From an optimization exercise on the open Yosys and OpenROAD flow, aimed at small area, a short achievable clock period and few clock cycles per item; shortcuts taken in it are not production practice.
The RTL was checked by simulation tests, not by an equivalence proof against the original design.
The series may have gaps, and a smaller design here may also do less where the tests do not look.

===== flow/constraint.sdc =====
create_clock -name core_clock -period 10.0 [get_ports {i_clk}]
set_input_delay 2.0000 -clock core_clock [delete_from_list [all_inputs] [get_ports {i_clk}]]
set_output_delay 2.0000 -clock core_clock [all_outputs]
set_load 0.01 [all_outputs]

===== flow/config.mk =====
export PLATFORM = sky130hd
export DESIGN_NAME = measureClifford
export DESIGN_NICKNAME = measureClifford
export VERILOG_FILES = /design/flow/design.v
export SDC_FILE = /design/flow/constraint.sdc
export NUM_CORES = 4
export LEC_CHECK = 0
export CAP_MARGIN = 20
export CORE_MARGIN = 2
export CORE_UTILIZATION = 40
export SLEW_MARGIN = 20

===== flow/design.v =====
module measureClifford(
    input wire i_clk,
    input wire i_rst_n,
    input wire [1 : 0] i_basis_0,
    input wire [1 : 0] i_basis_1,
    input wire [1 : 0] i_basis_2,
    input wire [1 : 0] i_basis_3,
    input wire [1 : 0] i_basis_4,
    input wire [1 : 0] i_result_0,
    input wire [1 : 0] i_result_1,
    input wire [1 : 0] i_result_2,
    input wire [1 : 0] i_result_3,
    input wire [1 : 0] i_result_4,
    output wire [5+1 : 0] o_value,
    output wire o_ready
);
    reg [0 : 2*5] tableau [0 : 2*5-1];
    reg [0 : 2*5] nxt_tableau [0 : 2*5-1];
    reg [1 : 0] basis [0 : 5-1];
    reg [1 : 0] nxt_basis [0 : 5-1];
    reg [1 : 0] result [0 : 5-1];
    reg [2 : 0] state, nxt_state;
    reg [$clog2(5)-1 : 0] cnt2, nxt_cnt2;
    reg [$clog2(5)-1 : 0] cnt3, nxt_cnt3;
    reg [$clog2(5)-1 : 0] cnt2_j, nxt_cnt2_j;
    reg [$clog2(5) : 0] first_row_idx, nxt_first_row_idx;
    reg [0 : 2*5] first_row, nxt_first_row;
    reg [0 : 2*5] ancilla, nxt_ancilla;
    reg [0 : 2*5] row1_1, row2_1;
    reg [0 : 2*5] row1_2, row2_2;
    reg [5+1 : 0] value, nxt_value;
    reg ready, nxt_ready;
    integer i, j;
    integer ib, it, jt, ip;
    wire [0 : 5-1] wire_0 [0 : 2*5-1];
    wire [0 : 2*5] new_row_1, new_row_2;
    wire [0 : 2*5] obs_row;
    wire [0 : 5-1] wire_1 [0 : 2*5-1];
    wire [0 : 2*5-1] IsCommute;
    function automatic row_bit(input [0 : 2*5] row, input [$clog2(5)-1 : 0] idx);
        integer k;
        begin
            row_bit = 1'b0;
            for(k=0;k<5;k=k+1) if(idx == k) row_bit = row[k];
        end
    endfunction
    row_sum u_row_sum_1(
        .row1(row1_1),
        .row2(row2_1),
        .new_row(new_row_1)
    );
    row_sum u_row_sum_2(
        .row1(row1_2),
        .row2(row2_2),
        .new_row(new_row_2)
    );
    generate
        genvar gi, gj;
        for(gi=0;gi<2*5;gi=gi+1) begin : gen_wire_0
            for(gj=0;gj<5;gj=gj+1) begin : gen_inner_wire_0
                assign wire_0[gi][gj] = (basis[gj][1]) ? ((basis[gj][0]) ? tableau[gi][gj] : (tableau[gi][gj+5] & tableau[gi][gj])) : 1'b0;
            end
        end
    endgenerate
    assign o_value = (ready) ? value : 0;
    assign o_ready = ready;
    generate
        for(gi=0;gi<5;gi=gi+1) begin : gen_obs_row
            assign obs_row[gi] = basis[gi][1];
            assign obs_row[gi+5] = basis[gi][0];
        end
        assign obs_row[2*5] = 0;
    endgenerate
    generate
        for(gi=0;gi<2*5;gi=gi+1) begin : gen_wire_1
            for(gj=0;gj<5;gj=gj+1) begin : gen_inner_wire_0
                assign wire_1[gi][gj] = (obs_row[gj] & tableau[gi][gj+5]) ^ (obs_row[gj+5] & tableau[gi][gj]);
            end
        end
    endgenerate
    generate
        for(gi=0;gi<2*5;gi=gi+1) begin : gen_iscommute
            assign IsCommute[gi] = 1 ^ (^wire_1[gi]);
        end
    endgenerate
    always @(posedge i_clk or negedge i_rst_n) begin
        if(!i_rst_n) begin
            tableau[0] <= 11'b00000100000;
            tableau[1] <= 11'b01000000000;
            tableau[2] <= 11'b00000001000;
            tableau[3] <= 11'b01010000000;
            tableau[4] <= 11'b00001000000;
            tableau[5] <= 11'b10000000000;
            tableau[6] <= 11'b00000011100;
            tableau[7] <= 11'b01100000000;
            tableau[8] <= 11'b00001000101;
            tableau[9] <= 11'b01010000011;
            state <= 0;
            for(i = 0;i < 5;i = i+1) begin
                basis[i] <= 2'b00;
                result[i] <= 2'b00;
            end
            value <= 0;
            ready <= 0;
            cnt2 <= 0;
            cnt2_j <= 0;
            cnt3 <= 0;
            first_row_idx <= 0;
            ancilla <= {11{1'b0}};
            first_row <= {11{1'b0}};
        end else begin
            state <= nxt_state;
            if(state == 0) begin
                basis[0] <= i_basis_0;
                basis[1] <= i_basis_1;
                basis[2] <= i_basis_2;
                basis[3] <= i_basis_3;
                basis[4] <= i_basis_4;
                result[0] <= i_result_0;
                result[1] <= i_result_1;
                result[2] <= i_result_2;
                result[3] <= i_result_3;
                result[4] <= i_result_4;
                value <= 2**5;
            end
            else begin
                for(i=0;i<5;i=i+1) begin
                    basis[i] <= nxt_basis[i];
                end
                value <= nxt_value;
            end
            for(i=0;i<2*5;i=i+1) begin
                tableau[i] <= nxt_tableau[i];
            end
            cnt2 <= nxt_cnt2;
            cnt2_j <= nxt_cnt2_j;
            first_row_idx <= nxt_first_row_idx;
            first_row <= nxt_first_row;
            ready <= nxt_ready;
            ancilla <= nxt_ancilla;
            cnt3 <= nxt_cnt3;
            ready <= nxt_ready;
        end
    end
    always @(*) begin
        if(state==0) begin
            nxt_state = 1;
            nxt_cnt2 = 0;
            nxt_cnt2_j = 0;
            nxt_cnt3 = 0;
            nxt_ready = ready;
        end
        else if(state == 1) begin
            nxt_state = 2;
            nxt_cnt2 = 0;
            nxt_cnt2_j = 0;
            nxt_cnt3 = 0;
            nxt_ready = ready;
        end
        else if(state == 2) begin
            nxt_cnt3 = 0;
            if(!result[cnt2][1]) begin
                if(cnt2 == 5-1) begin
                    nxt_state = 3;
                    nxt_cnt2 = 0;
                    nxt_cnt2_j = 0;
                    nxt_ready = ready;
                end
                else begin
                    nxt_cnt2 = cnt2 + 1;
                    nxt_cnt2_j = 0;
                    nxt_ready = ready;
                    nxt_state = state;
                end
            end
            else begin
                if(cnt2_j >= 5) begin
                    if(cnt2_j == 5 && first_row_idx == 0 && nxt_ancilla[2*5] != result[cnt2][0]) begin
                        nxt_state = 4;
                        nxt_ready = 1;
                        nxt_cnt2 = 0;
                        nxt_cnt2_j = 0;
                    end
                    else if(cnt2 == 5-1) begin
                        nxt_state = 3;
                        nxt_cnt2 = 0;
                        nxt_cnt2_j = 0;
                        nxt_ready = ready;
                    end
                    else begin
                        nxt_cnt2_j = 0;
                        nxt_cnt2 = cnt2 + 1;
                        nxt_ready = ready;
                        nxt_state = state;
                    end
                end
                else begin
                    nxt_cnt2_j = cnt2_j + 1;
                    nxt_cnt2 = cnt2;
                    nxt_state = state;
                    nxt_ready = ready;
                end
            end
        end
        else if(state == 3) begin
            nxt_cnt2 = 0;
            nxt_cnt2_j = 0;
            if(&IsCommute[5:2*5-1] == 0) begin
                nxt_state = 4;
                nxt_ready = 1;
                nxt_cnt3 = 0;
            end
            else begin
                if(cnt3 == 5) begin
                    nxt_state = 4;
                    nxt_ready = 1;
                    nxt_cnt3 = 0;
                end
                else begin
                    nxt_state = state;
                    nxt_ready = 0;
                    nxt_cnt3 = cnt3 + 1;
                end
            end
        end
        else begin
            nxt_state = 0;
            nxt_cnt2 = 0;
            nxt_cnt2_j = 0;
            nxt_cnt3 = 0;
            nxt_ready = 0;
        end
    end
    always @(*) begin
        for(ib = 0;ib<5;ib=ib+1) begin
            nxt_basis[ib] = basis[ib];
        end
        if(state == 1) begin
            for(ib = 0;ib<5;ib=ib+1) begin
                if(basis[ib] >= 2'b10) begin
                    nxt_basis[ib] = 2'b01;
                end
                else nxt_basis[ib] = basis[ib];
            end
        end
        else if(state == 2) begin
            if(cnt2_j == 0 && result[cnt2][1]) nxt_basis[cnt2] = 2'b00;
            else nxt_basis[cnt2] = basis[cnt2];
        end
        else begin
            for(ib = 0;ib<5;ib=ib+1) begin
                nxt_basis[ib] = basis[ib];
            end
        end
    end
    always @(*) begin
        jt = 0;
        for(it=0;it<2*5;it=it+1) nxt_tableau[it] = tableau[it];
        if(state == 1) begin
            nxt_ancilla = 0;
            for(it=0;it<2*5;it=it+1) begin
                for(jt=0;jt<5;jt=jt+1) begin
                    nxt_tableau[it][jt] = (basis[jt][1]) ? ((basis[jt][0]) ? (tableau[it][jt+5] ^ tableau[it][jt]) : tableau[it][jt+5]) : tableau[it][jt];
                    nxt_tableau[it][jt+5] = (basis[jt][1]) ? tableau[it][jt] : tableau[it][jt+5];
                end
                nxt_tableau[it][2*5] = tableau[it][2*5] ^ (^wire_0[it]);
            end
        end
        else if(state == 2) begin
            if(cnt2_j != 0 && first_row_idx != 0) begin
                nxt_ancilla = 0;
                if(cnt2_j-1 == first_row_idx-5) begin
                    nxt_tableau[cnt2_j-1] = new_row_1;
                    nxt_tableau[cnt2_j-1+5] = {11{1'b0}};
                    for(jt=0;jt<5;jt=jt+1) if(jt == cnt2) nxt_tableau[cnt2_j-1+5][jt+5] = 1'b1;
                    nxt_tableau[cnt2_j-1+5][2*5] = result[cnt2][0];
                end
                else begin
                    if(row_bit(tableau[cnt2_j-1], cnt2)) nxt_tableau[cnt2_j-1] = new_row_1;
                    else nxt_tableau[cnt2_j-1] = tableau[cnt2_j-1];
                    if(row_bit(tableau[cnt2_j-1+5], cnt2)) nxt_tableau[cnt2_j-1+5] = new_row_2;
                    else nxt_tableau[cnt2_j-1+5] = tableau[cnt2_j-1+5];
                end
            end
            else if(cnt2_j != 0 && first_row_idx == 0) begin
                if(row_bit(tableau[cnt2_j-1], cnt2)) begin
                    nxt_ancilla = new_row_1;
                end
                else begin
                    nxt_ancilla = ancilla;
                end
            end
            else begin
                for(it=0;it<2*5;it=it+1) begin
                    nxt_tableau[it] = tableau[it];
                end
                nxt_ancilla = {11{1'b0}};
            end
        end
        else if(state == 3) begin
            if(cnt3 == 0) begin
                nxt_ancilla = {11{1'b0}};
            end
            else begin
                if(IsCommute[cnt3-1] == 0) nxt_ancilla = new_row_1;
                else nxt_ancilla = ancilla;
            end
        end
        else nxt_ancilla = ancilla;
    end
    always @(*) begin
        ip = 0;
        nxt_first_row_idx = first_row_idx;
        nxt_first_row = first_row;
        if(state == 2 && cnt2_j == 0 && result[cnt2][1]) begin
            nxt_first_row_idx = 0;
            nxt_value = value;
            for(ip=2*5-1;ip>=5;ip=ip-1) begin
                if(row_bit(tableau[ip], cnt2)) begin
                    nxt_first_row_idx = ip;
                    nxt_value = value >>> 1;
                end
            end
            nxt_first_row = tableau[nxt_first_row_idx];
        end
        else if(state == 2 && cnt2_j == 5 && first_row_idx == 0 && nxt_ancilla[2*5] != result[cnt2][0]) nxt_value = 0;
        else if(state == 3 && &IsCommute[5:2*5-1] == 0) nxt_value = 0;
        else if(state == 3 && cnt3 == 5) begin
            if(nxt_ancilla[2*5]) nxt_value = value * -1;
            else nxt_value = value;
        end
        else nxt_value = value;
    end
    always @(*) begin
        row1_2 = {11{1'b0}};
        row2_2 = {11{1'b0}};
        if(state == 2) begin
            if(first_row_idx != 0 && cnt2_j != 0) begin
                if(cnt2_j-1 == first_row_idx-5) begin
                    row1_1 = {11{1'b0}};
                    row2_1 = first_row;
                    row1_2 = {11{1'b0}};
                    row2_2 = {11{1'b0}};
                end
                else begin
                    row1_1 = first_row;
                    row2_1 = tableau[cnt2_j-1];
                    row1_2 = first_row;
                    row2_2 = tableau[cnt2_j-1+5];
                end
            end
            else if(first_row_idx == 0 && cnt2_j != 0) begin
                row1_1 = tableau[cnt2_j-1+5];
                row2_1 = ancilla;
            end
            else begin
                row1_1 = {11{1'b0}};
                row2_1 = {11{1'b0}};
            end
        end
        else if(state == 3) begin
            if(cnt3 != 0) begin
                row1_1 = tableau[cnt3-1+5];
                row2_1 = ancilla;
            end
            else begin
                row1_1 = {11{1'b0}};
                row2_1 = {11{1'b0}};
            end
        end
        else begin
            row1_1 = {11{1'b0}};
            row2_1 = {11{1'b0}};
        end
    end
endmodule
module row_sum(
    input wire [0 : 2*5] row1,
    input wire [0 : 2*5] row2,
    output reg [0 : 2*5] new_row
);
    wire [1 : 0] phase_i [0 : 5-1];
    wire [0 : 2*5-1] front_row;
    reg [1 : 0] sum;
    reg last_bit;
    integer i;
    generate
        genvar gi;
        for(gi=0;gi<5;gi=gi+1) begin : phase_assign
            assign phase_i[gi] = (row1[gi] & ~row1[gi+5] & row2[gi] & row2[gi+5]) ? 2'b01 :
                                    (row1[gi] & row1[gi+5] & ~row2[gi] & row2[gi+5]) ? 2'b01 :
                                    (~row1[gi] & row1[gi+5] & row2[gi] & ~row2[gi+5]) ? 2'b01 :
                                    (row1[gi] & ~row1[gi+5] & ~row2[gi] & row2[gi+5]) ? 2'b11 :
                                    (~row1[gi] & row1[gi+5] & row2[gi] & row2[gi+5]) ? 2'b11 :
                                    (row1[gi] & row1[gi+5] & row2[gi] & ~row2[gi+5]) ? 2'b11 :
                                    2'b00;
        end
    endgenerate
    assign front_row = row1[0:2*5-1] ^ row2[0:2*5-1];
    always @(*) begin
        sum = 0;
        for(i=0;i<5;i=i+1) begin
            sum = (sum + phase_i[i]) % 4;
        end
        last_bit = row1[2*5] ^ row2[2*5] ^ sum[1];
        new_row = {front_row, last_bit};
    end
endmodule

===== flow/run.sh =====
#!/bin/bash
# synth_recipe.tcl (not shown) runs the flow's synth.tcl, then flattens the netlist and writes it again
# the make line also repeats each setting of config.mk as NAME=value (left out here)
make -C /OpenROAD-flow-scripts/flow DESIGN_CONFIG=/design/flow/config.mk WORK_HOME=/design/flow/orfs CLKGATE_MAP_FILE= SYNTH_SCRIPT=/design/flow/synth_recipe.tcl finish

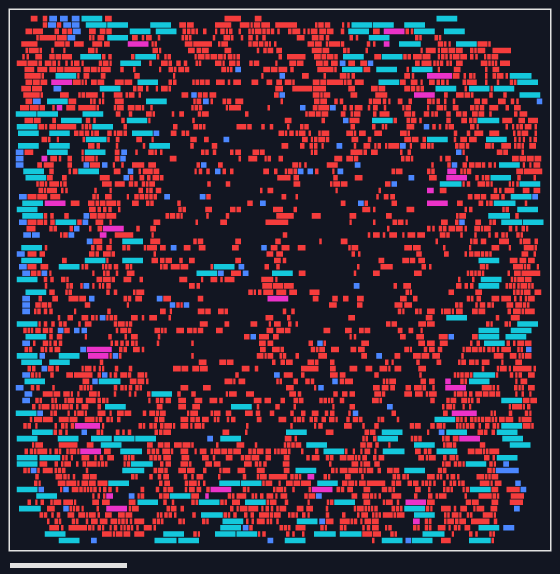
*Placement by cell class, run 1*
The bar under the picture is 50 um long.
Key: clock drivers and dummy loads = magenta [cells 32, share of their area 3.0%]; remaining buffers and delay cells = blue [cells 124, share of their area 4.8%]; remaining logic cells = red [cells 2364, share of their area 71%]; registers = cyan [cells 176, share of their area 21%]

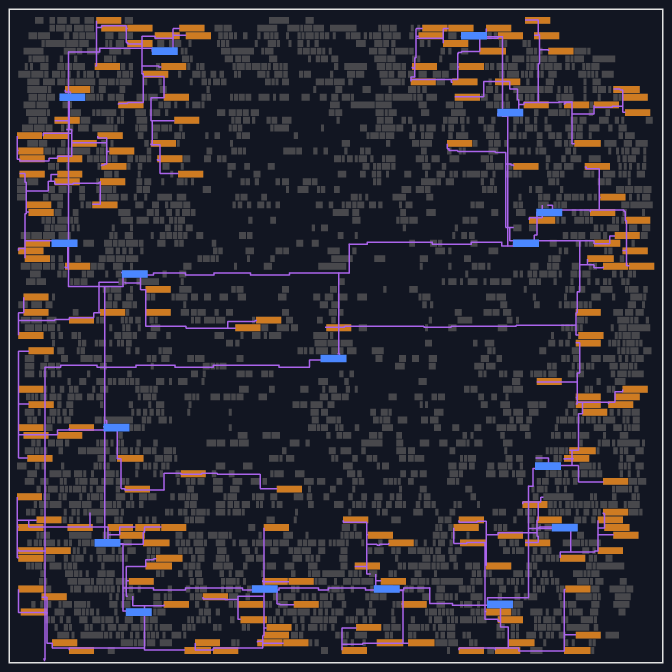
*Clock network drawn from the DEF, run 1*
Key: clock wires = purple [length 3180 um]; flip-flops = orange [count 176]; clock-net drivers = blue [count 17]
There are 18 routed clock nets. Position of the flops: widely spread.

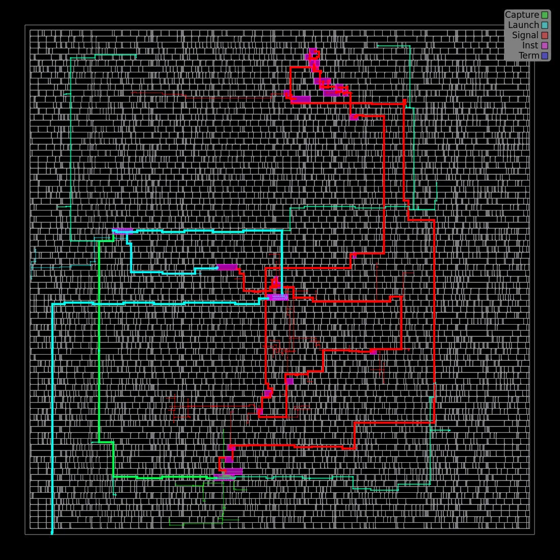
*Path with the least slack, run 1*
Final min period: 8.69 ns
setup total negative slack: 0 ns
final core utilization: 43.4%

==> results.rst, run 1 <==
.. list-table::
   :header-rows: 1

   * - Metric
     - Value
   * - Hold WS
     - 0.500 ns
   * - Clock network contribution to total cell area
     - 2.87%
   * - Result of the run
     - finished clean
   * - Boundary pin count
     - 30
   * - Unique masters post-synth
     - 102
   * - Aggregate routed wire length
     - 110000 um
   * - Register-to-register path setup slack
     - 1.31 ns
   * - Clock Tree Root
     - clkbuf_16
   * - Highest fanout seen on the critical path
     - 25
   * - Busiest grt layer
     - met2
   * - Register with the highest flop count
     - tableau
   * - Sum of met3 wire segment lengths after detailed routing
     - 10900 um
   * - Met2 wire length
     - between 40000 and 50000 um
   * - Largest family of logic cells by synthesized area
     - compound AO/OA/AOI/OAI gates
   * - Worst Setup Start Kind
     - register
   * - Fin nets
     - 2802
   * - Area share of the largest cell type after synthesis
     - around a fifth
   * - Maximum number of pins on one net before global-route repair
     - 66
   * - Worst slack at placement
     - 1.63 ns
   * - Cell area after technology mapping
     - 20600 um2
   * - Commonest non-fill, non-tap cell in the layout
     - nand2_1
   * - Most used standard cells in the synthesized netlist
     - nand2_1 (496), o21ai_0 (284), clkbuf_1 (201), nor2_1 (171), a21oi_1 (158)
   * - Antenna violations before repair
     - 4
   * - Worst Hold Class
     - register to register
   * - Clk buf depth
     - 2
   * - FF-to-FF End
     - tableau[7][10]
   * - Worst setup endpoint
     - tableau[7][10]
   * - Multi-input gate area
     - 14800 um2
   * - Number of sinks driven by the clock tree
     - around 180
   * - Number of setup buffers added after CTS
     - 0
   * - Number of clock-tree buffers in the layout
     - 17
   * - Reg2Reg Launch Point
     - cnt2_j[0]
   * - DPL Wire Length
     - 83500 um
   * - Portion of the post-synthesis area used by sequential elements
     - 21.5%
   * - Cell taking the most area after synthesis
     - dfrtp_1
   * - Number of cells on the critical path
     - 21
   * - Die X
     - 231 um
   * - Cell total after placement
     - 3343
   * - Mean post-synth cell area
     - around 7.4 um2
   * - Crit path arrival time
     - ~9.1 ns
   * - Tap cells
     - 680
   * - Clk Latency, worst-skew pair
     - around 0.53 ns
   * - Unrepaired setup endpoints after global routing
     - no
   * - Layout cells sized above 1
     - 8.53%
   * - Critical path origin
     - cnt2_j[0]
   * - Met1 Use GR
     - 53.5%
   * - Filler cell count
     - 5223
   * - M3 GR Usage
     - 9.36%
   * - Endpoint with the worst hold slack
     - ancilla[6]
   * - Worst path top cell family by delay
     - compound AO/OA/AOI/OAI gates
   * - Minimum setup slack in the final design
     - around 1.3 ns
   * - Core Footprint
     - ~51000 um2
   * - Vias after detailed routing
     - 22600
   * - Post-synthesis register bit count
     - 176
   * - Die Footprint
     - roughly 53000 um2
   * - Max-Cap Viols
     - 0
   * - Placed Area
     - between 20000 and 25000 um2
   * - Most used standard cell by instance count after synthesis
     - nand2_1
   * - Average vias per placed instance
     - about 6.7
   * - Seq/total area
     - between 10% and 20%
   * - Highest Clock Rate
     - ~120 MHz
   * - Cell-by-cell listing of the critical path
     - inv_1 > ha_1 > buf_4 > mux2i_1 > and2_1 > a221oi_1 > nand2_1 > a222oi_1 > nand2b_1 > xnor2_1 > fa_1 > inv_1 > fa_1 > ha_1 > nor4b_1 > a311oi_1 > xor2_1 > xor3_1 > a21oi_2 > o221ai_1 > a32o_1
   * - Slew at the pin closest to its max-slew limit
     - about 1.2 ns
   * - Number of logic inverters in the finished layout
     - about 110
   * - Clock tree from TritonCTS
     - done
   * - Category of the most critical setup path
     - register to register
   * - Layout buffering overhead excluding clock cells
     - under 10%
   * - Area-dominant class
     - multi-input gates
   * - Number of flip-flops under the largest register name
     - between 100 and 150
   * - Number of flip-flops and latches
     - 176
   * - Biggest regs
     - tableau (110), ancilla (11), first_row (11)
   * - Final count of negative-setup-slack endpoints
     - 0
   * - Number of signal-net buffers in the layout
     - 124
   * - Synthesized-area fraction occupied by xor and xnor cells
     - 8.74%
   * - Number of core rows
     - between 80 and 90
   * - Placer's final routability congestion estimate
     - around 1.1
   * - Hold buffers post-CTS
     - 0
   * - Detailed-routing iteration count for the pre-antenna-repair pass
     - 8
   * - Buffers & Inverters on Critical Path
     - 3
   * - Buffers on Ports
     - 29
   * - Total Routing Usage GR
     - 40.9%
   * - Number of inserted diodes
     - 1
   * - Area share of fa/ha/maj cells after synthesis
     - 6.23%
   * - Clock transition at path regs
     - 0.07 ns
   * - Synth-to-layout area growth
     - 7.68%
   * - Post-CTS sizing
     - 0
   * - Fraction of standard cell area in multi-input logic
     - about two thirds
   * - Global-route wire length before repair
     - about 160000 um
   * - Fraction of met2 tracks used by global routing
     - 62.1%
   * - Number of clock buffers inserted by TritonCTS
     - 17
   * - Most common flop cell mapped by yosys
     - dfrtp_1
   * - Max Clock Skew
     - ~0.025 ns
   * - Top sig layer
     - met5
   * - DRC violations left
     - 0
   * - Share of flip-flops with an asynchronous set or reset
     - 100%
   * - Starting Density
     - 40.3%
   * - Final Instance Area
     - 22200 um2
   * - Maximum level of the CTS H-tree
     - 4
   * - Antenna viol nets, final
     - 0
   * - Origin of the worst min-delay path
     - ancilla[6]
   * - Slowest cell on the critical path
     - a21oi_2
   * - Hold Violations, Final
     - 0
   * - Number of flops mapped to enable cells by yosys
     - 0
   * - Period utilisation layout
     - about 87%
   * - Sort of element at the end of the critical path
     - register
   * - FF/Latch Area
     - 4430 um2
   * - First-iteration detailed-routing DRC count
     - roughly 3300
   * - Data required, critical path
     - 10.41 ns
   * - Length of routed wiring on met1
     - 44900 um
   * - Worst hold path stage count
     - 2
   * - Max Transition Viols Final
     - 0
   * - Vias in the first global route
     - between 20000 and 25000
   * - Area share of and/or/nand/nor cells after synthesis
     - 19.2%
   * - Post-Syn Nets
     - slightly below 3000
   * - Mux share of post-synthesis cell area
     - under 10%
   * - Area fraction in compound gates after synthesis
     - 32.7%
   * - R2R depth
     - 21
   * - Overflow left after global routing
     - 0
   * - Final Instance Count excl. Fillers
     - 3377
   * - Max-slew headroom at the worst pin
     - between 10% and 20%
   * - Leading post-synthesis cells by cell area
     - dfrtp_1 (19%), nand2_1 (9.0%), o21ai_0 (6.9%)
### M3 wires, run 1

The bar under the picture is 50 um long.
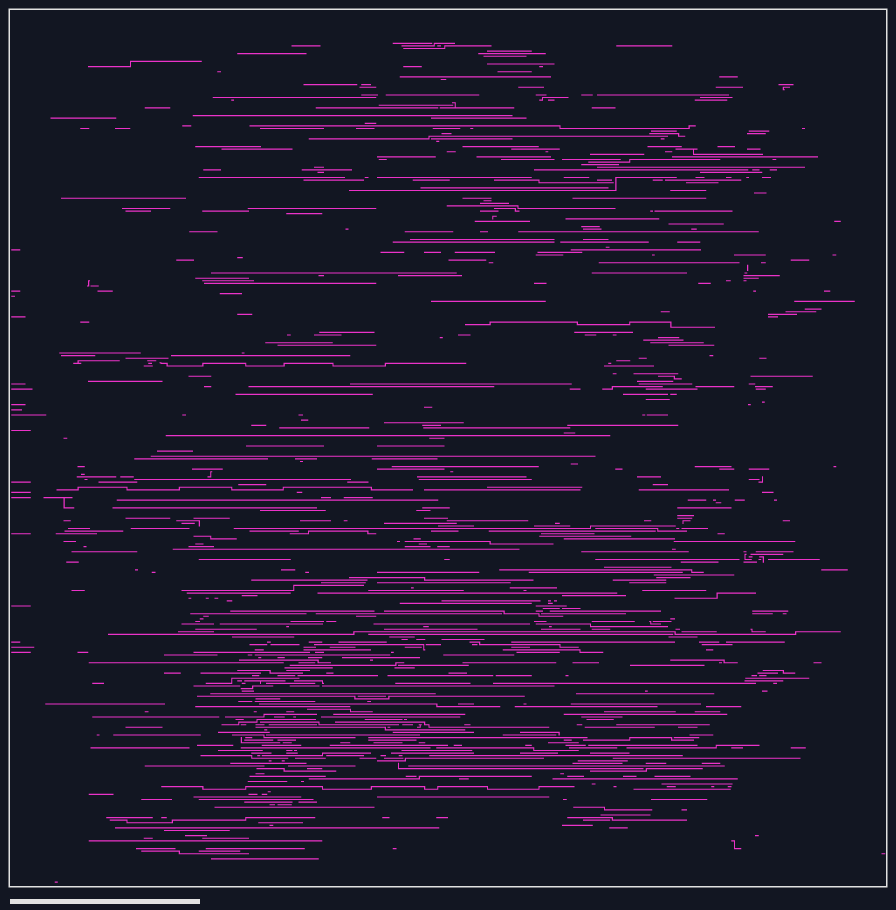

--- run 2 (changed files replaced; the others as in run 1) ---
==> flow/design.v <==
module measureClifford(
    input wire i_clk,
    input wire i_rst_n,
    input wire [1 : 0] i_basis_0,
    input wire [1 : 0] i_basis_1,
    input wire [1 : 0] i_basis_2,
    input wire [1 : 0] i_basis_3,
    input wire [1 : 0] i_basis_4,
    input wire [1 : 0] i_result_0,
    input wire [1 : 0] i_result_1,
    input wire [1 : 0] i_result_2,
    input wire [1 : 0] i_result_3,
    input wire [1 : 0] i_result_4,
    output wire [6 : 0] o_value,
    output wire o_ready
);
    reg [4:0] tx [0:9];      
    reg [4:0] tz [0:9];      
    reg [4:0] ts;            
    reg       armed;         
    reg       busy;          
    reg [4:0] done;          
    reg [2:0] nrand;         
    wire [1:0] b [0:4];
    assign b[0] = i_basis_0; assign b[1] = i_basis_1; assign b[2] = i_basis_2;
    assign b[3] = i_basis_3; assign b[4] = i_basis_4;
    wire [4:0] meas = {i_result_4[1], i_result_3[1], i_result_2[1], i_result_1[1], i_result_0[1]};
    wire [4:0] outc = {i_result_4[0], i_result_3[0], i_result_2[0], i_result_1[0], i_result_0[0]};
    wire rot_en = armed & ~busy;
    reg [4:0] rx [0:9];
    reg [4:0] rz [0:9];
    reg [4:0] rs;
    integer i, j, q;
    always @(*) begin
        for (i = 0; i < 10; i = i + 1) begin
            for (q = 0; q < 5; q = q + 1) begin
                if (rot_en && b[q][1]) begin
                    rx[i][q] = b[q][0] ? (tx[i][q] ^ tz[i][q]) : tz[i][q];
                    rz[i][q] = tx[i][q];
                end else begin
                    rx[i][q] = tx[i][q];
                    rz[i][q] = tz[i][q];
                end
            end
        end
        for (j = 0; j < 5; j = j + 1) begin
            rs[j] = ts[j];
            for (q = 0; q < 5; q = q + 1)
                if (rot_en && b[q][1])
                    rs[j] = rs[j] ^ (tx[5+j][q] & (b[q][0] | tz[5+j][q]));
        end
    end
    wire [4:0] rem = meas & ~(busy ? done : 5'b0) & {5{armed}};
    wire [4:0] sel = rem & ~{rem[3:0] | {rem[2:0], 1'b0} | {rem[1:0], 2'b0} | {rem[0], 3'b0}, 1'b0};
    wire [4:0] rest = rem & ~sel;
    wire       last = ~|rest;
    wire       outcome = |(sel & outc);
    reg [9:0] c;
    always @(*) begin
        for (i = 0; i < 10; i = i + 1)
            c[i] = |(rx[i] & sel);
    end
    wire [4:0] cs = c[9:5];
    wire [4:0] piv = cs & ~{cs[3:0] | {cs[2:0], 1'b0} | {cs[1:0], 2'b0} | {cs[0], 3'b0}, 1'b0};
    wire       rnd = |cs;
    reg [4:0] px, pz;
    reg       ps;
    always @(*) begin
        px = 5'b0; pz = 5'b0; ps = 1'b0;
        for (j = 0; j < 5; j = j + 1) begin
            px = px | (rx[5+j] & {5{piv[j]}});
            pz = pz | (rz[5+j] & {5{piv[j]}});
            ps = ps | (rs[j] & piv[j]);
        end
    end
    function automatic prod_phase(input [4:0] ax, input [4:0] az, input [4:0] bx, input [4:0] bz);
        reg [4:0] anti, neg;
        reg [2:0] cnt;
        integer k;
        begin
            anti = (ax & bz) ^ (az & bx);
            neg = (ax & ~az & ~bx & bz) | (~ax & az & bx & bz) | (ax & az & bx & ~bz);
            cnt = 3'd0;
            for (k = 0; k < 5; k = k + 1) cnt = cnt + anti[k];
            prod_phase = cnt[1] ^ (^neg);
        end
    endfunction
    reg [4:0] nx [0:9];
    reg [4:0] nz [0:9];
    reg [4:0] ns;
    always @(*) begin
        for (i = 0; i < 5; i = i + 1) begin
            if (piv[i]) begin
                nx[i] = px; nz[i] = pz;
            end else if (c[i] & rnd) begin
                nx[i] = rx[i] ^ px; nz[i] = rz[i] ^ pz;
            end else begin
                nx[i] = rx[i]; nz[i] = rz[i];
            end
            if (piv[i]) begin
                nx[5+i] = 5'b0; nz[5+i] = sel; ns[i] = outcome;
            end else if (c[5+i]) begin
                nx[5+i] = rx[5+i] ^ px; nz[5+i] = rz[5+i] ^ pz;
                ns[i] = rs[i] ^ ps ^ prod_phase(px, pz, rx[5+i], rz[5+i]);
            end else begin
                nx[5+i] = rx[5+i]; nz[5+i] = rz[5+i]; ns[i] = rs[i];
            end
        end
    end
    function automatic zprod_sign(input [24:0] xs, input [24:0] zs, input [4:0] ss, input [4:0] m);
        reg [24:0] y;
        reg [4:0] ycnt;
        reg acc;
        integer a, bb, k;
        begin
            y = xs & zs;
            ycnt = 5'd0;
            acc = ^(ss & m);
            for (a = 0; a < 5; a = a + 1)
                for (k = 0; k < 5; k = k + 1)
                    ycnt = ycnt + (y[5*a+k] & m[a]);
            for (a = 0; a < 5; a = a + 1)
                for (bb = a + 1; bb < 5; bb = bb + 1)
                    acc = acc ^ (m[a] & m[bb] & (^(zs[5*a +: 5] & xs[5*bb +: 5])));
            zprod_sign = acc ^ ycnt[1];
        end
    endfunction
    wire [24:0] rxs = {rx[9], rx[8], rx[7], rx[6], rx[5]};
    wire [24:0] rzs = {rz[9], rz[8], rz[7], rz[6], rz[5]};
    wire det_sign = zprod_sign(rxs, rzs, rs, c[4:0]);
    wire contra = (|sel) & ~rnd & (det_sign ^ outcome);
    reg [4:0] obs;
    always @(*) begin
        for (q = 0; q < 5; q = q + 1)
            obs[q] = (|b[q]) & ~meas[q];
    end
    reg [4:0] dsel;
    reg       anticomm;
    always @(*) begin
        anticomm = 1'b0;
        for (i = 0; i < 5; i = i + 1) begin
            dsel[i] = ^(nx[i] & obs);
            anticomm = anticomm | (^(nx[5+i] & obs));
        end
    end
    wire [24:0] nxs = {nx[9], nx[8], nx[7], nx[6], nx[5]};
    wire [24:0] nzs = {nz[9], nz[8], nz[7], nz[6], nz[5]};
    wire exp_neg = zprod_sign(nxs, nzs, ns, dsel);
    wire [2:0] nr = nrand + rnd;
    wire [5:0] mag = 6'd32 >> nr;
    wire [6:0] val = {1'b0, mag};
    assign o_value = (contra | anticomm) ? 7'd0 : (exp_neg ? (7'd0 - val) : val);
    wire fin = armed & (last | contra);
    assign o_ready = fin;
    always @(posedge i_clk or negedge i_rst_n) begin
        if (!i_rst_n) begin
            tx[0] <= 5'b00000; tz[0] <= 5'b00001;
            tx[1] <= 5'b00010; tz[1] <= 5'b00000;
            tx[2] <= 5'b00000; tz[2] <= 5'b00100;
            tx[3] <= 5'b01010; tz[3] <= 5'b00000;
            tx[4] <= 5'b10000; tz[4] <= 5'b00000;
            tx[5] <= 5'b00001; tz[5] <= 5'b00000;
            tx[6] <= 5'b00000; tz[6] <= 5'b01110;
            tx[7] <= 5'b00110; tz[7] <= 5'b00000;
            tx[8] <= 5'b10000; tz[8] <= 5'b01000;
            tx[9] <= 5'b01010; tz[9] <= 5'b10000;
            ts <= 5'b11000;
            armed <= 1'b0;
            busy <= 1'b0;
            done <= 5'b0;
            nrand <= 3'd0;
        end else begin
            for (i = 0; i < 10; i = i + 1) begin
                tx[i] <= nx[i];
                tz[i] <= nz[i];
            end
            ts <= ns;
            armed <= 1'b1;
            busy <= armed & ~fin;
            done <= (busy ? done : 5'b0) | sel;
            nrand <= fin ? 3'd0 : nr;
        end
    end
endmodule
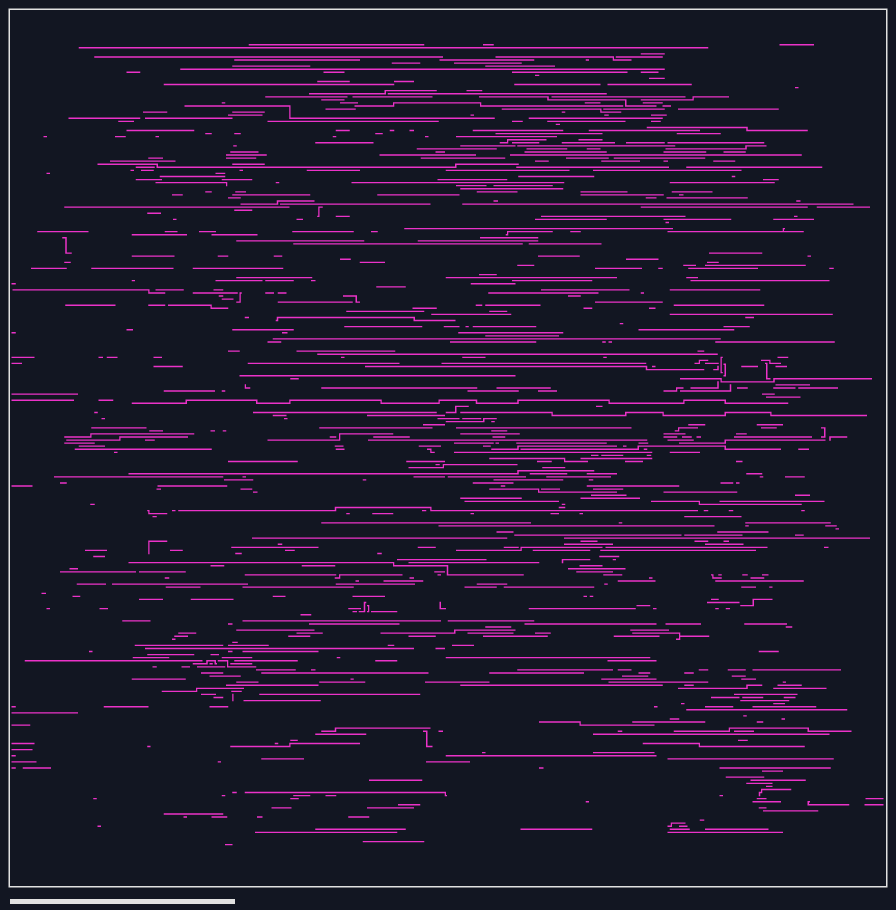
*M3 wires, run 2*
The bar under the picture is 50 um long.
The layer carries 8890 um of wire. The wires run mostly horizontal. 447 nets have wire on it.

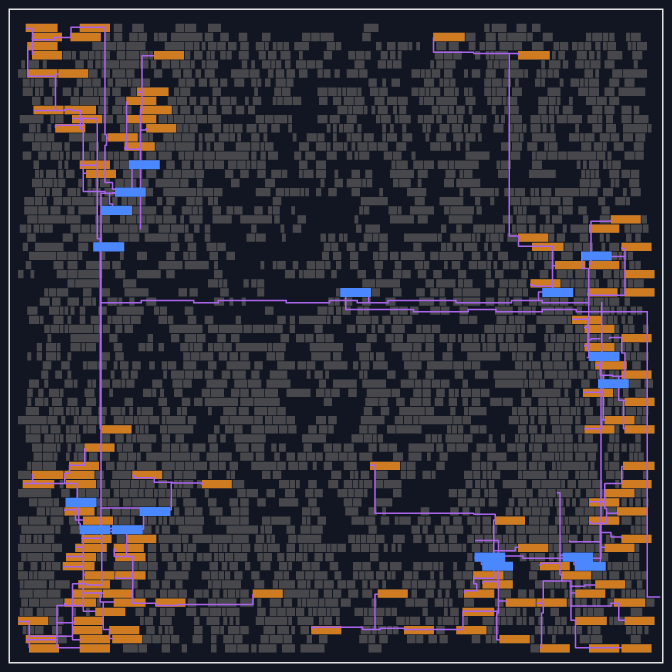
*Clock network drawn from the DEF, run 2*
Key: flip-flops = orange [count 115]; clock wires = purple [length 2140 um]; clock-net drivers = blue [count 17]
There are 18 routed clock nets.

==> run 2 against run 1 <==
Net effect: the layout now fails its checks (negative setup slack); die area is 29% lower; synthesized cell count is 32% lower; via count is 17% lower; sequential share of layout area is 7.2 points lower; worst hold slack better by 0.099 ns; critical path depth is 15 higher; clock skew is 0.011 ns lower; critical endpoint is now o_value[2].
==> results.rst, run 2 <==
.. list-table::
   :header-rows: 1

   * - Metric
     - Value
   * - DPL Wire Length
     - 70800 um
   * - Aggregate routed wire length
     - 86600 um
   * - Slowest cell on the critical path
     - xor3_2
   * - Period utilisation layout
     - 127%
   * - Met1 Use GR
     - 55.6%
   * - Highest Clock Rate
     - 78.6 MHz
   * - Area share of the largest cell type after synthesis
     - 16.6%
   * - Clock transition at path regs
     - 0.06 ns
   * - Top sig layer
     - met5
   * - Maximum number of pins on one net before global-route repair
     - 70
   * - Length of routed wiring on met1
     - approximately 33000 um
   * - Vias after detailed routing
     - roughly 19000
   * - Clock Tree Root
     - clkbuf_16
   * - FF/Latch Area
     - between 2000 and 3000 um2
   * - Multi-input gate area
     - between 10000 and 15000 um2
   * - Met2 wire length
     - 36800 um
   * - Unrepaired setup endpoints after global routing
     - yes
   * - Clk Latency, worst-skew pair
     - 0.45 ns
   * - Number of logic inverters in the finished layout
     - 36
   * - Mux share of post-synthesis cell area
     - 3.20%
   * - Starting Density
     - between 40% and 50%
   * - Category of the most critical setup path
     - primary input to output pin
   * - FF-to-FF End
     - nrand[2]
   * - Failed layout checks
     - negative setup slack
   * - Buffers & Inverters on Critical Path
     - 9
   * - Register-to-register path setup slack
     - between 2 and 2.5 ns
   * - Average vias per placed instance
     - 6.04
   * - Boundary pin count
     - 30
   * - Worst Hold Class
     - register to register
   * - Number of flops mapped to enable cells by yosys
     - 0
   * - Most common flop cell mapped by yosys
     - dfrtp_1
   * - Busiest grt layer
     - met2
   * - Unique masters post-synth
     - 113
   * - Number of clock buffers inserted by TritonCTS
     - 17
   * - Origin of the worst min-delay path
     - done[4]
   * - Fin nets
     - between 2000 and 3000
   * - Max-Cap Viols
     - 0
   * - Antenna viol nets, final
     - 0
   * - Leading post-synthesis cells by cell area
     - dfrtp_1 (17%), xnor2_1 (12%), nand2_1 (8.1%)
   * - Final count of negative-setup-slack endpoints
     - 8
   * - Reg2Reg Launch Point
     - armed
   * - Commonest non-fill, non-tap cell in the layout
     - buf_4
   * - Number of flip-flops and latches
     - roughly 120
   * - Critical path origin
     - i_result_3[1]
   * - Placed Area
     - 20400 um2
   * - M3 GR Usage
     - 9.87%
   * - Sum of met3 wire segment lengths after detailed routing
     - roughly 9000 um
   * - Clk buf depth
     - 2
   * - Number of cells on the critical path
     - 36
   * - Tap cells
     - about 460
   * - Post-synthesis register bit count
     - 115
   * - Mean post-synth cell area
     - 7.57 um2
   * - Global-route wire length before repair
     - 122000 um
   * - Clock network contribution to total cell area
     - 2.47%
   * - Worst hold path stage count
     - 3
   * - Worst path top cell family by delay
     - adder cells
   * - Max Clock Skew
     - 0.0134 ns
   * - Biggest regs
     - tx (50), tz (50)
   * - Die X
     - 194 um
   * - Area share of and/or/nand/nor cells after synthesis
     - 25.1%
   * - Max-slew headroom at the worst pin
     - 36.2%
   * - Number of signal-net buffers in the layout
     - 808
   * - Synthesized-area fraction occupied by xor and xnor cells
     - a little under a fifth
   * - Core Footprint
     - 35700 um2
   * - Minimum setup slack in the final design
     - -2.72 ns
   * - Cell area after technology mapping
     - 14500 um2
   * - Portion of the post-synthesis area used by sequential elements
     - approximately 20%
   * - Number of setup buffers added after CTS
     - 42
   * - Buffers on Ports
     - 29
   * - Number of sinks driven by the clock tree
     - 115
   * - Vias in the first global route
     - 18200
   * - Detailed-routing iteration count for the pre-antenna-repair pass
     - 6
   * - Fraction of standard cell area in multi-input logic
     - 53.1%
   * - Filler cell count
     - between 3000 and 4000
   * - Area share of fa/ha/maj cells after synthesis
     - 4.37%
   * - Data required, critical path
     - 8.00 ns
   * - Result of the run
     - finished with violations
   * - Hold buffers post-CTS
     - 0
   * - First-iteration detailed-routing DRC count
     - 2007
   * - Sort of element at the end of the critical path
     - output pin
   * - Final Instance Area
     - between 20000 and 25000 um2
   * - Area fraction in compound gates after synthesis
     - between 20 and 25%
   * - Most used standard cells in the synthesized netlist
     - nand2_1 (314), xnor2_1 (206), nor2_1 (180), a21oi_1 (174), nand3_1 (109)
   * - Synth-to-layout area growth
     - 57.1%
   * - Antenna violations before repair
     - 6
   * - Hold Violations, Final
     - 0
   * - Layout buffering overhead excluding clock cells
     - approximately 29%
   * - Largest family of logic cells by synthesized area
     - simple AND/OR/NAND/NOR gates
   * - Area-dominant class
     - multi-input gates
   * - Number of core rows
     - 69
   * - Most used standard cell by instance count after synthesis
     - nand2_1
   * - Share of flip-flops with an asynchronous set or reset
     - 100%
   * - Fraction of met2 tracks used by global routing
     - 69.6%
   * - Endpoint with the worst hold slack
     - done[4]
   * - Total Routing Usage GR
     - 45.2%
   * - Worst slack at placement
     - -3.58 ns
   * - Post-Syn Nets
     - 1973
   * - Number of inserted diodes
     - 1
Testbench counts for the RTL of run 2, summed over its fixed seeds: cycles 3,228, items 2,400.
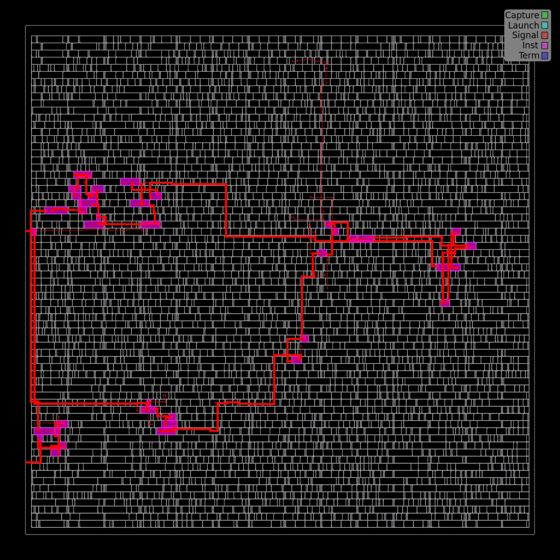
*Path with the least slack, run 2*
setup total negative slack: -16.84 ns
Final min period: 12.72 ns
Final Instance Count excl. Fillers: 3112
minimum setup slack in the final design: -2.72 ns
final core utilization: 63.9%

### Routing congestion, run 2

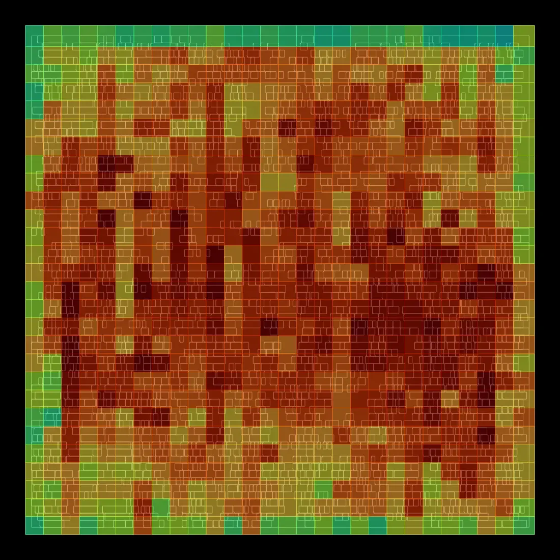

## Run 3: files that changed since run 2, shown whole
==> flow/design.v <==
module measureClifford(
    input wire i_clk,
    input wire i_rst_n,
    input wire [1 : 0] i_basis_0,
    input wire [1 : 0] i_basis_1,
    input wire [1 : 0] i_basis_2,
    input wire [1 : 0] i_basis_3,
    input wire [1 : 0] i_basis_4,
    input wire [1 : 0] i_result_0,
    input wire [1 : 0] i_result_1,
    input wire [1 : 0] i_result_2,
    input wire [1 : 0] i_result_3,
    input wire [1 : 0] i_result_4,
    output wire [6 : 0] o_value,
    output wire o_ready
);
    reg [4:0] tx [0:9];      
    reg [4:0] tz [0:9];      
    reg [1:0] tk [0:4];      
    reg       armed;         
    reg       busy;          
    reg [4:0] done;          
    reg [2:0] nrand;         
    wire [1:0] b [0:4];
    assign b[0] = i_basis_0; assign b[1] = i_basis_1; assign b[2] = i_basis_2;
    assign b[3] = i_basis_3; assign b[4] = i_basis_4;
    wire [4:0] meas = {i_result_4[1], i_result_3[1], i_result_2[1], i_result_1[1], i_result_0[1]};
    wire [4:0] outc = {i_result_4[0], i_result_3[0], i_result_2[0], i_result_1[0], i_result_0[0]};
    integer i, j, q;
    wire rot_en = armed & ~busy;
    reg [4:0] roth, roty;
    reg [4:0] rx [0:9];
    reg [4:0] rz [0:9];
    reg [1:0] rk [0:4];
    reg [4:0] yv;
    reg       yn0, yn1, pxz;
    always @(*) begin
        for (q = 0; q < 5; q = q + 1) begin
            roth[q] = rot_en & b[q][1] & ~b[q][0];
            roty[q] = rot_en & b[q][1] & b[q][0];
        end
        for (i = 0; i < 10; i = i + 1) begin
            for (q = 0; q < 5; q = q + 1) begin
                if (roty[q]) begin
                    rx[i][q] = tx[i][q] ^ tz[i][q];
                    rz[i][q] = tx[i][q];
                end else if (roth[q]) begin
                    rx[i][q] = tz[i][q];
                    rz[i][q] = tx[i][q];
                end else begin
                    rx[i][q] = tx[i][q];
                    rz[i][q] = tz[i][q];
                end
            end
        end
        for (j = 0; j < 5; j = j + 1) begin
            yv = roty & tx[5+j];
            yn0 = ^yv;
            yn1 = (yv[0] & yv[1]) ^ (yv[0] & yv[2]) ^ (yv[1] & yv[2]) ^ (yv[3] & yv[4])
                ^ ((yv[0] ^ yv[1] ^ yv[2]) & (yv[3] ^ yv[4]));
            pxz = ^((roth | roty) & tx[5+j] & tz[5+j]);
            rk[j][0] = tk[j][0] ^ yn0;
            rk[j][1] = tk[j][1] ^ yn1 ^ yn0 ^ pxz ^ (tk[j][0] & yn0);
        end
    end
    reg [4:0] Bq [0:4];
    always @(*) begin
        for (i = 0; i < 5; i = i + 1)
            for (j = 0; j < 5; j = j + 1)
                Bq[i][j] = 1'b0;
        for (i = 0; i < 5; i = i + 1)
            for (j = i + 1; j < 5; j = j + 1)
                Bq[i][j] = (^(tz[5+i] & tx[5+j])) ^ (tk[i][0] & tk[j][0]);
    end
    function automatic qform(input [4:0] m, input [9:0] kk1, input [24:0] bb);
        integer a, c;
        begin
            qform = ^(m & kk1[4:0]);
            for (a = 0; a < 5; a = a + 1)
                for (c = a + 1; c < 5; c = c + 1)
                    qform = qform ^ (m[a] & m[c] & bb[5*a+c]);
        end
    endfunction
    wire [4:0]  k1 = {tk[4][1], tk[3][1], tk[2][1], tk[1][1], tk[0][1]};
    wire [24:0] bflat = {Bq[4], Bq[3], Bq[2], Bq[1], Bq[0]};
    wire [4:0] rem = meas & ~(busy ? done : 5'b0) & {5{armed}};
    wire [4:0] sel = rem & ~{rem[3:0] | {rem[2:0], 1'b0} | {rem[1:0], 2'b0} | {rem[0], 3'b0}, 1'b0};
    wire [4:0] rest = rem & ~sel;
    wire       last = ~|rest;
    wire       outcome = |(sel & outc);
    reg [9:0] c;
    always @(*) begin
        for (i = 0; i < 10; i = i + 1)
            c[i] = |(rx[i] & sel);
    end
    wire [4:0] cs = c[9:5];
    wire [4:0] piv = cs & ~{cs[3:0] | {cs[2:0], 1'b0} | {cs[1:0], 2'b0} | {cs[0], 3'b0}, 1'b0};
    wire       rnd = |cs;
    reg [4:0] px, pz;
    reg [1:0] pk;
    always @(*) begin
        px = 5'b0; pz = 5'b0; pk = 2'b0;
        for (j = 0; j < 5; j = j + 1) begin
            px = px | (rx[5+j] & {5{piv[j]}});
            pz = pz | (rz[5+j] & {5{piv[j]}});
            pk = pk | (rk[j] & {2{piv[j]}});
        end
    end
    reg [4:0] nx [0:9];
    reg [4:0] nz [0:9];
    reg [1:0] nk [0:4];
    always @(*) begin
        for (i = 0; i < 5; i = i + 1) begin
            if (piv[i]) begin
                nx[i] = px; nz[i] = pz;
            end else if (c[i] & rnd) begin
                nx[i] = rx[i] ^ px; nz[i] = rz[i] ^ pz;
            end else begin
                nx[i] = rx[i]; nz[i] = rz[i];
            end
            if (piv[i]) begin
                nx[5+i] = 5'b0; nz[5+i] = sel; nk[i] = {outcome, 1'b0};
            end else if (c[5+i]) begin
                nx[5+i] = rx[5+i] ^ px; nz[5+i] = rz[5+i] ^ pz;
                nk[i][0] = rk[i][0] ^ pk[0];
                nk[i][1] = rk[i][1] ^ pk[1] ^ (^(pz & rx[5+i])) ^ (rk[i][0] & pk[0]);
            end else begin
                nx[5+i] = rx[5+i]; nz[5+i] = rz[5+i]; nk[i] = rk[i];
            end
        end
    end
    wire [4:0] isy = roty;           
    wire       ya = |(sel & isy);    
    wire contra = (|sel) & ~rnd & (qform(c[4:0], k1, bflat) ^ ya ^ outcome);
    reg [4:0] obs;
    always @(*) begin
        for (q = 0; q < 5; q = q + 1)
            obs[q] = (|b[q]) & ~meas[q];
    end
    wire [4:0] yo = obs & isy;
    wire ny0 = ^yo;
    wire ny1 = (yo[0] & yo[1]) ^ (yo[0] & yo[2]) ^ (yo[1] & yo[2]) ^ (yo[3] & yo[4])
             ^ ((yo[0] ^ yo[1] ^ yo[2]) & (yo[3] ^ yo[4]));
    wire cor1 = ny0 ^ ny1;
    wire cor2 = ya ? ~ny1 : cor1;    
    reg [9:0] ac;
    always @(*) begin
        for (i = 0; i < 10; i = i + 1)
            ac[i] = ^(rx[i] & obs);
    end
    wire ac1 = |ac[9:5];
    wire ac2 = |(ac[9:5] ^ cs);
    wire neg1 = qform(ac[4:0], k1, bflat) ^ cor1;
    wire neg2 = qform(ac[4:0] ^ c[4:0], k1, bflat) ^ cor2 ^ outcome;
    wire anticomm = ac1 & ac2;
    wire exp_neg = ac1 ? neg2 : neg1;
    reg [5:0] mag0;
    always @(*) begin
        case (nrand)
            3'd0: mag0 = 6'd32;
            3'd1: mag0 = 6'd16;
            3'd2: mag0 = 6'd8;
            3'd3: mag0 = 6'd4;
            3'd4: mag0 = 6'd2;
            default: mag0 = 6'd1;
        endcase
    end
    wire [6:0] pos = {1'b0, rnd ? {1'b0, mag0[5:1]} : mag0};
    wire [6:0] negv = {|pos[5:0], |pos[5:0], |pos[4:0], |pos[3:0], |pos[2:0], |pos[1:0], pos[0]};
    assign o_value = (contra | anticomm) ? 7'd0 : (exp_neg ? negv : pos);
    wire fin = armed & (last | contra);
    assign o_ready = fin;
    always @(posedge i_clk or negedge i_rst_n) begin
        if (!i_rst_n) begin
            tx[0] <= 5'b00000; tz[0] <= 5'b00001;
            tx[1] <= 5'b00010; tz[1] <= 5'b00000;
            tx[2] <= 5'b00000; tz[2] <= 5'b00100;
            tx[3] <= 5'b01010; tz[3] <= 5'b00000;
            tx[4] <= 5'b10000; tz[4] <= 5'b00000;
            tx[5] <= 5'b00001; tz[5] <= 5'b00000;
            tx[6] <= 5'b00000; tz[6] <= 5'b01110;
            tx[7] <= 5'b00110; tz[7] <= 5'b00000;
            tx[8] <= 5'b10000; tz[8] <= 5'b01000;
            tx[9] <= 5'b01010; tz[9] <= 5'b10000;
            tk[0] <= 2'd0; tk[1] <= 2'd0; tk[2] <= 2'd0; tk[3] <= 2'd2; tk[4] <= 2'd2;
            armed <= 1'b0;
            busy <= 1'b0;
            done <= 5'b0;
            nrand <= 3'd0;
        end else begin
            for (i = 0; i < 10; i = i + 1) begin
                tx[i] <= nx[i];
                tz[i] <= nz[i];
            end
            for (j = 0; j < 5; j = j + 1) tk[j] <= nk[j];
            armed <= 1'b1;
            busy <= armed & ~fin;
            done <= (busy ? done : 5'b0) | sel;
            nrand <= fin ? 3'd0 : nrand + rnd;
        end
    end
endmodule
==> flow/config.mk <==
export PLATFORM = sky130hd
export DESIGN_NAME = measureClifford
export DESIGN_NICKNAME = measureClifford
export VERILOG_FILES = /design/flow/design.v
export SDC_FILE = /design/flow/constraint.sdc
export NUM_CORES = 4
export LEC_CHECK = 0
export CAP_MARGIN = 20
export CORE_MARGIN = 2
export CORE_UTILIZATION = 55
export CTS_BUF_LIST = sky130_fd_sc_hd__clkbuf_8
export SETUP_SLACK_MARGIN = 3
export SLEW_MARGIN = 20
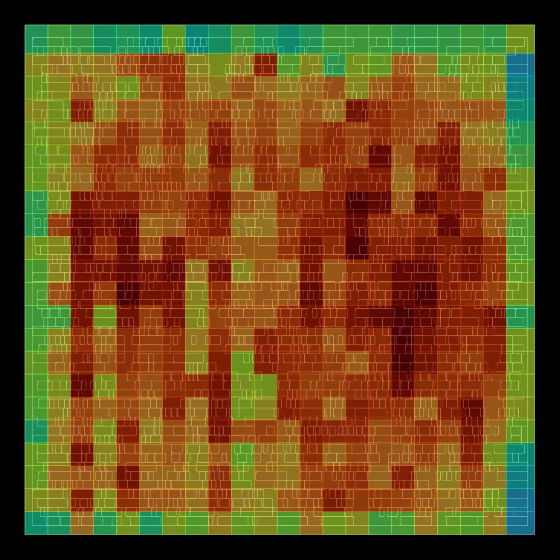
*Routing congestion, run 3*
Total Routing Usage GR: 43.6%
per-cell routed wire length: 25.7 um
met1 Use GR: 56.7%
busiest grt layer: met2

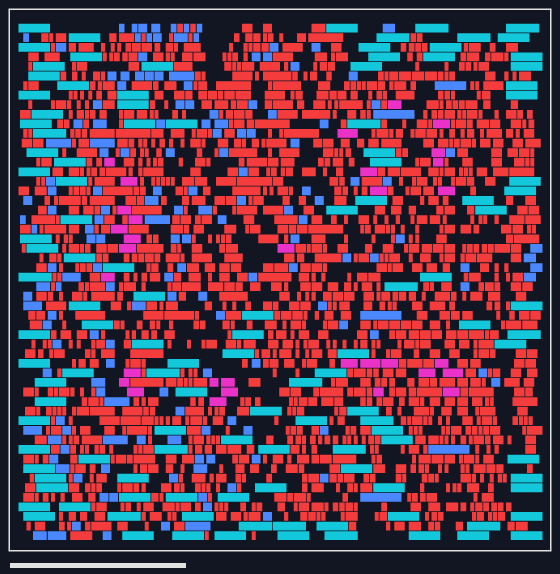
*Placement by cell class, run 3*
The bar under the picture is 50 um long.
Key: remaining logic cells = red [cells 1427, share of their area 66%]; remaining buffers and delay cells = blue [cells 167, share of their area 10%]; registers = cyan [cells 120, share of their area 21%]; clock drivers and dummy loads = magenta [cells 32, share of their area 2.8%]

==> run 3 against run 2 <==
Net effect: now clean on timing, DRC and antenna; die area decreased by 38%; first-iteration DRC count is 6.6% lower; sequential cell count increased by 5; clock skew increased by 0.012 ns; critical path type unchanged; worst setup slack better by 5.0 ns.
==> results.rst, run 3 <==
.. list-table::
   :header-rows: 1

   * - Metric
     - Value
   * - Number of flip-flops and latches
     - 120
   * - Leading post-synthesis cells by cell area
     - dfrtp_1 (21%), xnor2_1 (15%), nand2_1 (10%)
   * - Maximum level of the CTS H-tree
     - 4
   * - Unrepaired setup endpoints after global routing
     - yes
   * - Max Transition Viols Final
     - 0
   * - Starting Density
     - between 50% and 60%
   * - Vias after detailed routing
     - about 13000
   * - Worst setup endpoint
     - o_value[1]
   * - Synthesized-area fraction occupied by xor and xnor cells
     - between 20 and 25%
   * - Sort of element at the end of the critical path
     - output pin
   * - Aggregate routed wire length
     - 52000 um
   * - Most common flop cell mapped by yosys
     - dfrtp_1
   * - Buffers on Ports
     - 29
   * - Clock Tree Root
     - clkbuf_8
   * - DPL Wire Length
     - 36300 um
   * - Worst Hold Class
     - register to register
   * - Share of flip-flops with an asynchronous set or reset
     - 100%
   * - Unique masters post-synth
     - 74
   * - Cell-by-cell listing of the critical path
     - buf_4 > and3b_2 > buf_12 > buf_8 > nand3_4 > a21oi_2 > xnor2_1 > xnor3_2 > xor2_4 > or2_1 > or3_1 > o21ai_2 > nor3_2 > xnor2_2 > xnor2_2 > mux2i_2 > buf_4 > o211ai_1 > a31oi_2 > buf_2
   * - Most used standard cells in the synthesized netlist
     - nand2_1 (336), xnor2_1 (209), nor2_1 (159), a21oi_1 (116), dfrtp_1 (101)
   * - Multi-input gate area
     - approximately 9600 um2
   * - Number of setup buffers added after CTS
     - 71
   * - Worst hold path stage count
     - 2
   * - Worst path top cell family by delay
     - XOR/XNOR gates
   * - Endpoint with the worst hold slack
     - done[4]
   * - M3 GR Usage
     - 10.0%
   * - Largest family of logic cells by synthesized area
     - simple AND/OR/NAND/NOR gates
   * - Top sig layer
     - met5
   * - Fin nets
     - 1784
   * - Met2 wire length
     - 22600 um
   * - Setup total negative slack
     - 0 ns
   * - Mean post-synth cell area
     - around 7.5 um2
   * - Highest fanout seen on the critical path
     - 6
   * - Cell area after technology mapping
     - around 12000 um2
   * - Final count of negative-setup-slack endpoints
     - 0
   * - Data required, critical path
     - about 8.0 ns
   * - Category of the most critical setup path
     - primary input to output pin
   * - Reg2Reg Launch Point
     - armed
   * - Vias in the first global route
     - approximately 12000
   * - Number of clock buffers inserted by TritonCTS
     - 17
   * - Area-dominant class
     - multi-input gates
   * - Biggest regs
     - tx (50), tz (50), tk (10)
   * - Detailed-routing iteration count for the pre-antenna-repair pass
     - 6
   * - Number of core rows
     - 54
   * - Layout buffering overhead excluding clock cells
     - between 10 and 15%
   * - Sum of met3 wire segment lengths after detailed routing
     - 6360 um
   * - Hold buffers post-CTS
     - 0
   * - Number of clock-tree buffers in the layout
     - 17
   * - Worst Setup Start Kind
     - primary input
   * - Filler cell count
     - 1925
   * - Final Instance Area
     - between 15000 and 20000 um2
   * - Number of cells on the critical path
     - 20
   * - Area share of and/or/nand/nor cells after synthesis
     - 24.4%
   * - Boundary pin count
     - 30
   * - FF-to-FF End
     - tk[4][1]
   * - Origin of the worst min-delay path
     - done[4]
   * - R2R depth
     - 21
   * - Clock transition at path regs
     - 0.09 ns
   * - Result of the run
     - finished clean
   * - Crit path arrival time
     - 5.73 ns
   * - Mux share of post-synthesis cell area
     - 3.37%
   * - Length of routed wiring on met1
     - 19300 um
   * - Clock network contribution to total cell area
     - 2.69%
   * - Final core utilization
     - roughly two thirds
   * - Clk buf depth
     - 2
   * - Overflow left after global routing
     - 0
   * - Synth-to-layout area growth
     - 22.3%
   * - DRC violations left
     - 0
   * - Max-Cap Viols
     - 0
   * - Antenna violations before repair
     - 1
   * - Maximum number of pins on one net before global-route repair
     - 76
   * - Area share of fa/ha/maj cells after synthesis
     - 3.32%
   * - Number of flops mapped to enable cells by yosys
     - 0
   * - Number of signal-net buffers in the layout
     - 167
   * - Tap cells
     - 280
   * - Portion of the post-synthesis area used by sequential elements
     - around a quarter
   * - Final Instance Count excl. Fillers
     - 2026
   * - Max Clock Skew
     - about 0.025 ns
   * - Fraction of met2 tracks used by global routing
     - 66.7%
   * - Seq/total area
     - 20.2%
   * - Post-Syn Nets
     - around 1700
   * - Minimum setup slack in the final design
     - 2.27 ns
   * - Commonest non-fill, non-tap cell in the layout
     - nand2_1
   * - Worst slack at placement
     - 0.785 ns
   * - Average vias per placed instance
     - around 6.5
   * - Number of inserted diodes
     - 0
   * - Register-to-register path setup slack
     - 3.61 ns
   * - Global-route wire length before repair
     - 77000 um
   * - YS warnings
     - 11
   * - Post-CTS sizing
     - 244
   * - Fraction of standard cell area in multi-input logic
     - about 64%
   * - Placed Area
     - about 13000 um2
   * - Most used standard cell by instance count after synthesis
     - nand2_1
Testbench counts for the RTL of run 3, summed over its fixed seeds: cycles 3,228, items 2,400.
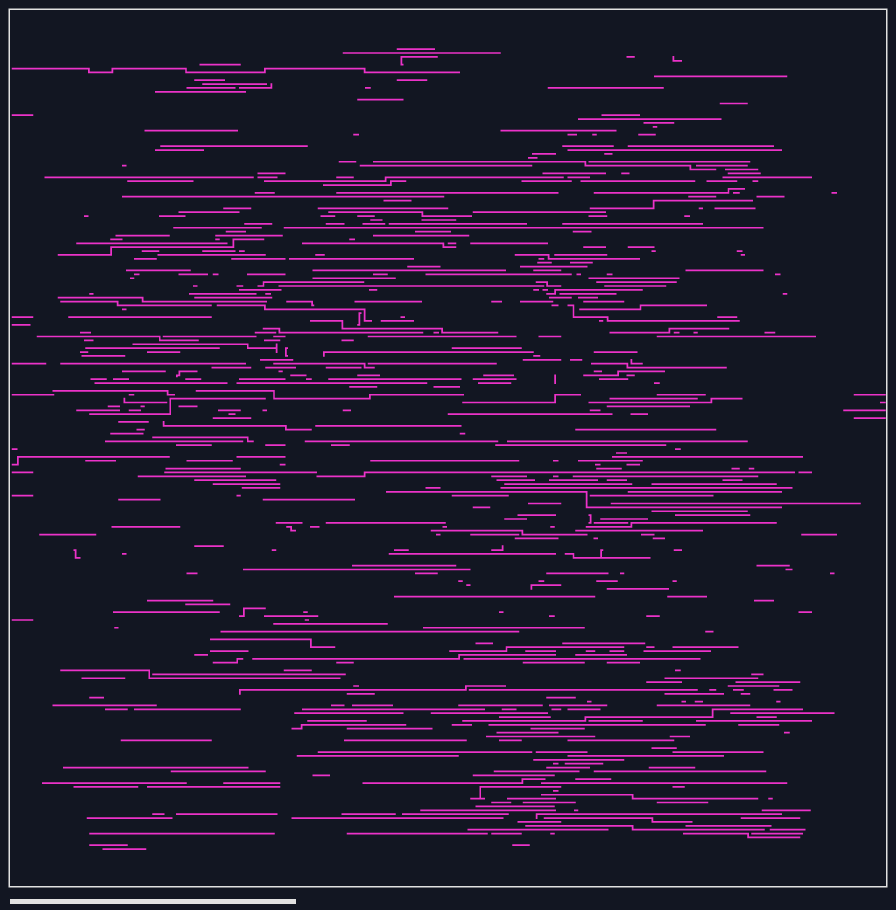
*M3 wires, run 3*
The bar under the picture is 50 um long.
304 nets have wire on it. The wires run mostly horizontal.

### Path with the least slack, run 3

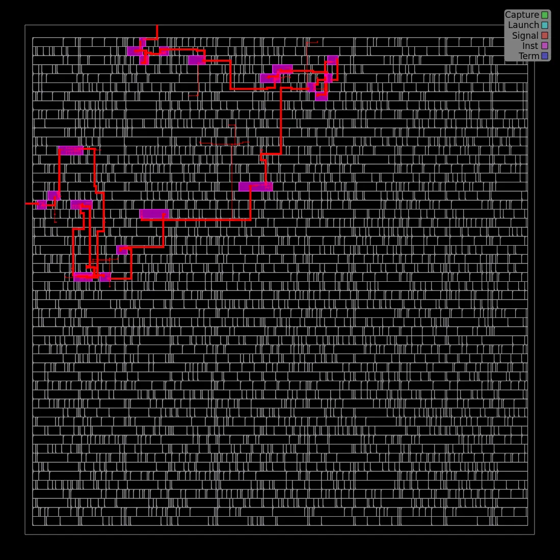

==> inputs of run 4 (changes only) <==
--- a/flow/config.mk
+++ b/flow/config.mk
@@ -9,5 +9,5 @@
 export CORE_MARGIN = 2
 export CORE_UTILIZATION = 55
 export CTS_BUF_LIST = sky130_fd_sc_hd__clkbuf_8
-export SETUP_SLACK_MARGIN = 3
+export SETUP_SLACK_MARGIN = 2.5
 export SLEW_MARGIN = 20
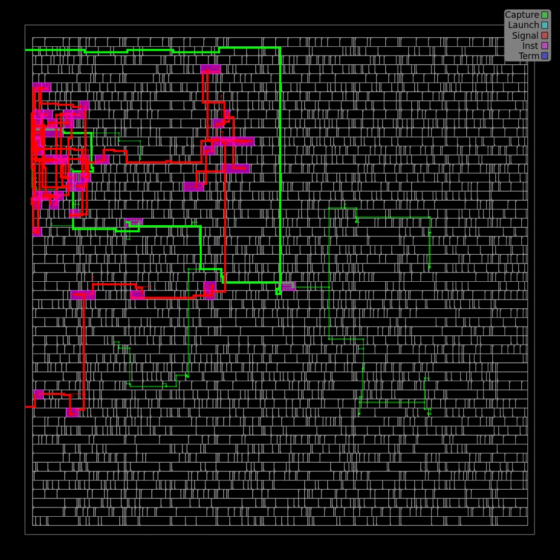
*Path with the least slack, run 4*
Final min period: 7.70 ns
minimum setup slack in the final design: 2.30 ns

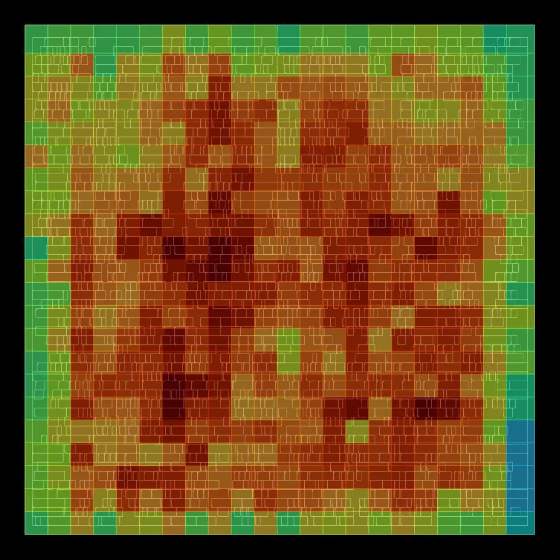
*Routing congestion, run 4*
Total Routing Usage GR: 44.4%
per-cell routed wire length: 25.9 um

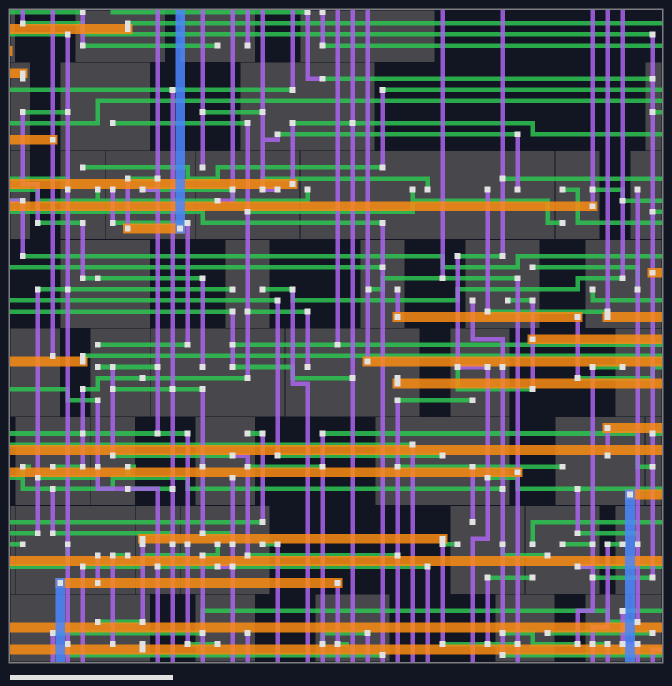
*Layout detail, run 4*
The bar under the picture is 5 um long. Window x 67 to 87, y 36 to 56 um. Cells in gray, sequential cells in the stronger gray; small squares are vias.
Key: M4 = blue; M1 = green; M2 = purple; M3 = orange
Sequential cells in the window: 0. Most frequent: nand2_1 (6), buf_4 (6), buf_6 (4). 36 logic cells have their middle in the window.

==> run 4 against run 3 <==
Net effect: utilization grew 1.4 points; register-to-register slack lost 0.94 ns; via count is 1.3% higher; critical path depth is 23 higher; area after synthesis is the same; final area is 2.1% higher; die area unchanged; count of clock-buffer cells in the layout unchanged; cell count rose by 1.1%; highest routed layer is now met4.
==> results.rst, run 4 <==
.. list-table::
   :header-rows: 1

   * - Metric
     - Value
   * - Highest fanout seen on the critical path
     - 4
   * - Maximum level of the CTS H-tree
     - 4
   * - Buffers on Ports
     - 29
   * - Seq/total area
     - 19.8%
   * - Maximum number of pins on one net before global-route repair
     - 68
   * - Synthesized-area fraction occupied by xor and xnor cells
     - ~23%
   * - Clock tree from TritonCTS
     - done
   * - Sum of met3 wire segment lengths after detailed routing
     - 7110 um
   * - Placed Area
     - 12900 um2
   * - Number of setup buffers added after CTS
     - 76
   * - Worst Hold Class
     - register to register
   * - Crit path arrival time
     - 8.12 ns
   * - Largest family of logic cells by synthesized area
     - simple AND/OR/NAND/NOR gates
   * - Hold buffers post-CTS
     - 0
   * - Hold Violations, Final
     - 0
   * - Top sig layer
     - met4
   * - Highest Clock Rate
     - 130 MHz
   * - Filler cell count
     - 1785
   * - Number of clock buffers inserted by TritonCTS
     - 17
   * - Area share of the largest cell type after synthesis
     - about 21%
   * - Slowest cell on the critical path
     - xnor3_1
   * - Average vias per placed instance
     - 6.53
   * - Synth-to-layout area growth
     - 24.8%
   * - Post-synthesis register bit count
     - 120
   * - Number of logic inverters in the finished layout
     - 29
   * - Area-dominant class
     - multi-input gates
   * - Most used standard cell by instance count after synthesis
     - nand2_1
   * - Category of the most critical setup path
     - primary input to register
   * - Clock Tree Root
     - clkbuf_8
   * - Fin nets
     - 1807
   * - Number of flip-flops and latches
     - 120
   * - Aggregate routed wire length
     - 53100 um
   * - Max-Cap Viols
     - 0
   * - Origin of the worst min-delay path
     - done[4]
   * - Final Instance Area
     - 15300 um2
   * - Max-slew headroom at the worst pin
     - 15.9%
   * - Clock network contribution to total cell area
     - 2.45%
   * - M3 GR Usage
     - approximately 14%
   * - Slew at the pin closest to its max-slew limit
     - 1.25 ns
   * - Clock transition at path regs
     - 0.09 ns
   * - Unique masters post-synth
     - 74
   * - Area share of and/or/nand/nor cells after synthesis
     - 24.4%
   * - Sort of element at the end of the critical path
     - register
   * - Layout buffering overhead excluding clock cells
     - approximately 11%
   * - FF/Latch Area
     - 3030 um2
   * - Most used standard cells in the synthesized netlist
     - nand2_1 (336), xnor2_1 (209), nor2_1 (159), a21oi_1 (116), dfrtp_1 (101)
   * - Commonest non-fill, non-tap cell in the layout
     - nand2_1
   * - Worst path top cell family by delay
     - buffers and inverters
   * - Antenna viol nets, final
     - 0
   * - Setup total negative slack
     - 0 ns
   * - Unrepaired setup endpoints after global routing
     - yes
   * - Data required, critical path
     - 10.41 ns
   * - Clk buf depth
     - 2
   * - Number of flops mapped to enable cells by yosys
     - 0
   * - Cell total after placement
     - 1900
   * - DRC violations left
     - 0
   * - Biggest regs
     - tx (50), tz (50), tk (10)
   * - Max Clock Skew
     - 0.0216 ns
   * - Antenna violations before repair
     - 0
   * - Post-Syn Nets
     - 1691
   * - Number of clock-tree buffers in the layout
     - 17
   * - Final count of negative-setup-slack endpoints
     - 0
   * - Number of inserted diodes
     - 0
   * - Detailed-routing iteration count for the pre-antenna-repair pass
     - 9
   * - Die Footprint
     - 23500 um2
   * - Mux share of post-synthesis cell area
     - 3.37%
   * - Length of routed wiring on met1
     - 20300 um
   * - Worst slack at placement
     - 0.842 ns
   * - Tap cells
     - 280
   * - Mean post-synth cell area
     - roughly 7.5 um2
   * - Cell taking the most area after synthesis
     - dfrtp_1
   * - DPL Wire Length
     - 36700 um
   * - Result of the run
     - finished clean
   * - Area fraction in compound gates after synthesis
     - 17.5%
   * - R2R depth
     - 43
   * - Vias in the first global route
     - 12500
   * - Max Transition Viols Final
     - 0
   * - Met2 wire length
     - 22200 um
   * - Leading post-synthesis cells by cell area
     - dfrtp_1 (21%), xnor2_1 (15%), nand2_1 (10%)
   * - FF-to-FF End
     - nrand[2]
   * - Overflow left after global routing
     - 0
   * - Post-CTS sizing
     - about 240
   * - Vias after detailed routing
     - 13400
   * - Number of signal-net buffers in the layout
     - 190
   * - Number of cells on the critical path
     - 43
   * - Worst Setup Start Kind
     - primary input
   * - Endpoint with the worst hold slack
     - done[4]
   * - YS warnings
     - 11
### M3 wires, run 4

The bar under the picture is 50 um long.
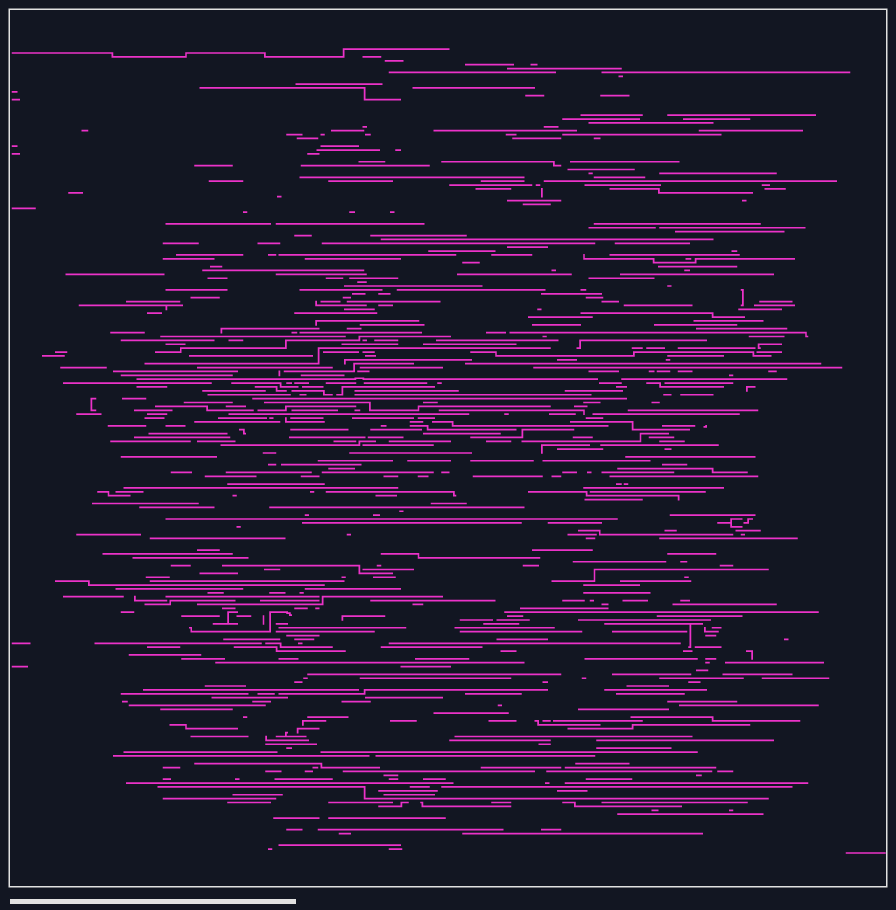

==> inputs of run 5 (changes only) <==
--- a/flow/config.mk
+++ b/flow/config.mk
@@ -9,5 +9,5 @@
 export CORE_MARGIN = 2
 export CORE_UTILIZATION = 55
 export CTS_BUF_LIST = sky130_fd_sc_hd__clkbuf_8
-export SETUP_SLACK_MARGIN = 2.5
+export SETUP_SLACK_MARGIN = 3.5
 export SLEW_MARGIN = 20
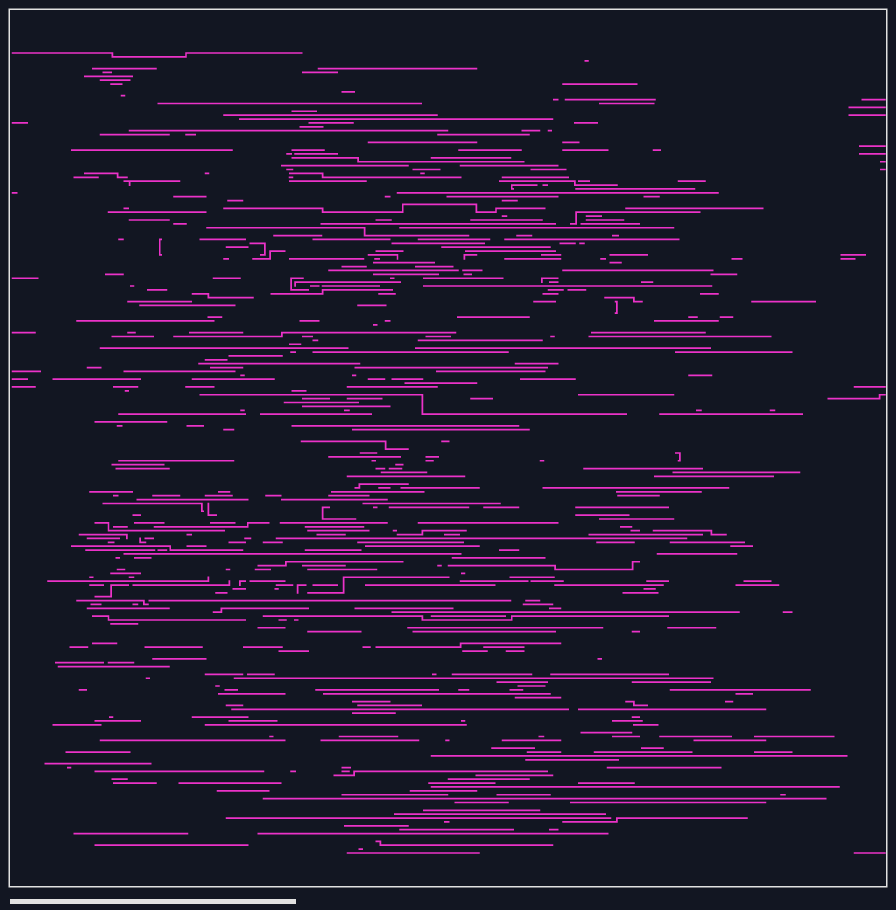
*M3 wires, run 5*
The bar under the picture is 50 um long.
The longest straight run is 98.4 um. 286 nets have wire on it. The layer holds 12% of the routed length.

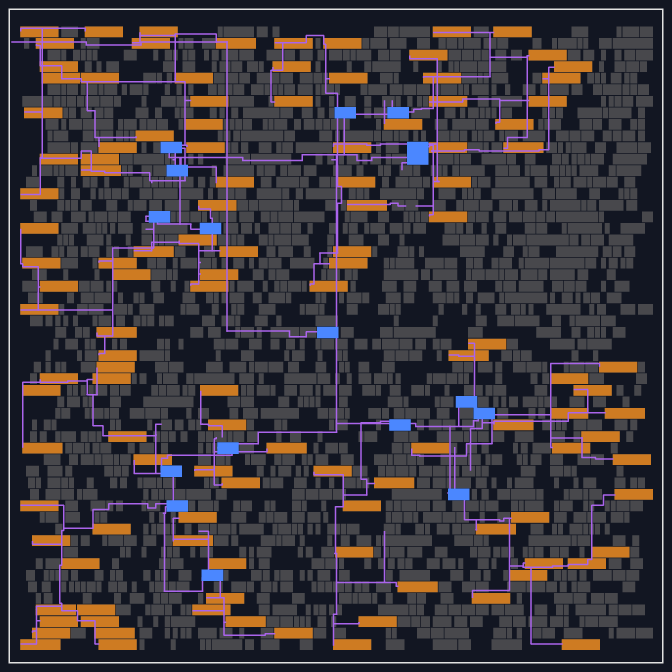
*Clock network drawn from the DEF, run 5*
Key: clock-net drivers = blue [count 17]; flip-flops = orange [count 120]; clock wires = purple [length 2090 um]
Position of the flops: widely spread.

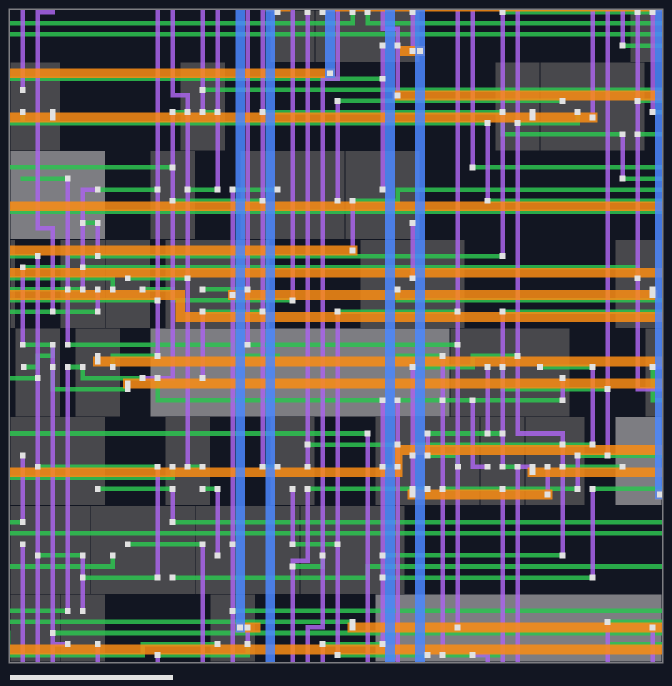
*Layout detail, run 5*
The bar under the picture is 5 um long. Window x 67 to 87, y 36 to 56 um. Cells in gray, sequential cells in the stronger gray; small squares are vias.
Key: M2 = purple; M1 = green; M3 = orange; M4 = blue
Netlist names of flops here include `tx` (2). 32 logic cells have their middle in the window. Most frequent: nand2_1 (11), xnor2_1 (6). Sequential cells in the window: 2.

==> run 5 against run 4 <==
Net effect: worst setup slack worse by 0.026 ns; critical path type is now primary input to output pin; non-clock buffer count fell by 27; maximum frequency down 0.33%; wire length fell by 6.8%; clock skew fell by 0.00052 ns; register-to-register slack gained 1.3 ns; still clean on timing, DRC and antenna; sequential share of layout area increased by 0.50 points; global-route usage fell by 3.1 points; largest cell class unchanged.
==> results.rst, run 5 <==
.. list-table::
   :header-rows: 1

   * - Metric
     - Value
   * - Result of the run
     - finished clean
   * - Hold buffers post-CTS
     - 0
   * - Highest Clock Rate
     - 129 MHz
   * - Cell total after placement
     - between 1500 and 2000
   * - Die X
     - approximately 150 um
   * - Clock network contribution to total cell area
     - 2.44%
   * - Worst hold path stage count
     - 2
   * - Most used standard cells in the synthesized netlist
     - nand2_1 (336), xnor2_1 (209), nor2_1 (159), a21oi_1 (116), dfrtp_1 (101)
   * - Total Routing Usage GR
     - 41.3%
   * - Reg2Reg Launch Point
     - armed
   * - Final Instance Area
     - 14900 um2
   * - Area-dominant class
     - multi-input gates
   * - Filler cell count
     - 1856
   * - Met2 wire length
     - approximately 21000 um
   * - Sum of met3 wire segment lengths after detailed routing
     - 5860 um
   * - YS warnings
     - 11
   * - Starting Density
     - 56.1%
   * - Slowest cell on the critical path
     - xnor3_2
   * - Number of flops mapped to enable cells by yosys
     - 0
   * - Die Footprint
     - 23500 um2
   * - Origin of the worst min-delay path
     - done[4]
   * - Number of core rows
     - 54
   * - Average vias per placed instance
     - 6.43
   * - Buffers & Inverters on Critical Path
     - 4
   * - Multi-input gate area
     - 9550 um2
   * - Number of flip-flops and latches
     - 120
   * - Synth-to-layout area growth
     - 21.8%
   * - Met1 Use GR
     - 56.3%
   * - Area share of and/or/nand/nor cells after synthesis
     - ~24%
   * - Core Footprint
     - 21900 um2
   * - Number of inserted diodes
     - 0
   * - Worst setup endpoint
     - o_value[1]
   * - Number of clock-tree buffers in the layout
     - 17
   * - Max-slew headroom at the worst pin
     - 22.9%
   * - Final count of negative-setup-slack endpoints
     - 0
   * - Buffers on Ports
     - 29
   * - Seq/total area
     - between 20% and 30%
   * - DRC violations left
     - 0
   * - Slew at the pin closest to its max-slew limit
     - 1.14 ns
   * - Most used standard cell by instance count after synthesis
     - nand2_1
   * - Placed Area
     - 12900 um2
   * - Top sig layer
     - met4
   * - Per-cell routed wire length
     - 24.5 um
   * - R2R depth
     - 21
   * - Minimum setup slack in the final design
     - roughly 2.3 ns
   * - Final core utilization
     - about two thirds
   * - Final Instance Count excl. Fillers
     - 2022
   * - Endpoint with the worst hold slack
     - done[4]
   * - First-iteration detailed-routing DRC count
     - 1683
   * - Crit path arrival time
     - 5.73 ns
   * - FF/Latch Area
     - approximately 3000 um2
   * - Antenna violations before repair
     - 0
   * - Fraction of standard cell area in multi-input logic
     - 63.9%
   * - Global-route wire length before repair
     - ~73000 um
   * - Period utilisation layout
     - 77.3%
   * - Fraction of met2 tracks used by global routing
     - between 60% and 70%
   * - Number of signal-net buffers in the layout
     - 163
   * - Fin nets
     - approximately 1800
   * - Mux share of post-synthesis cell area
     - under 10%
   * - Register-to-register path setup slack
     - ~4.0 ns
   * - Largest family of logic cells by synthesized area
     - simple AND/OR/NAND/NOR gates
   * - Hold Violations, Final
     - 0
   * - Clk buf depth
     - 2
   * - Critical path origin
     - i_result_4[1]
   * - Leading post-synthesis cells by cell area
     - dfrtp_1 (21%), xnor2_1 (15%), nand2_1 (10%)
   * - Commonest non-fill, non-tap cell in the layout
     - nand2_1
   * - Max-Cap Viols
     - 0
   * - Worst slack at placement
     - 0.876 ns
   * - Mean post-synth cell area
     - 7.48 um2
   * - Cell-by-cell listing of the critical path
     - clkdlybuf4s15_2 > o21bai_2 > nor2_1 > a22oi_2 > xnor3_2 > xnor2_4 > buf_12 > xnor2_4 > nand2_2 > xnor3_1 > xnor2_2 > xnor2_2 > xnor2_2 > xnor2_2 > mux2i_4 > buf_6 > o211ai_1 > a31oi_2 > buf_2
### Routing congestion, run 5

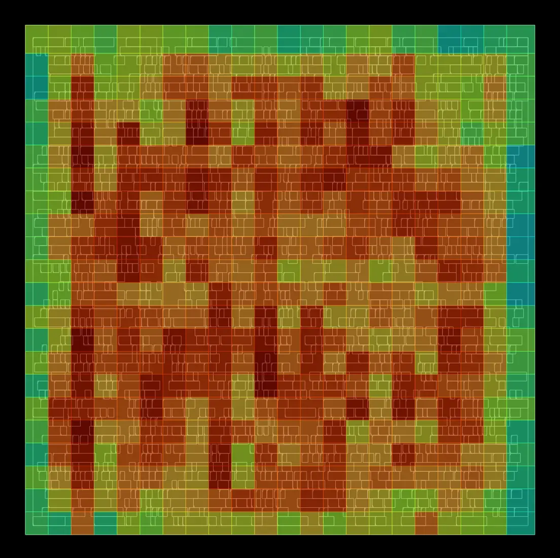

==> inputs of run 6 (changes only) <==
--- a/flow/config.mk
+++ b/flow/config.mk
@@ -9,5 +9,5 @@
 export CORE_MARGIN = 2
 export CORE_UTILIZATION = 55
 export CTS_BUF_LIST = sky130_fd_sc_hd__clkbuf_8
-export SETUP_SLACK_MARGIN = 3.5
+export SETUP_SLACK_MARGIN = 4
 export SLEW_MARGIN = 20
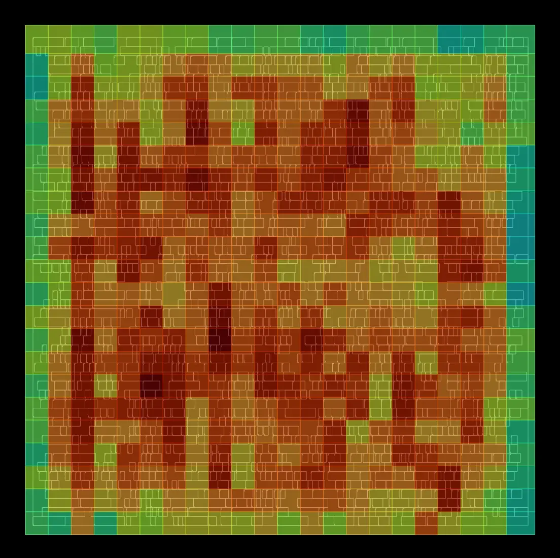
*Routing congestion, run 6*
fraction of met2 tracks used by global routing: 62.3%
Total Routing Usage GR: 41.3%
met1 Use GR: 56.4%

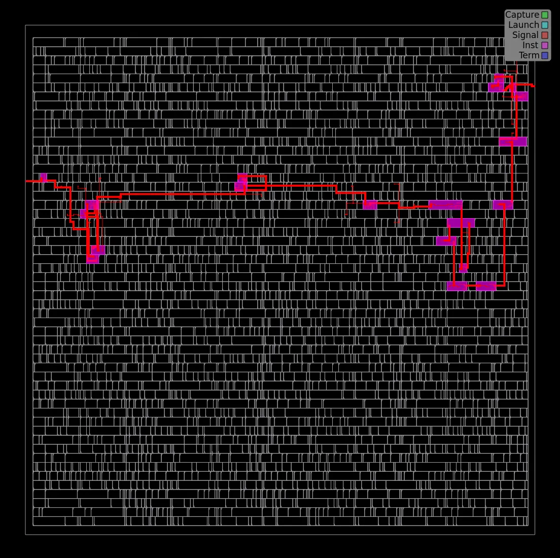
*Path with the least slack, run 6*
minimum setup slack in the final design: 2.25 ns
setup total negative slack: 0 ns
final core utilization: 70.1%
Final Instance Count excl. Fillers: 2034
Final min period: 7.75 ns

==> run 6 against run 5 <==
Net effect: worst setup slack lost 0.020 ns; via count rose by 1.4%; worst hold slack worse by 0.00055 ns; sequential cell count is the same; sequential share of layout area down 0.53 points; register-to-register slack gained 0.35 ns; count of clock-buffer cells in the layout unchanged; highest routed layer unchanged.
==> results.rst, run 6 <==
.. list-table::
   :header-rows: 1

   * - Metric
     - Value
   * - M3 GR Usage
     - between 10% and 20%
   * - Area-dominant class
     - multi-input gates
   * - Busiest grt layer
     - met2
   * - Die Footprint
     - 23500 um2
   * - Antenna viol nets, final
     - 0
   * - Vias in the first global route
     - 12000
   * - Worst path top cell family by delay
     - XOR/XNOR gates
   * - Maximum number of pins on one net before global-route repair
     - 73
   * - Data required, critical path
     - 8.00 ns
   * - Clock Tree Root
     - clkbuf_8
   * - Unique masters post-synth
     - 74
   * - YS warnings
     - 11
   * - Number of core rows
     - 54
   * - Portion of the post-synthesis area used by sequential elements
     - 24.7%
   * - Area share of the largest cell type after synthesis
     - 20.6%
   * - Mux share of post-synthesis cell area
     - 3.37%
   * - Multi-input combinational gate total
     - 1398
   * - Biggest regs
     - tx (50), tz (50), tk (10)
   * - Layout buffering overhead excluding clock cells
     - 11.1%
   * - Boundary pin count
     - 30
   * - Critical path origin
     - i_basis_1[1]
   * - Number of flip-flops and latches
     - 120
   * - Number of flops mapped to enable cells by yosys
     - 0
   * - Most used standard cell by instance count after synthesis
     - nand2_1
   * - Fin nets
     - 1792
   * - Number of sinks driven by the clock tree
     - 120
   * - Aggregate routed wire length
     - 50700 um
   * - Clock tree from TritonCTS
     - done
   * - Clk buf depth
     - 2
   * - FF-to-FF End
     - tk[1][1]
   * - Sum of met3 wire segment lengths after detailed routing
     - ~6100 um
   * - Multi-input gate area
     - 9780 um2
   * - Core Footprint
     - ~22000 um2
   * - Hold Violations, Final
     - 0
   * - Hold buffers post-CTS
     - 0
   * - Fraction of standard cell area in multi-input logic
     - 63.8%
   * - R2R depth
     - 21
   * - Cell taking the most area after synthesis
     - dfrtp_1
   * - DRC violations left
     - 0
   * - Max Clock Skew
     - 0.0182 ns
   * - Max-slew headroom at the worst pin
     - between 10% and 20%
   * - Maximum level of the CTS H-tree
     - 4
   * - Mean post-synth cell area
     - 7.48 um2
   * - Number of setup buffers added after CTS
     - 64
   * - Result of the run
     - finished clean
   * - Length of routed wiring on met1
     - 19900 um
   * - Number of cells on the critical path
     - 20
   * - Buffers on Ports
     - 29
   * - Layout cells sized above 1
     - ~23%
   * - Category of the most critical setup path
     - primary input to output pin
   * - Most used cell along the critical path
     - xnor2_2
   * - Highest Clock Rate
     - between 100 and 150 MHz
   * - Antenna violations before repair
     - 0
   * - Reg2Reg Launch Point
     - armed
   * - Vias after detailed routing
     - 13200
   * - Sort of element at the end of the critical path
     - output pin
   * - Floorplan die height
     - 153 um
   * - Per-cell routed wire length
     - 24.9 um
   * - Post-synthesis instance total
     - 1640
   * - Global-route wire length before repair
     - 73500 um
   * - Number of logic inverters in the finished layout
     - 29
   * - First-iteration detailed-routing DRC count
     - 1798
   * - Highest fanout seen on the critical path
     - 6
   * - Worst setup endpoint
     - o_value[1]
   * - Commonest non-fill, non-tap cell in the layout
     - nand2_1
   * - Crit path arrival time
     - 5.75 ns
   * - DPL Wire Length
     - 34400 um
   * - Register-to-register path setup slack
     - 4.35 ns
   * - Area share of and/or/nand/nor cells after synthesis
     - 24.4%
   * - Worst Hold Class
     - register to register
   * - Unrepaired setup endpoints after global routing
     - yes
   * - Most used standard cells in the synthesized netlist
     - nand2_1 (336), xnor2_1 (209), nor2_1 (159), a21oi_1 (116), dfrtp_1 (101)
   * - Worst Setup Start Kind
     - primary input
   * - Clock network contribution to total cell area
     - 2.38%
   * - Slew at the pin closest to its max-slew limit
     - 1.24 ns
   * - Largest family of logic cells by synthesized area
     - simple AND/OR/NAND/NOR gates
   * - Number of inserted diodes
     - 0
   * - Die X
     - 153 um
   * - Overflow left after global routing
     - 0
   * - Area share of fa/ha/maj cells after synthesis
     - under 10%
   * - Clock transition at path regs
     - ~0.070 ns
   * - Clk Latency, worst-skew pair
     - 0.48 ns
   * - Tap cells
     - 280
   * - Critical Path Max Stage Delay
     - 0.41 ns
   * - Share of flip-flops with an asynchronous set or reset
     - 100%
   * - Cell total after placement
     - between 1500 and 2000
   * - Max Transition Viols Final
     - 0
   * - Number of clock buffers inserted by TritonCTS
     - 17
   * - Period utilisation layout
     - 77.5%
   * - Number of clock-tree buffers in the layout
     - 17
   * - Met2 wire length
     - 22100 um
   * - Cell area after technology mapping
     - 12300 um2
   * - Post-CTS sizing
     - roughly 250
   * - Synthesized-area fraction occupied by xor and xnor cells
     - 22.6%
   * - Number of signal-net buffers in the layout
     - 175
   * - Starting Density
     - 56.1%
   * - Synth-to-layout area growth
     - 25.0%
   * - Most common flop cell mapped by yosys
     - dfrtp_1
   * - Commonest cells after routing, fill and taps aside
     - nand2_1 (331), xnor2_1 (180), nor2_1 (152)
   * - FF/Latch Area
     - 3030 um2
   * - Worst hold path stage count
     - 2
   * - Endpoint with the worst hold slack
     - done[2]
   * - Origin of the worst min-delay path
     - done[2]
   * - Cell-by-cell listing of the critical path
     - buf_2 > and3b_2 > buf_6 > o21ai_1 > a32o_2 > a222oi_1 > buf_4 > nand2_4 > xnor2_4 > nand2_2 > xnor3_1 > xnor2_2 > xnor2_2 > xnor2_2 > xnor2_2 > mux2i_4 > buf_6 > o211ai_1 > a31oi_2 > buf_2
   * - Placer's final routability congestion estimate
     - between 0.9 and 1
   * - Leading post-synthesis cells by cell area
     - dfrtp_1 (21%), xnor2_1 (15%), nand2_1 (10%)
   * - Placed Area
     - 12900 um2
   * - Area fraction in compound gates after synthesis
     - ~17%
   * - Worst slack at placement
     - 0.876 ns
   * - Filler cell count
     - 1820
   * - Top sig layer
     - met4
   * - Post-synthesis register bit count
     - 120
   * - Seq/total area
     - 19.7%
   * - Final count of negative-setup-slack endpoints
     - 0
   * - Post-Syn Nets
     - 1691
   * - Average vias per placed instance
     - approximately 6.5
   * - Buffers & Inverters on Critical Path
     - 5
   * - Final Instance Area
     - roughly 15000 um2
   * - Max-Cap Viols
     - 0
   * - Detailed-routing iteration count for the pre-antenna-repair pass
     - 8
   * - Hold WS
     - 0.533 ns
   * - Slowest cell on the critical path
     - a222oi_1
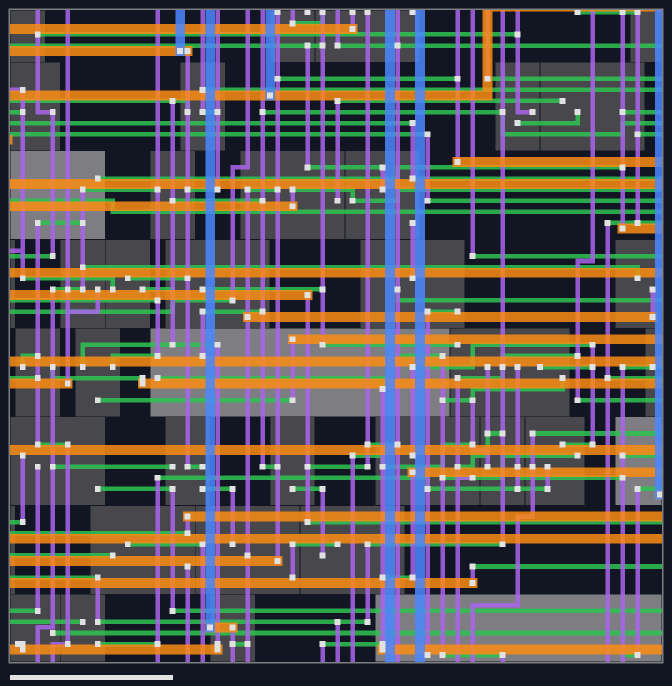
*Layout detail, run 6*
The bar under the picture is 5 um long. Window x 67 to 87, y 36 to 56 um. Cells in gray, sequential cells in the stronger gray; small squares are vias.
Key: M3 = orange; M4 = blue; M1 = green; M2 = purple
31 logic cells have their middle in the window. Most frequent: nand2_1 (11), xnor2_1 (6), nor2_1 (3). Netlist names of flops here include `tx` (2). Sequential cells in the window: 2.

### Placement by cell class, run 6

The bar under the picture is 50 um long.
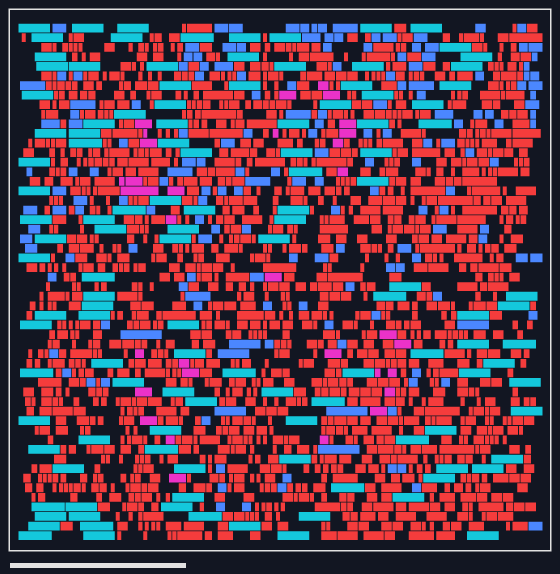

==> inputs of run 7 (changes only) <==
--- a/flow/design.v
+++ b/flow/design.v
@@ -83,7 +83,7 @@
     endfunction
     wire [4:0]  k1 = {tk[4][1], tk[3][1], tk[2][1], tk[1][1], tk[0][1]};
     wire [24:0] bflat = {Bq[4], Bq[3], Bq[2], Bq[1], Bq[0]};
-    wire [4:0] rem = meas & ~(busy ? done : 5'b0) & {5{armed}};
+    wire [4:0] rem = meas & ~done & {5{armed}};
     wire [4:0] sel = rem & ~{rem[3:0] | {rem[2:0], 1'b0} | {rem[1:0], 2'b0} | {rem[0], 3'b0}, 1'b0};
     wire [4:0] rest = rem & ~sel;
     wire       last = ~|rest;
@@ -195,7 +195,7 @@
             for (j = 0; j < 5; j = j + 1) tk[j] <= nk[j];
             armed <= 1'b1;
             busy <= armed & ~fin;
-            done <= (busy ? done : 5'b0) | sel;
+            done <= fin ? 5'b0 : (done | sel);
             nrand <= fin ? 3'd0 : nrand + rnd;
         end
     end
--- a/flow/config.mk
+++ b/flow/config.mk
@@ -9,5 +9,5 @@
 export CORE_MARGIN = 2
 export CORE_UTILIZATION = 55
 export CTS_BUF_LIST = sky130_fd_sc_hd__clkbuf_8
-export SETUP_SLACK_MARGIN = 4
+export SETUP_SLACK_MARGIN = 3
 export SLEW_MARGIN = 20
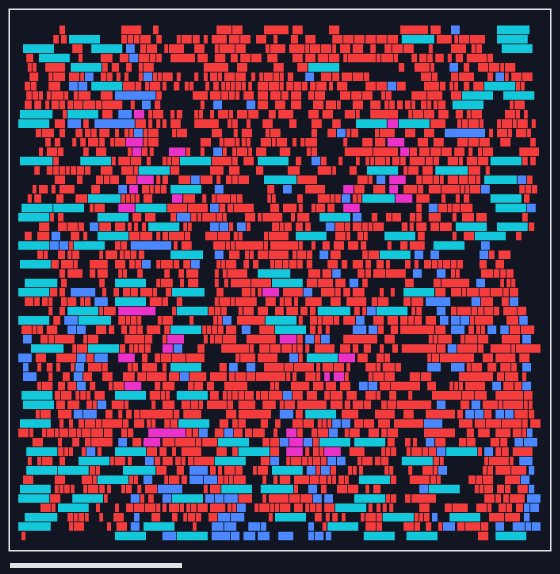
*Placement by cell class, run 7*
The bar under the picture is 50 um long.
Key: remaining logic cells = red [cells 1460, share of their area 67%]; remaining buffers and delay cells = blue [cells 187, share of their area 11%]; clock drivers and dummy loads = magenta [cells 32, share of their area 2.6%]; registers = cyan [cells 120, share of their area 20%]

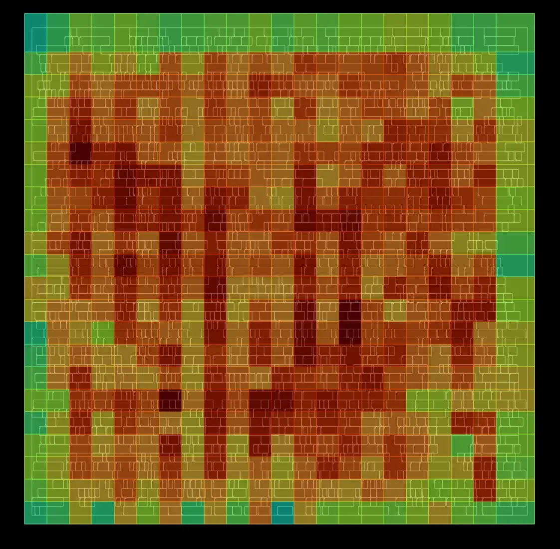
*Routing congestion, run 7*
final core utilization: 69.3%
per-cell routed wire length: 25.4 um
Total Routing Usage GR: 44.0%
met1 Use GR: 59.1%

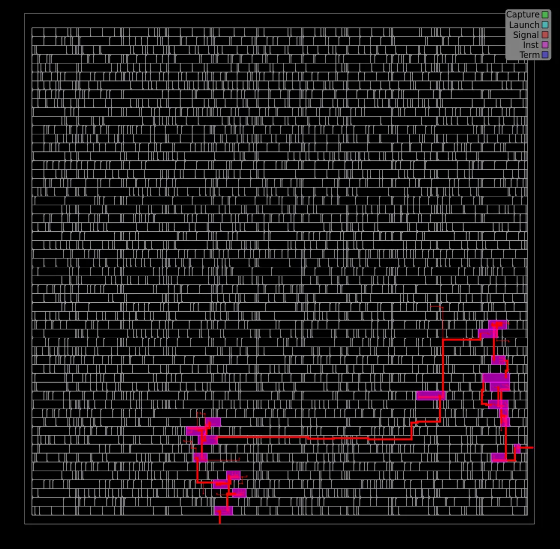
*Path with the least slack, run 7*
Final min period: 7.83 ns
Final Instance Count excl. Fillers: 2114
minimum setup slack in the final design: 2.17 ns

==> run 7 against run 6 <==
Net effect: still clean on timing, DRC and antenna; maximum frequency shrank 1.0%; global-route usage grew 2.7 points; worst hold slack lost 0.035 ns; synthesized cell count grew 2.2%; register-to-register slack gained 0.05 ns; cell count grew 3.9%; wire length grew 6.0%; via count grew 5.2%; critical path type unchanged; critical endpoint is now o_value[4].
==> results.rst, run 7 <==
.. list-table::
   :header-rows: 1

   * - Metric
     - Value
   * - Result of the run
     - finished clean
   * - Number of inserted diodes
     - 2
   * - Floorplan die height
     - 157 um
   * - Share of flip-flops with an asynchronous set or reset
     - 100%
   * - Final count of negative-setup-slack endpoints
     - 0
   * - Area share of fa/ha/maj cells after synthesis
     - 3.18%
   * - Number of sinks driven by the clock tree
     - 120
   * - Clock tree from TritonCTS
     - done
   * - Die X
     - 157 um
   * - Area share of and/or/nand/nor cells after synthesis
     - around 24%
   * - Most used standard cells in the synthesized netlist
     - nand2_1 (257), xnor2_1 (172), nor2_1 (158), a21oi_1 (141), dfrtp_1 (101)
   * - Period utilisation layout
     - 78.3%
   * - Filler cell count
     - 1892
   * - Clock network contribution to total cell area
     - 2.55%
   * - Most common flop cell mapped by yosys
     - dfrtp_1
   * - Cell area after technology mapping
     - 12800 um2
   * - Maximum level of the CTS H-tree
     - 4
   * - Met2 wire length
     - around 22000 um
   * - Buffers on Ports
     - 29
   * - Crit path arrival time
     - 5.83 ns
   * - Number of logic inverters in the finished layout
     - 29
   * - YS warnings
     - 11
   * - Number of cells on the critical path
     - 19
   * - Post-CTS sizing
     - between 150 and 200
   * - Worst Setup Start Kind
     - primary input
   * - Sort of element at the end of the critical path
     - output pin
   * - Number of clock-tree buffers in the layout
     - 17
   * - Worst setup endpoint
     - o_value[4]
   * - Detailed-routing iteration count for the pre-antenna-repair pass
     - 7
   * - Number of flip-flops and latches
     - 120
   * - Fraction of met2 tracks used by global routing
     - 65.7%
   * - Worst hold path stage count
     - 1
   * - Die Footprint
     - 24600 um2
   * - Register-to-register path setup slack
     - between 4 and 5 ns
   * - Hold WS
     - 0.498 ns
   * - Multi-input gate area
     - 10200 um2
   * - Reg2Reg Launch Point
     - armed
   * - Area fraction in compound gates after synthesis
     - 21.0%
   * - Tap cells
     - 313
   * - Hold buffers post-CTS
     - 0
   * - Global-route wire length before repair
     - 79500 um
   * - Number of signal-net buffers in the layout
     - 187
   * - Placer's final routability congestion estimate
     - 1.04
   * - Largest family of logic cells by synthesized area
     - simple AND/OR/NAND/NOR gates
   * - Post-synthesis instance total
     - 1676
   * - Fraction of standard cell area in multi-input logic
     - 64.7%
   * - FF/Latch Area
     - 3030 um2
   * - Cell total after placement
     - 1966
   * - Critical Path Max Stage Delay
     - between 0.4 and 0.5 ns
   * - Worst slack at placement
     - 0.886 ns
   * - Fin nets
     - between 1500 and 2000
   * - Unique masters post-synth
     - 93
   * - Placed Area
     - approximately 14000 um2
   * - Leading post-synthesis cells by cell area
     - dfrtp_1 (20%), xnor2_1 (12%), nand2_1 (7.5%)
   * - Final Instance Area
     - ~16000 um2
   * - Area-dominant class
     - multi-input gates
   * - Clock Tree Root
     - clkbuf_8
   * - Commonest cells after routing, fill and taps aside
     - nand2_1 (252), nor2_1 (151), xnor2_1 (147)
   * - Unrepaired setup endpoints after global routing
     - yes
   * - M3 GR Usage
     - a little under an eighth
   * - Aggregate routed wire length
     - 53800 um
   * - Origin of the worst min-delay path
     - done[4]
   * - Top sig layer
     - met5
   * - Mean post-synth cell area
     - around 7.7 um2
   * - Antenna viol nets, final
     - 0
   * - Biggest regs
     - tx (50), tz (50), tk (10)
   * - Number of clock buffers inserted by TritonCTS
     - 17
   * - R2R depth
     - 17
   * - DRC violations left
     - 0
   * - Synthesized-area fraction occupied by xor and xnor cells
     - roughly a fifth
   * - Sum of met3 wire segment lengths after detailed routing
     - around 7000 um
   * - Cell taking the most area after synthesis
     - dfrtp_1
   * - Worst Hold Class
     - register to register
   * - Worst path top cell family by delay
     - XOR/XNOR gates
   * - Setup total negative slack
     - 0 ns
   * - Average vias per placed instance
     - 6.56
   * - Maximum number of pins on one net before global-route repair
     - 45
   * - Length of routed wiring on met1
     - 21000 um
   * - Overflow left after global routing
     - 0
   * - Number of flops mapped to enable cells by yosys
     - 0
   * - Post-synthesis register bit count
     - 120
   * - Clk Latency, worst-skew pair
     - 0.49 ns
   * - Number of setup buffers added after CTS
     - 78
   * - Max Transition Viols Final
     - 0
   * - Buffers & Inverters on Critical Path
     - 6
   * - Multi-input combinational gate total
     - 1431
   * - Max-Cap Viols
     - 0
   * - Portion of the post-synthesis area used by sequential elements
     - 23.6%
   * - Commonest non-fill, non-tap cell in the layout
     - nand2_1
   * - DPL Wire Length
     - 37300 um
   * - Clock transition at path regs
     - 0.09 ns
   * - Starting Density
     - 56.3%
   * - Boundary pin count
     - 30
   * - Category of the most critical setup path
     - primary input to output pin
   * - Max-slew headroom at the worst pin
     - 22.3%
   * - Seq/total area
     - 19.2%
   * - Area share of the largest cell type after synthesis
     - 19.7%
   * - Most used standard cell by instance count after synthesis
     - nand2_1
   * - Slew at the pin closest to its max-slew limit
     - 1.16 ns
   * - Number of core rows
     - between 50 and 60
   * - Slowest cell on the critical path
     - xnor3_2
   * - FF-to-FF End
     - tk[3][1]
   * - Vias in the first global route
     - 12900
   * - Max Clock Skew
     - 0.0197 ns
   * - Antenna violations before repair
     - 1
   * - Highest fanout seen on the critical path
     - 5
   * - Mux share of post-synthesis cell area
     - 2.97%
   * - Busiest grt layer
     - met2
   * - Layout cells sized above 1
     - 23.6%
   * - Endpoint with the worst hold slack
     - done[4]
   * - Data required, critical path
     - 8.00 ns
   * - Core Footprint
     - 22800 um2
   * - Synth-to-layout area growth
     - 23.0%
   * - Post-Syn Nets
     - 1727
   * - Highest Clock Rate
     - between 100 and 150 MHz
   * - Cell-by-cell listing of the critical path
     - buf_8 > buf_6 > buf_6 > and3b_4 > buf_6 > a21oi_4 > a211oi_2 > xnor2_2 > xnor3_2 > xnor2_2 > a2bb2oi_2 > or3_4 > xnor3_1 > xor2_2 > xnor2_2 > buf_4 > o211ai_1 > a211oi_2 > buf_2
   * - Layout buffering overhead excluding clock cells
     - 10.4%
   * - Hold Violations, Final
     - 0
   * - Clk buf depth
     - 2
   * - First-iteration detailed-routing DRC count
     - approximately 2100
   * - Vias after detailed routing
     - 13900
   * - Critical path origin
     - i_basis_2[1]
Testbench counts for the RTL of run 7, summed over its fixed seeds: cycles 3,228, items 2,400.

==> notes/layouts.md <==
Pictures saved along the way, in no particular order.

Layout detail.
Plate I
The bar under the picture is 5 um long. Window x 87 to 107, y 48 to 68 um. Cells in gray, sequential cells in the stronger gray; small squares are vias.
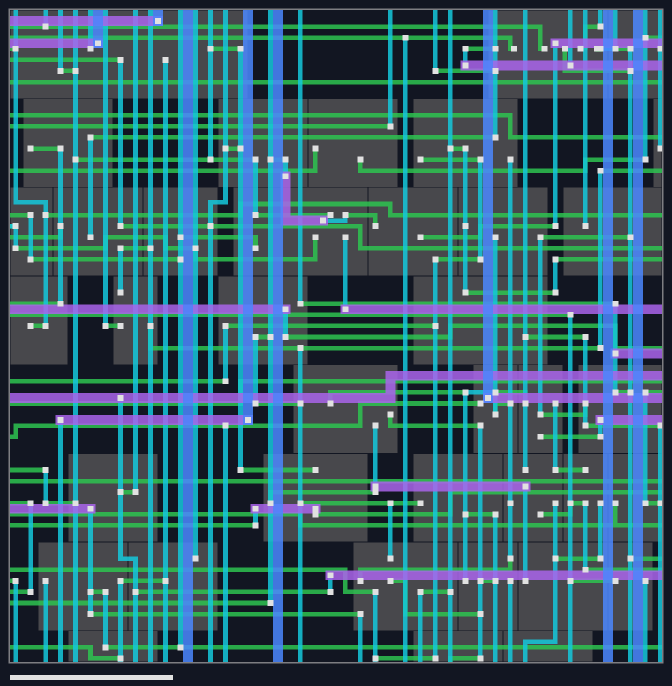
Plate II
The bar under the picture is 5 um long. Window x 105 to 125, y 59 to 79 um. Cells in gray, sequential cells in the stronger gray; small squares are vias.
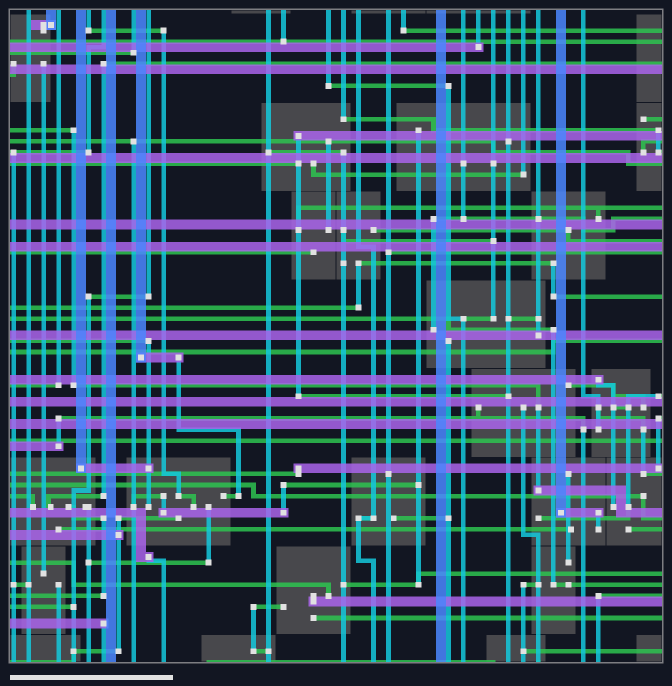
Plate III
The bar under the picture is 5 um long. Window x 68 to 88, y 37 to 57 um. Cells in gray, sequential cells in the stronger gray; small squares are vias.
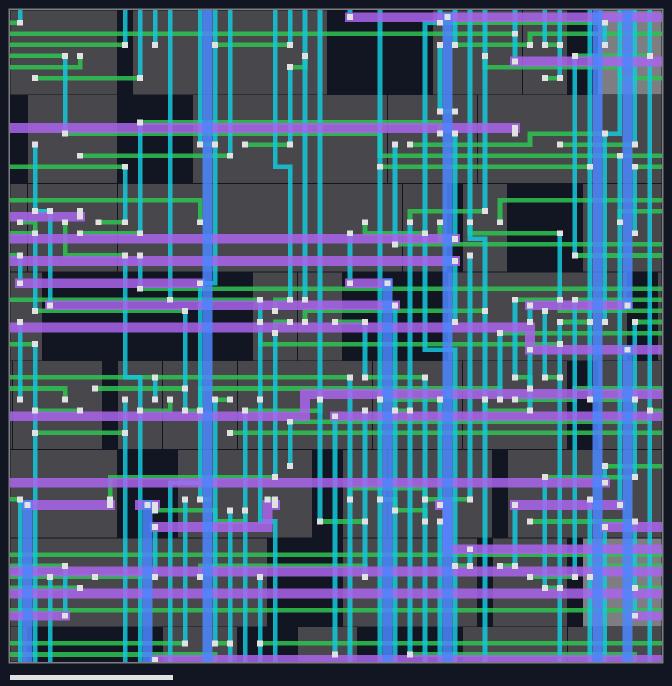
Plate IV
The bar under the picture is 5 um long. Window x 67 to 87, y 36 to 56 um. Cells in gray, sequential cells in the stronger gray; small squares are vias.
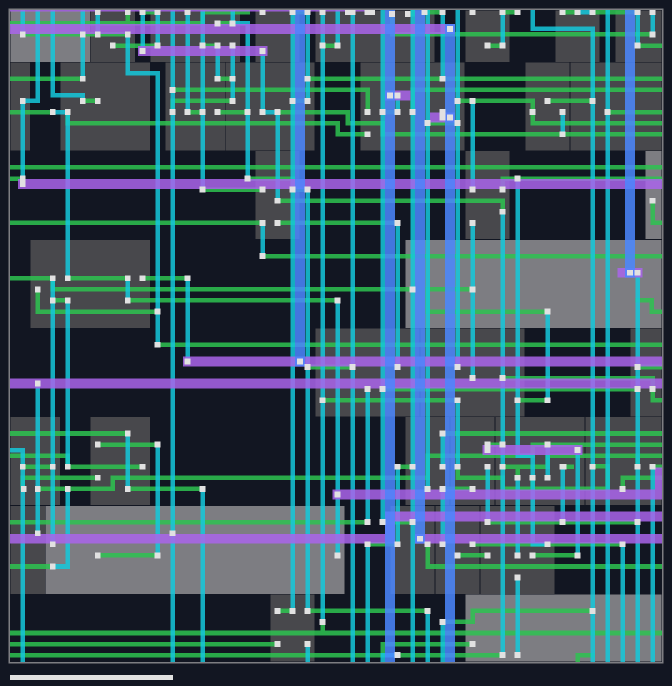
Plate III: run 7
Plate II: run 1
Plate IV: run 3
Plate I: run 2
The one with the largest die is Plate II.

Key to Plate IV:
Key: M2 = cyan; M1 = green; M4 = blue; M3 = purple
Netlist names of flops here include `tz` (2), `tx` (1). 31 logic cells have their middle in the window. Most frequent: nor2_1 (7), nand2_1 (5), a21oi_1 (3). Sequential cells in the window: 3.


==> screenshots <==
Placement by cell class.
The bar under the picture is 50 um long.
(a)
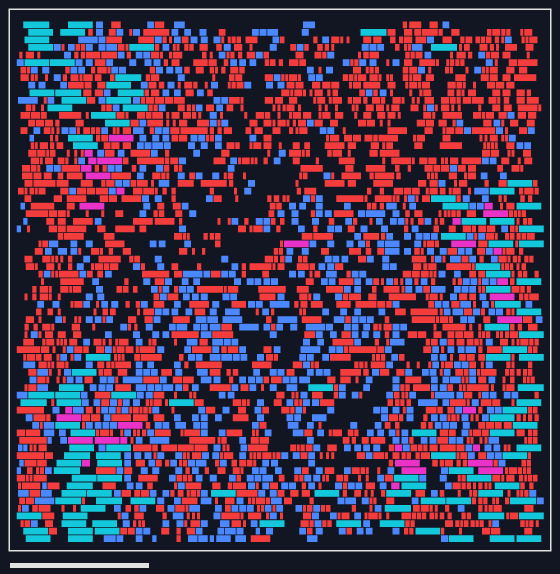
(b)
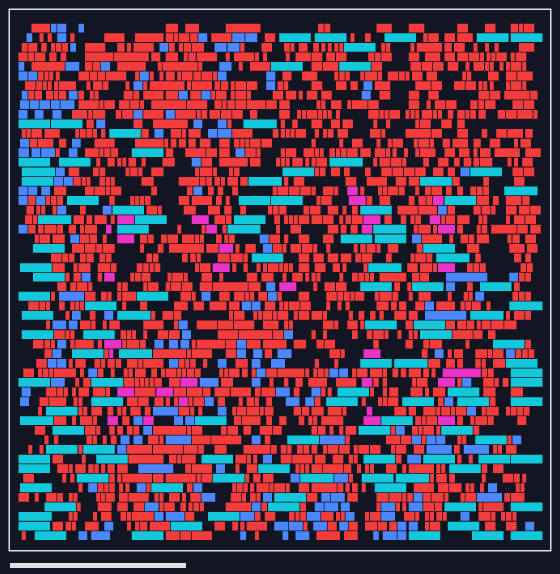
(c)
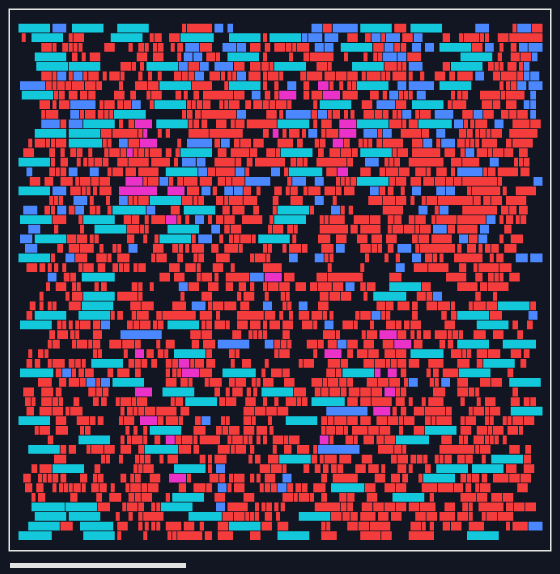
Of these, most cells: (a)
- run 4 = (b)
- run 2 = (a)
- run 5 = (c)

[re-timing with driven ports]
In the flow no input, the clock included, has a driving cell. The finished layouts below were timed again as built, in two steps. Step 1: set_driving_cell puts a clkbuf_16 on i_clk and a buf_2 on each other input, an assumption about the parent block. Step 2, shift: input delay + t, output delay - t, t = (earliest + latest rising clock arrival at the registers) / 2. This alone moves slack from input paths to output paths. a / b / c = ideal ports / drivers / drivers and shift; a / b = the first two.
run | t (ns) | setup WS [ns] | latest minus earliest clock arrival (ns) | worst slew at a driven data input, ns | pins driven straight from the clock port
run 1 | 0.575 | 1.313 / 1.313 / 1.313 | 0.025 / 0.025 | 0.06 | 1
run 2 | 0.506 | -2.718 / -2.747 / -2.747 | 0.013 / 0.014 | 0.05 | 1
run 3 | 0.520 | 2.268 / 2.240 / 2.240 | 0.025 / 0.026 | 0.05 | 1
run 4 | 0.512 | 2.296 / 2.267 / 1.809 | 0.021 / 0.021 | 0.06 | 1
run 5 | 0.510 | 2.270 / 2.226 / 2.226 | 0.021 / 0.021 | 0.07 | 1
run 6 | 0.513 | 2.250 / 2.230 / 2.230 | 0.018 / 0.018 | 0.06 | 1
run 7 | 0.521 | 2.172 / 2.134 / 2.134 | 0.020 / 0.020 | 0.05 | 1
For run 4, which loses most, drivers alone change the setup slack by -0.029 ns; drivers and shift together by -0.487 ns.
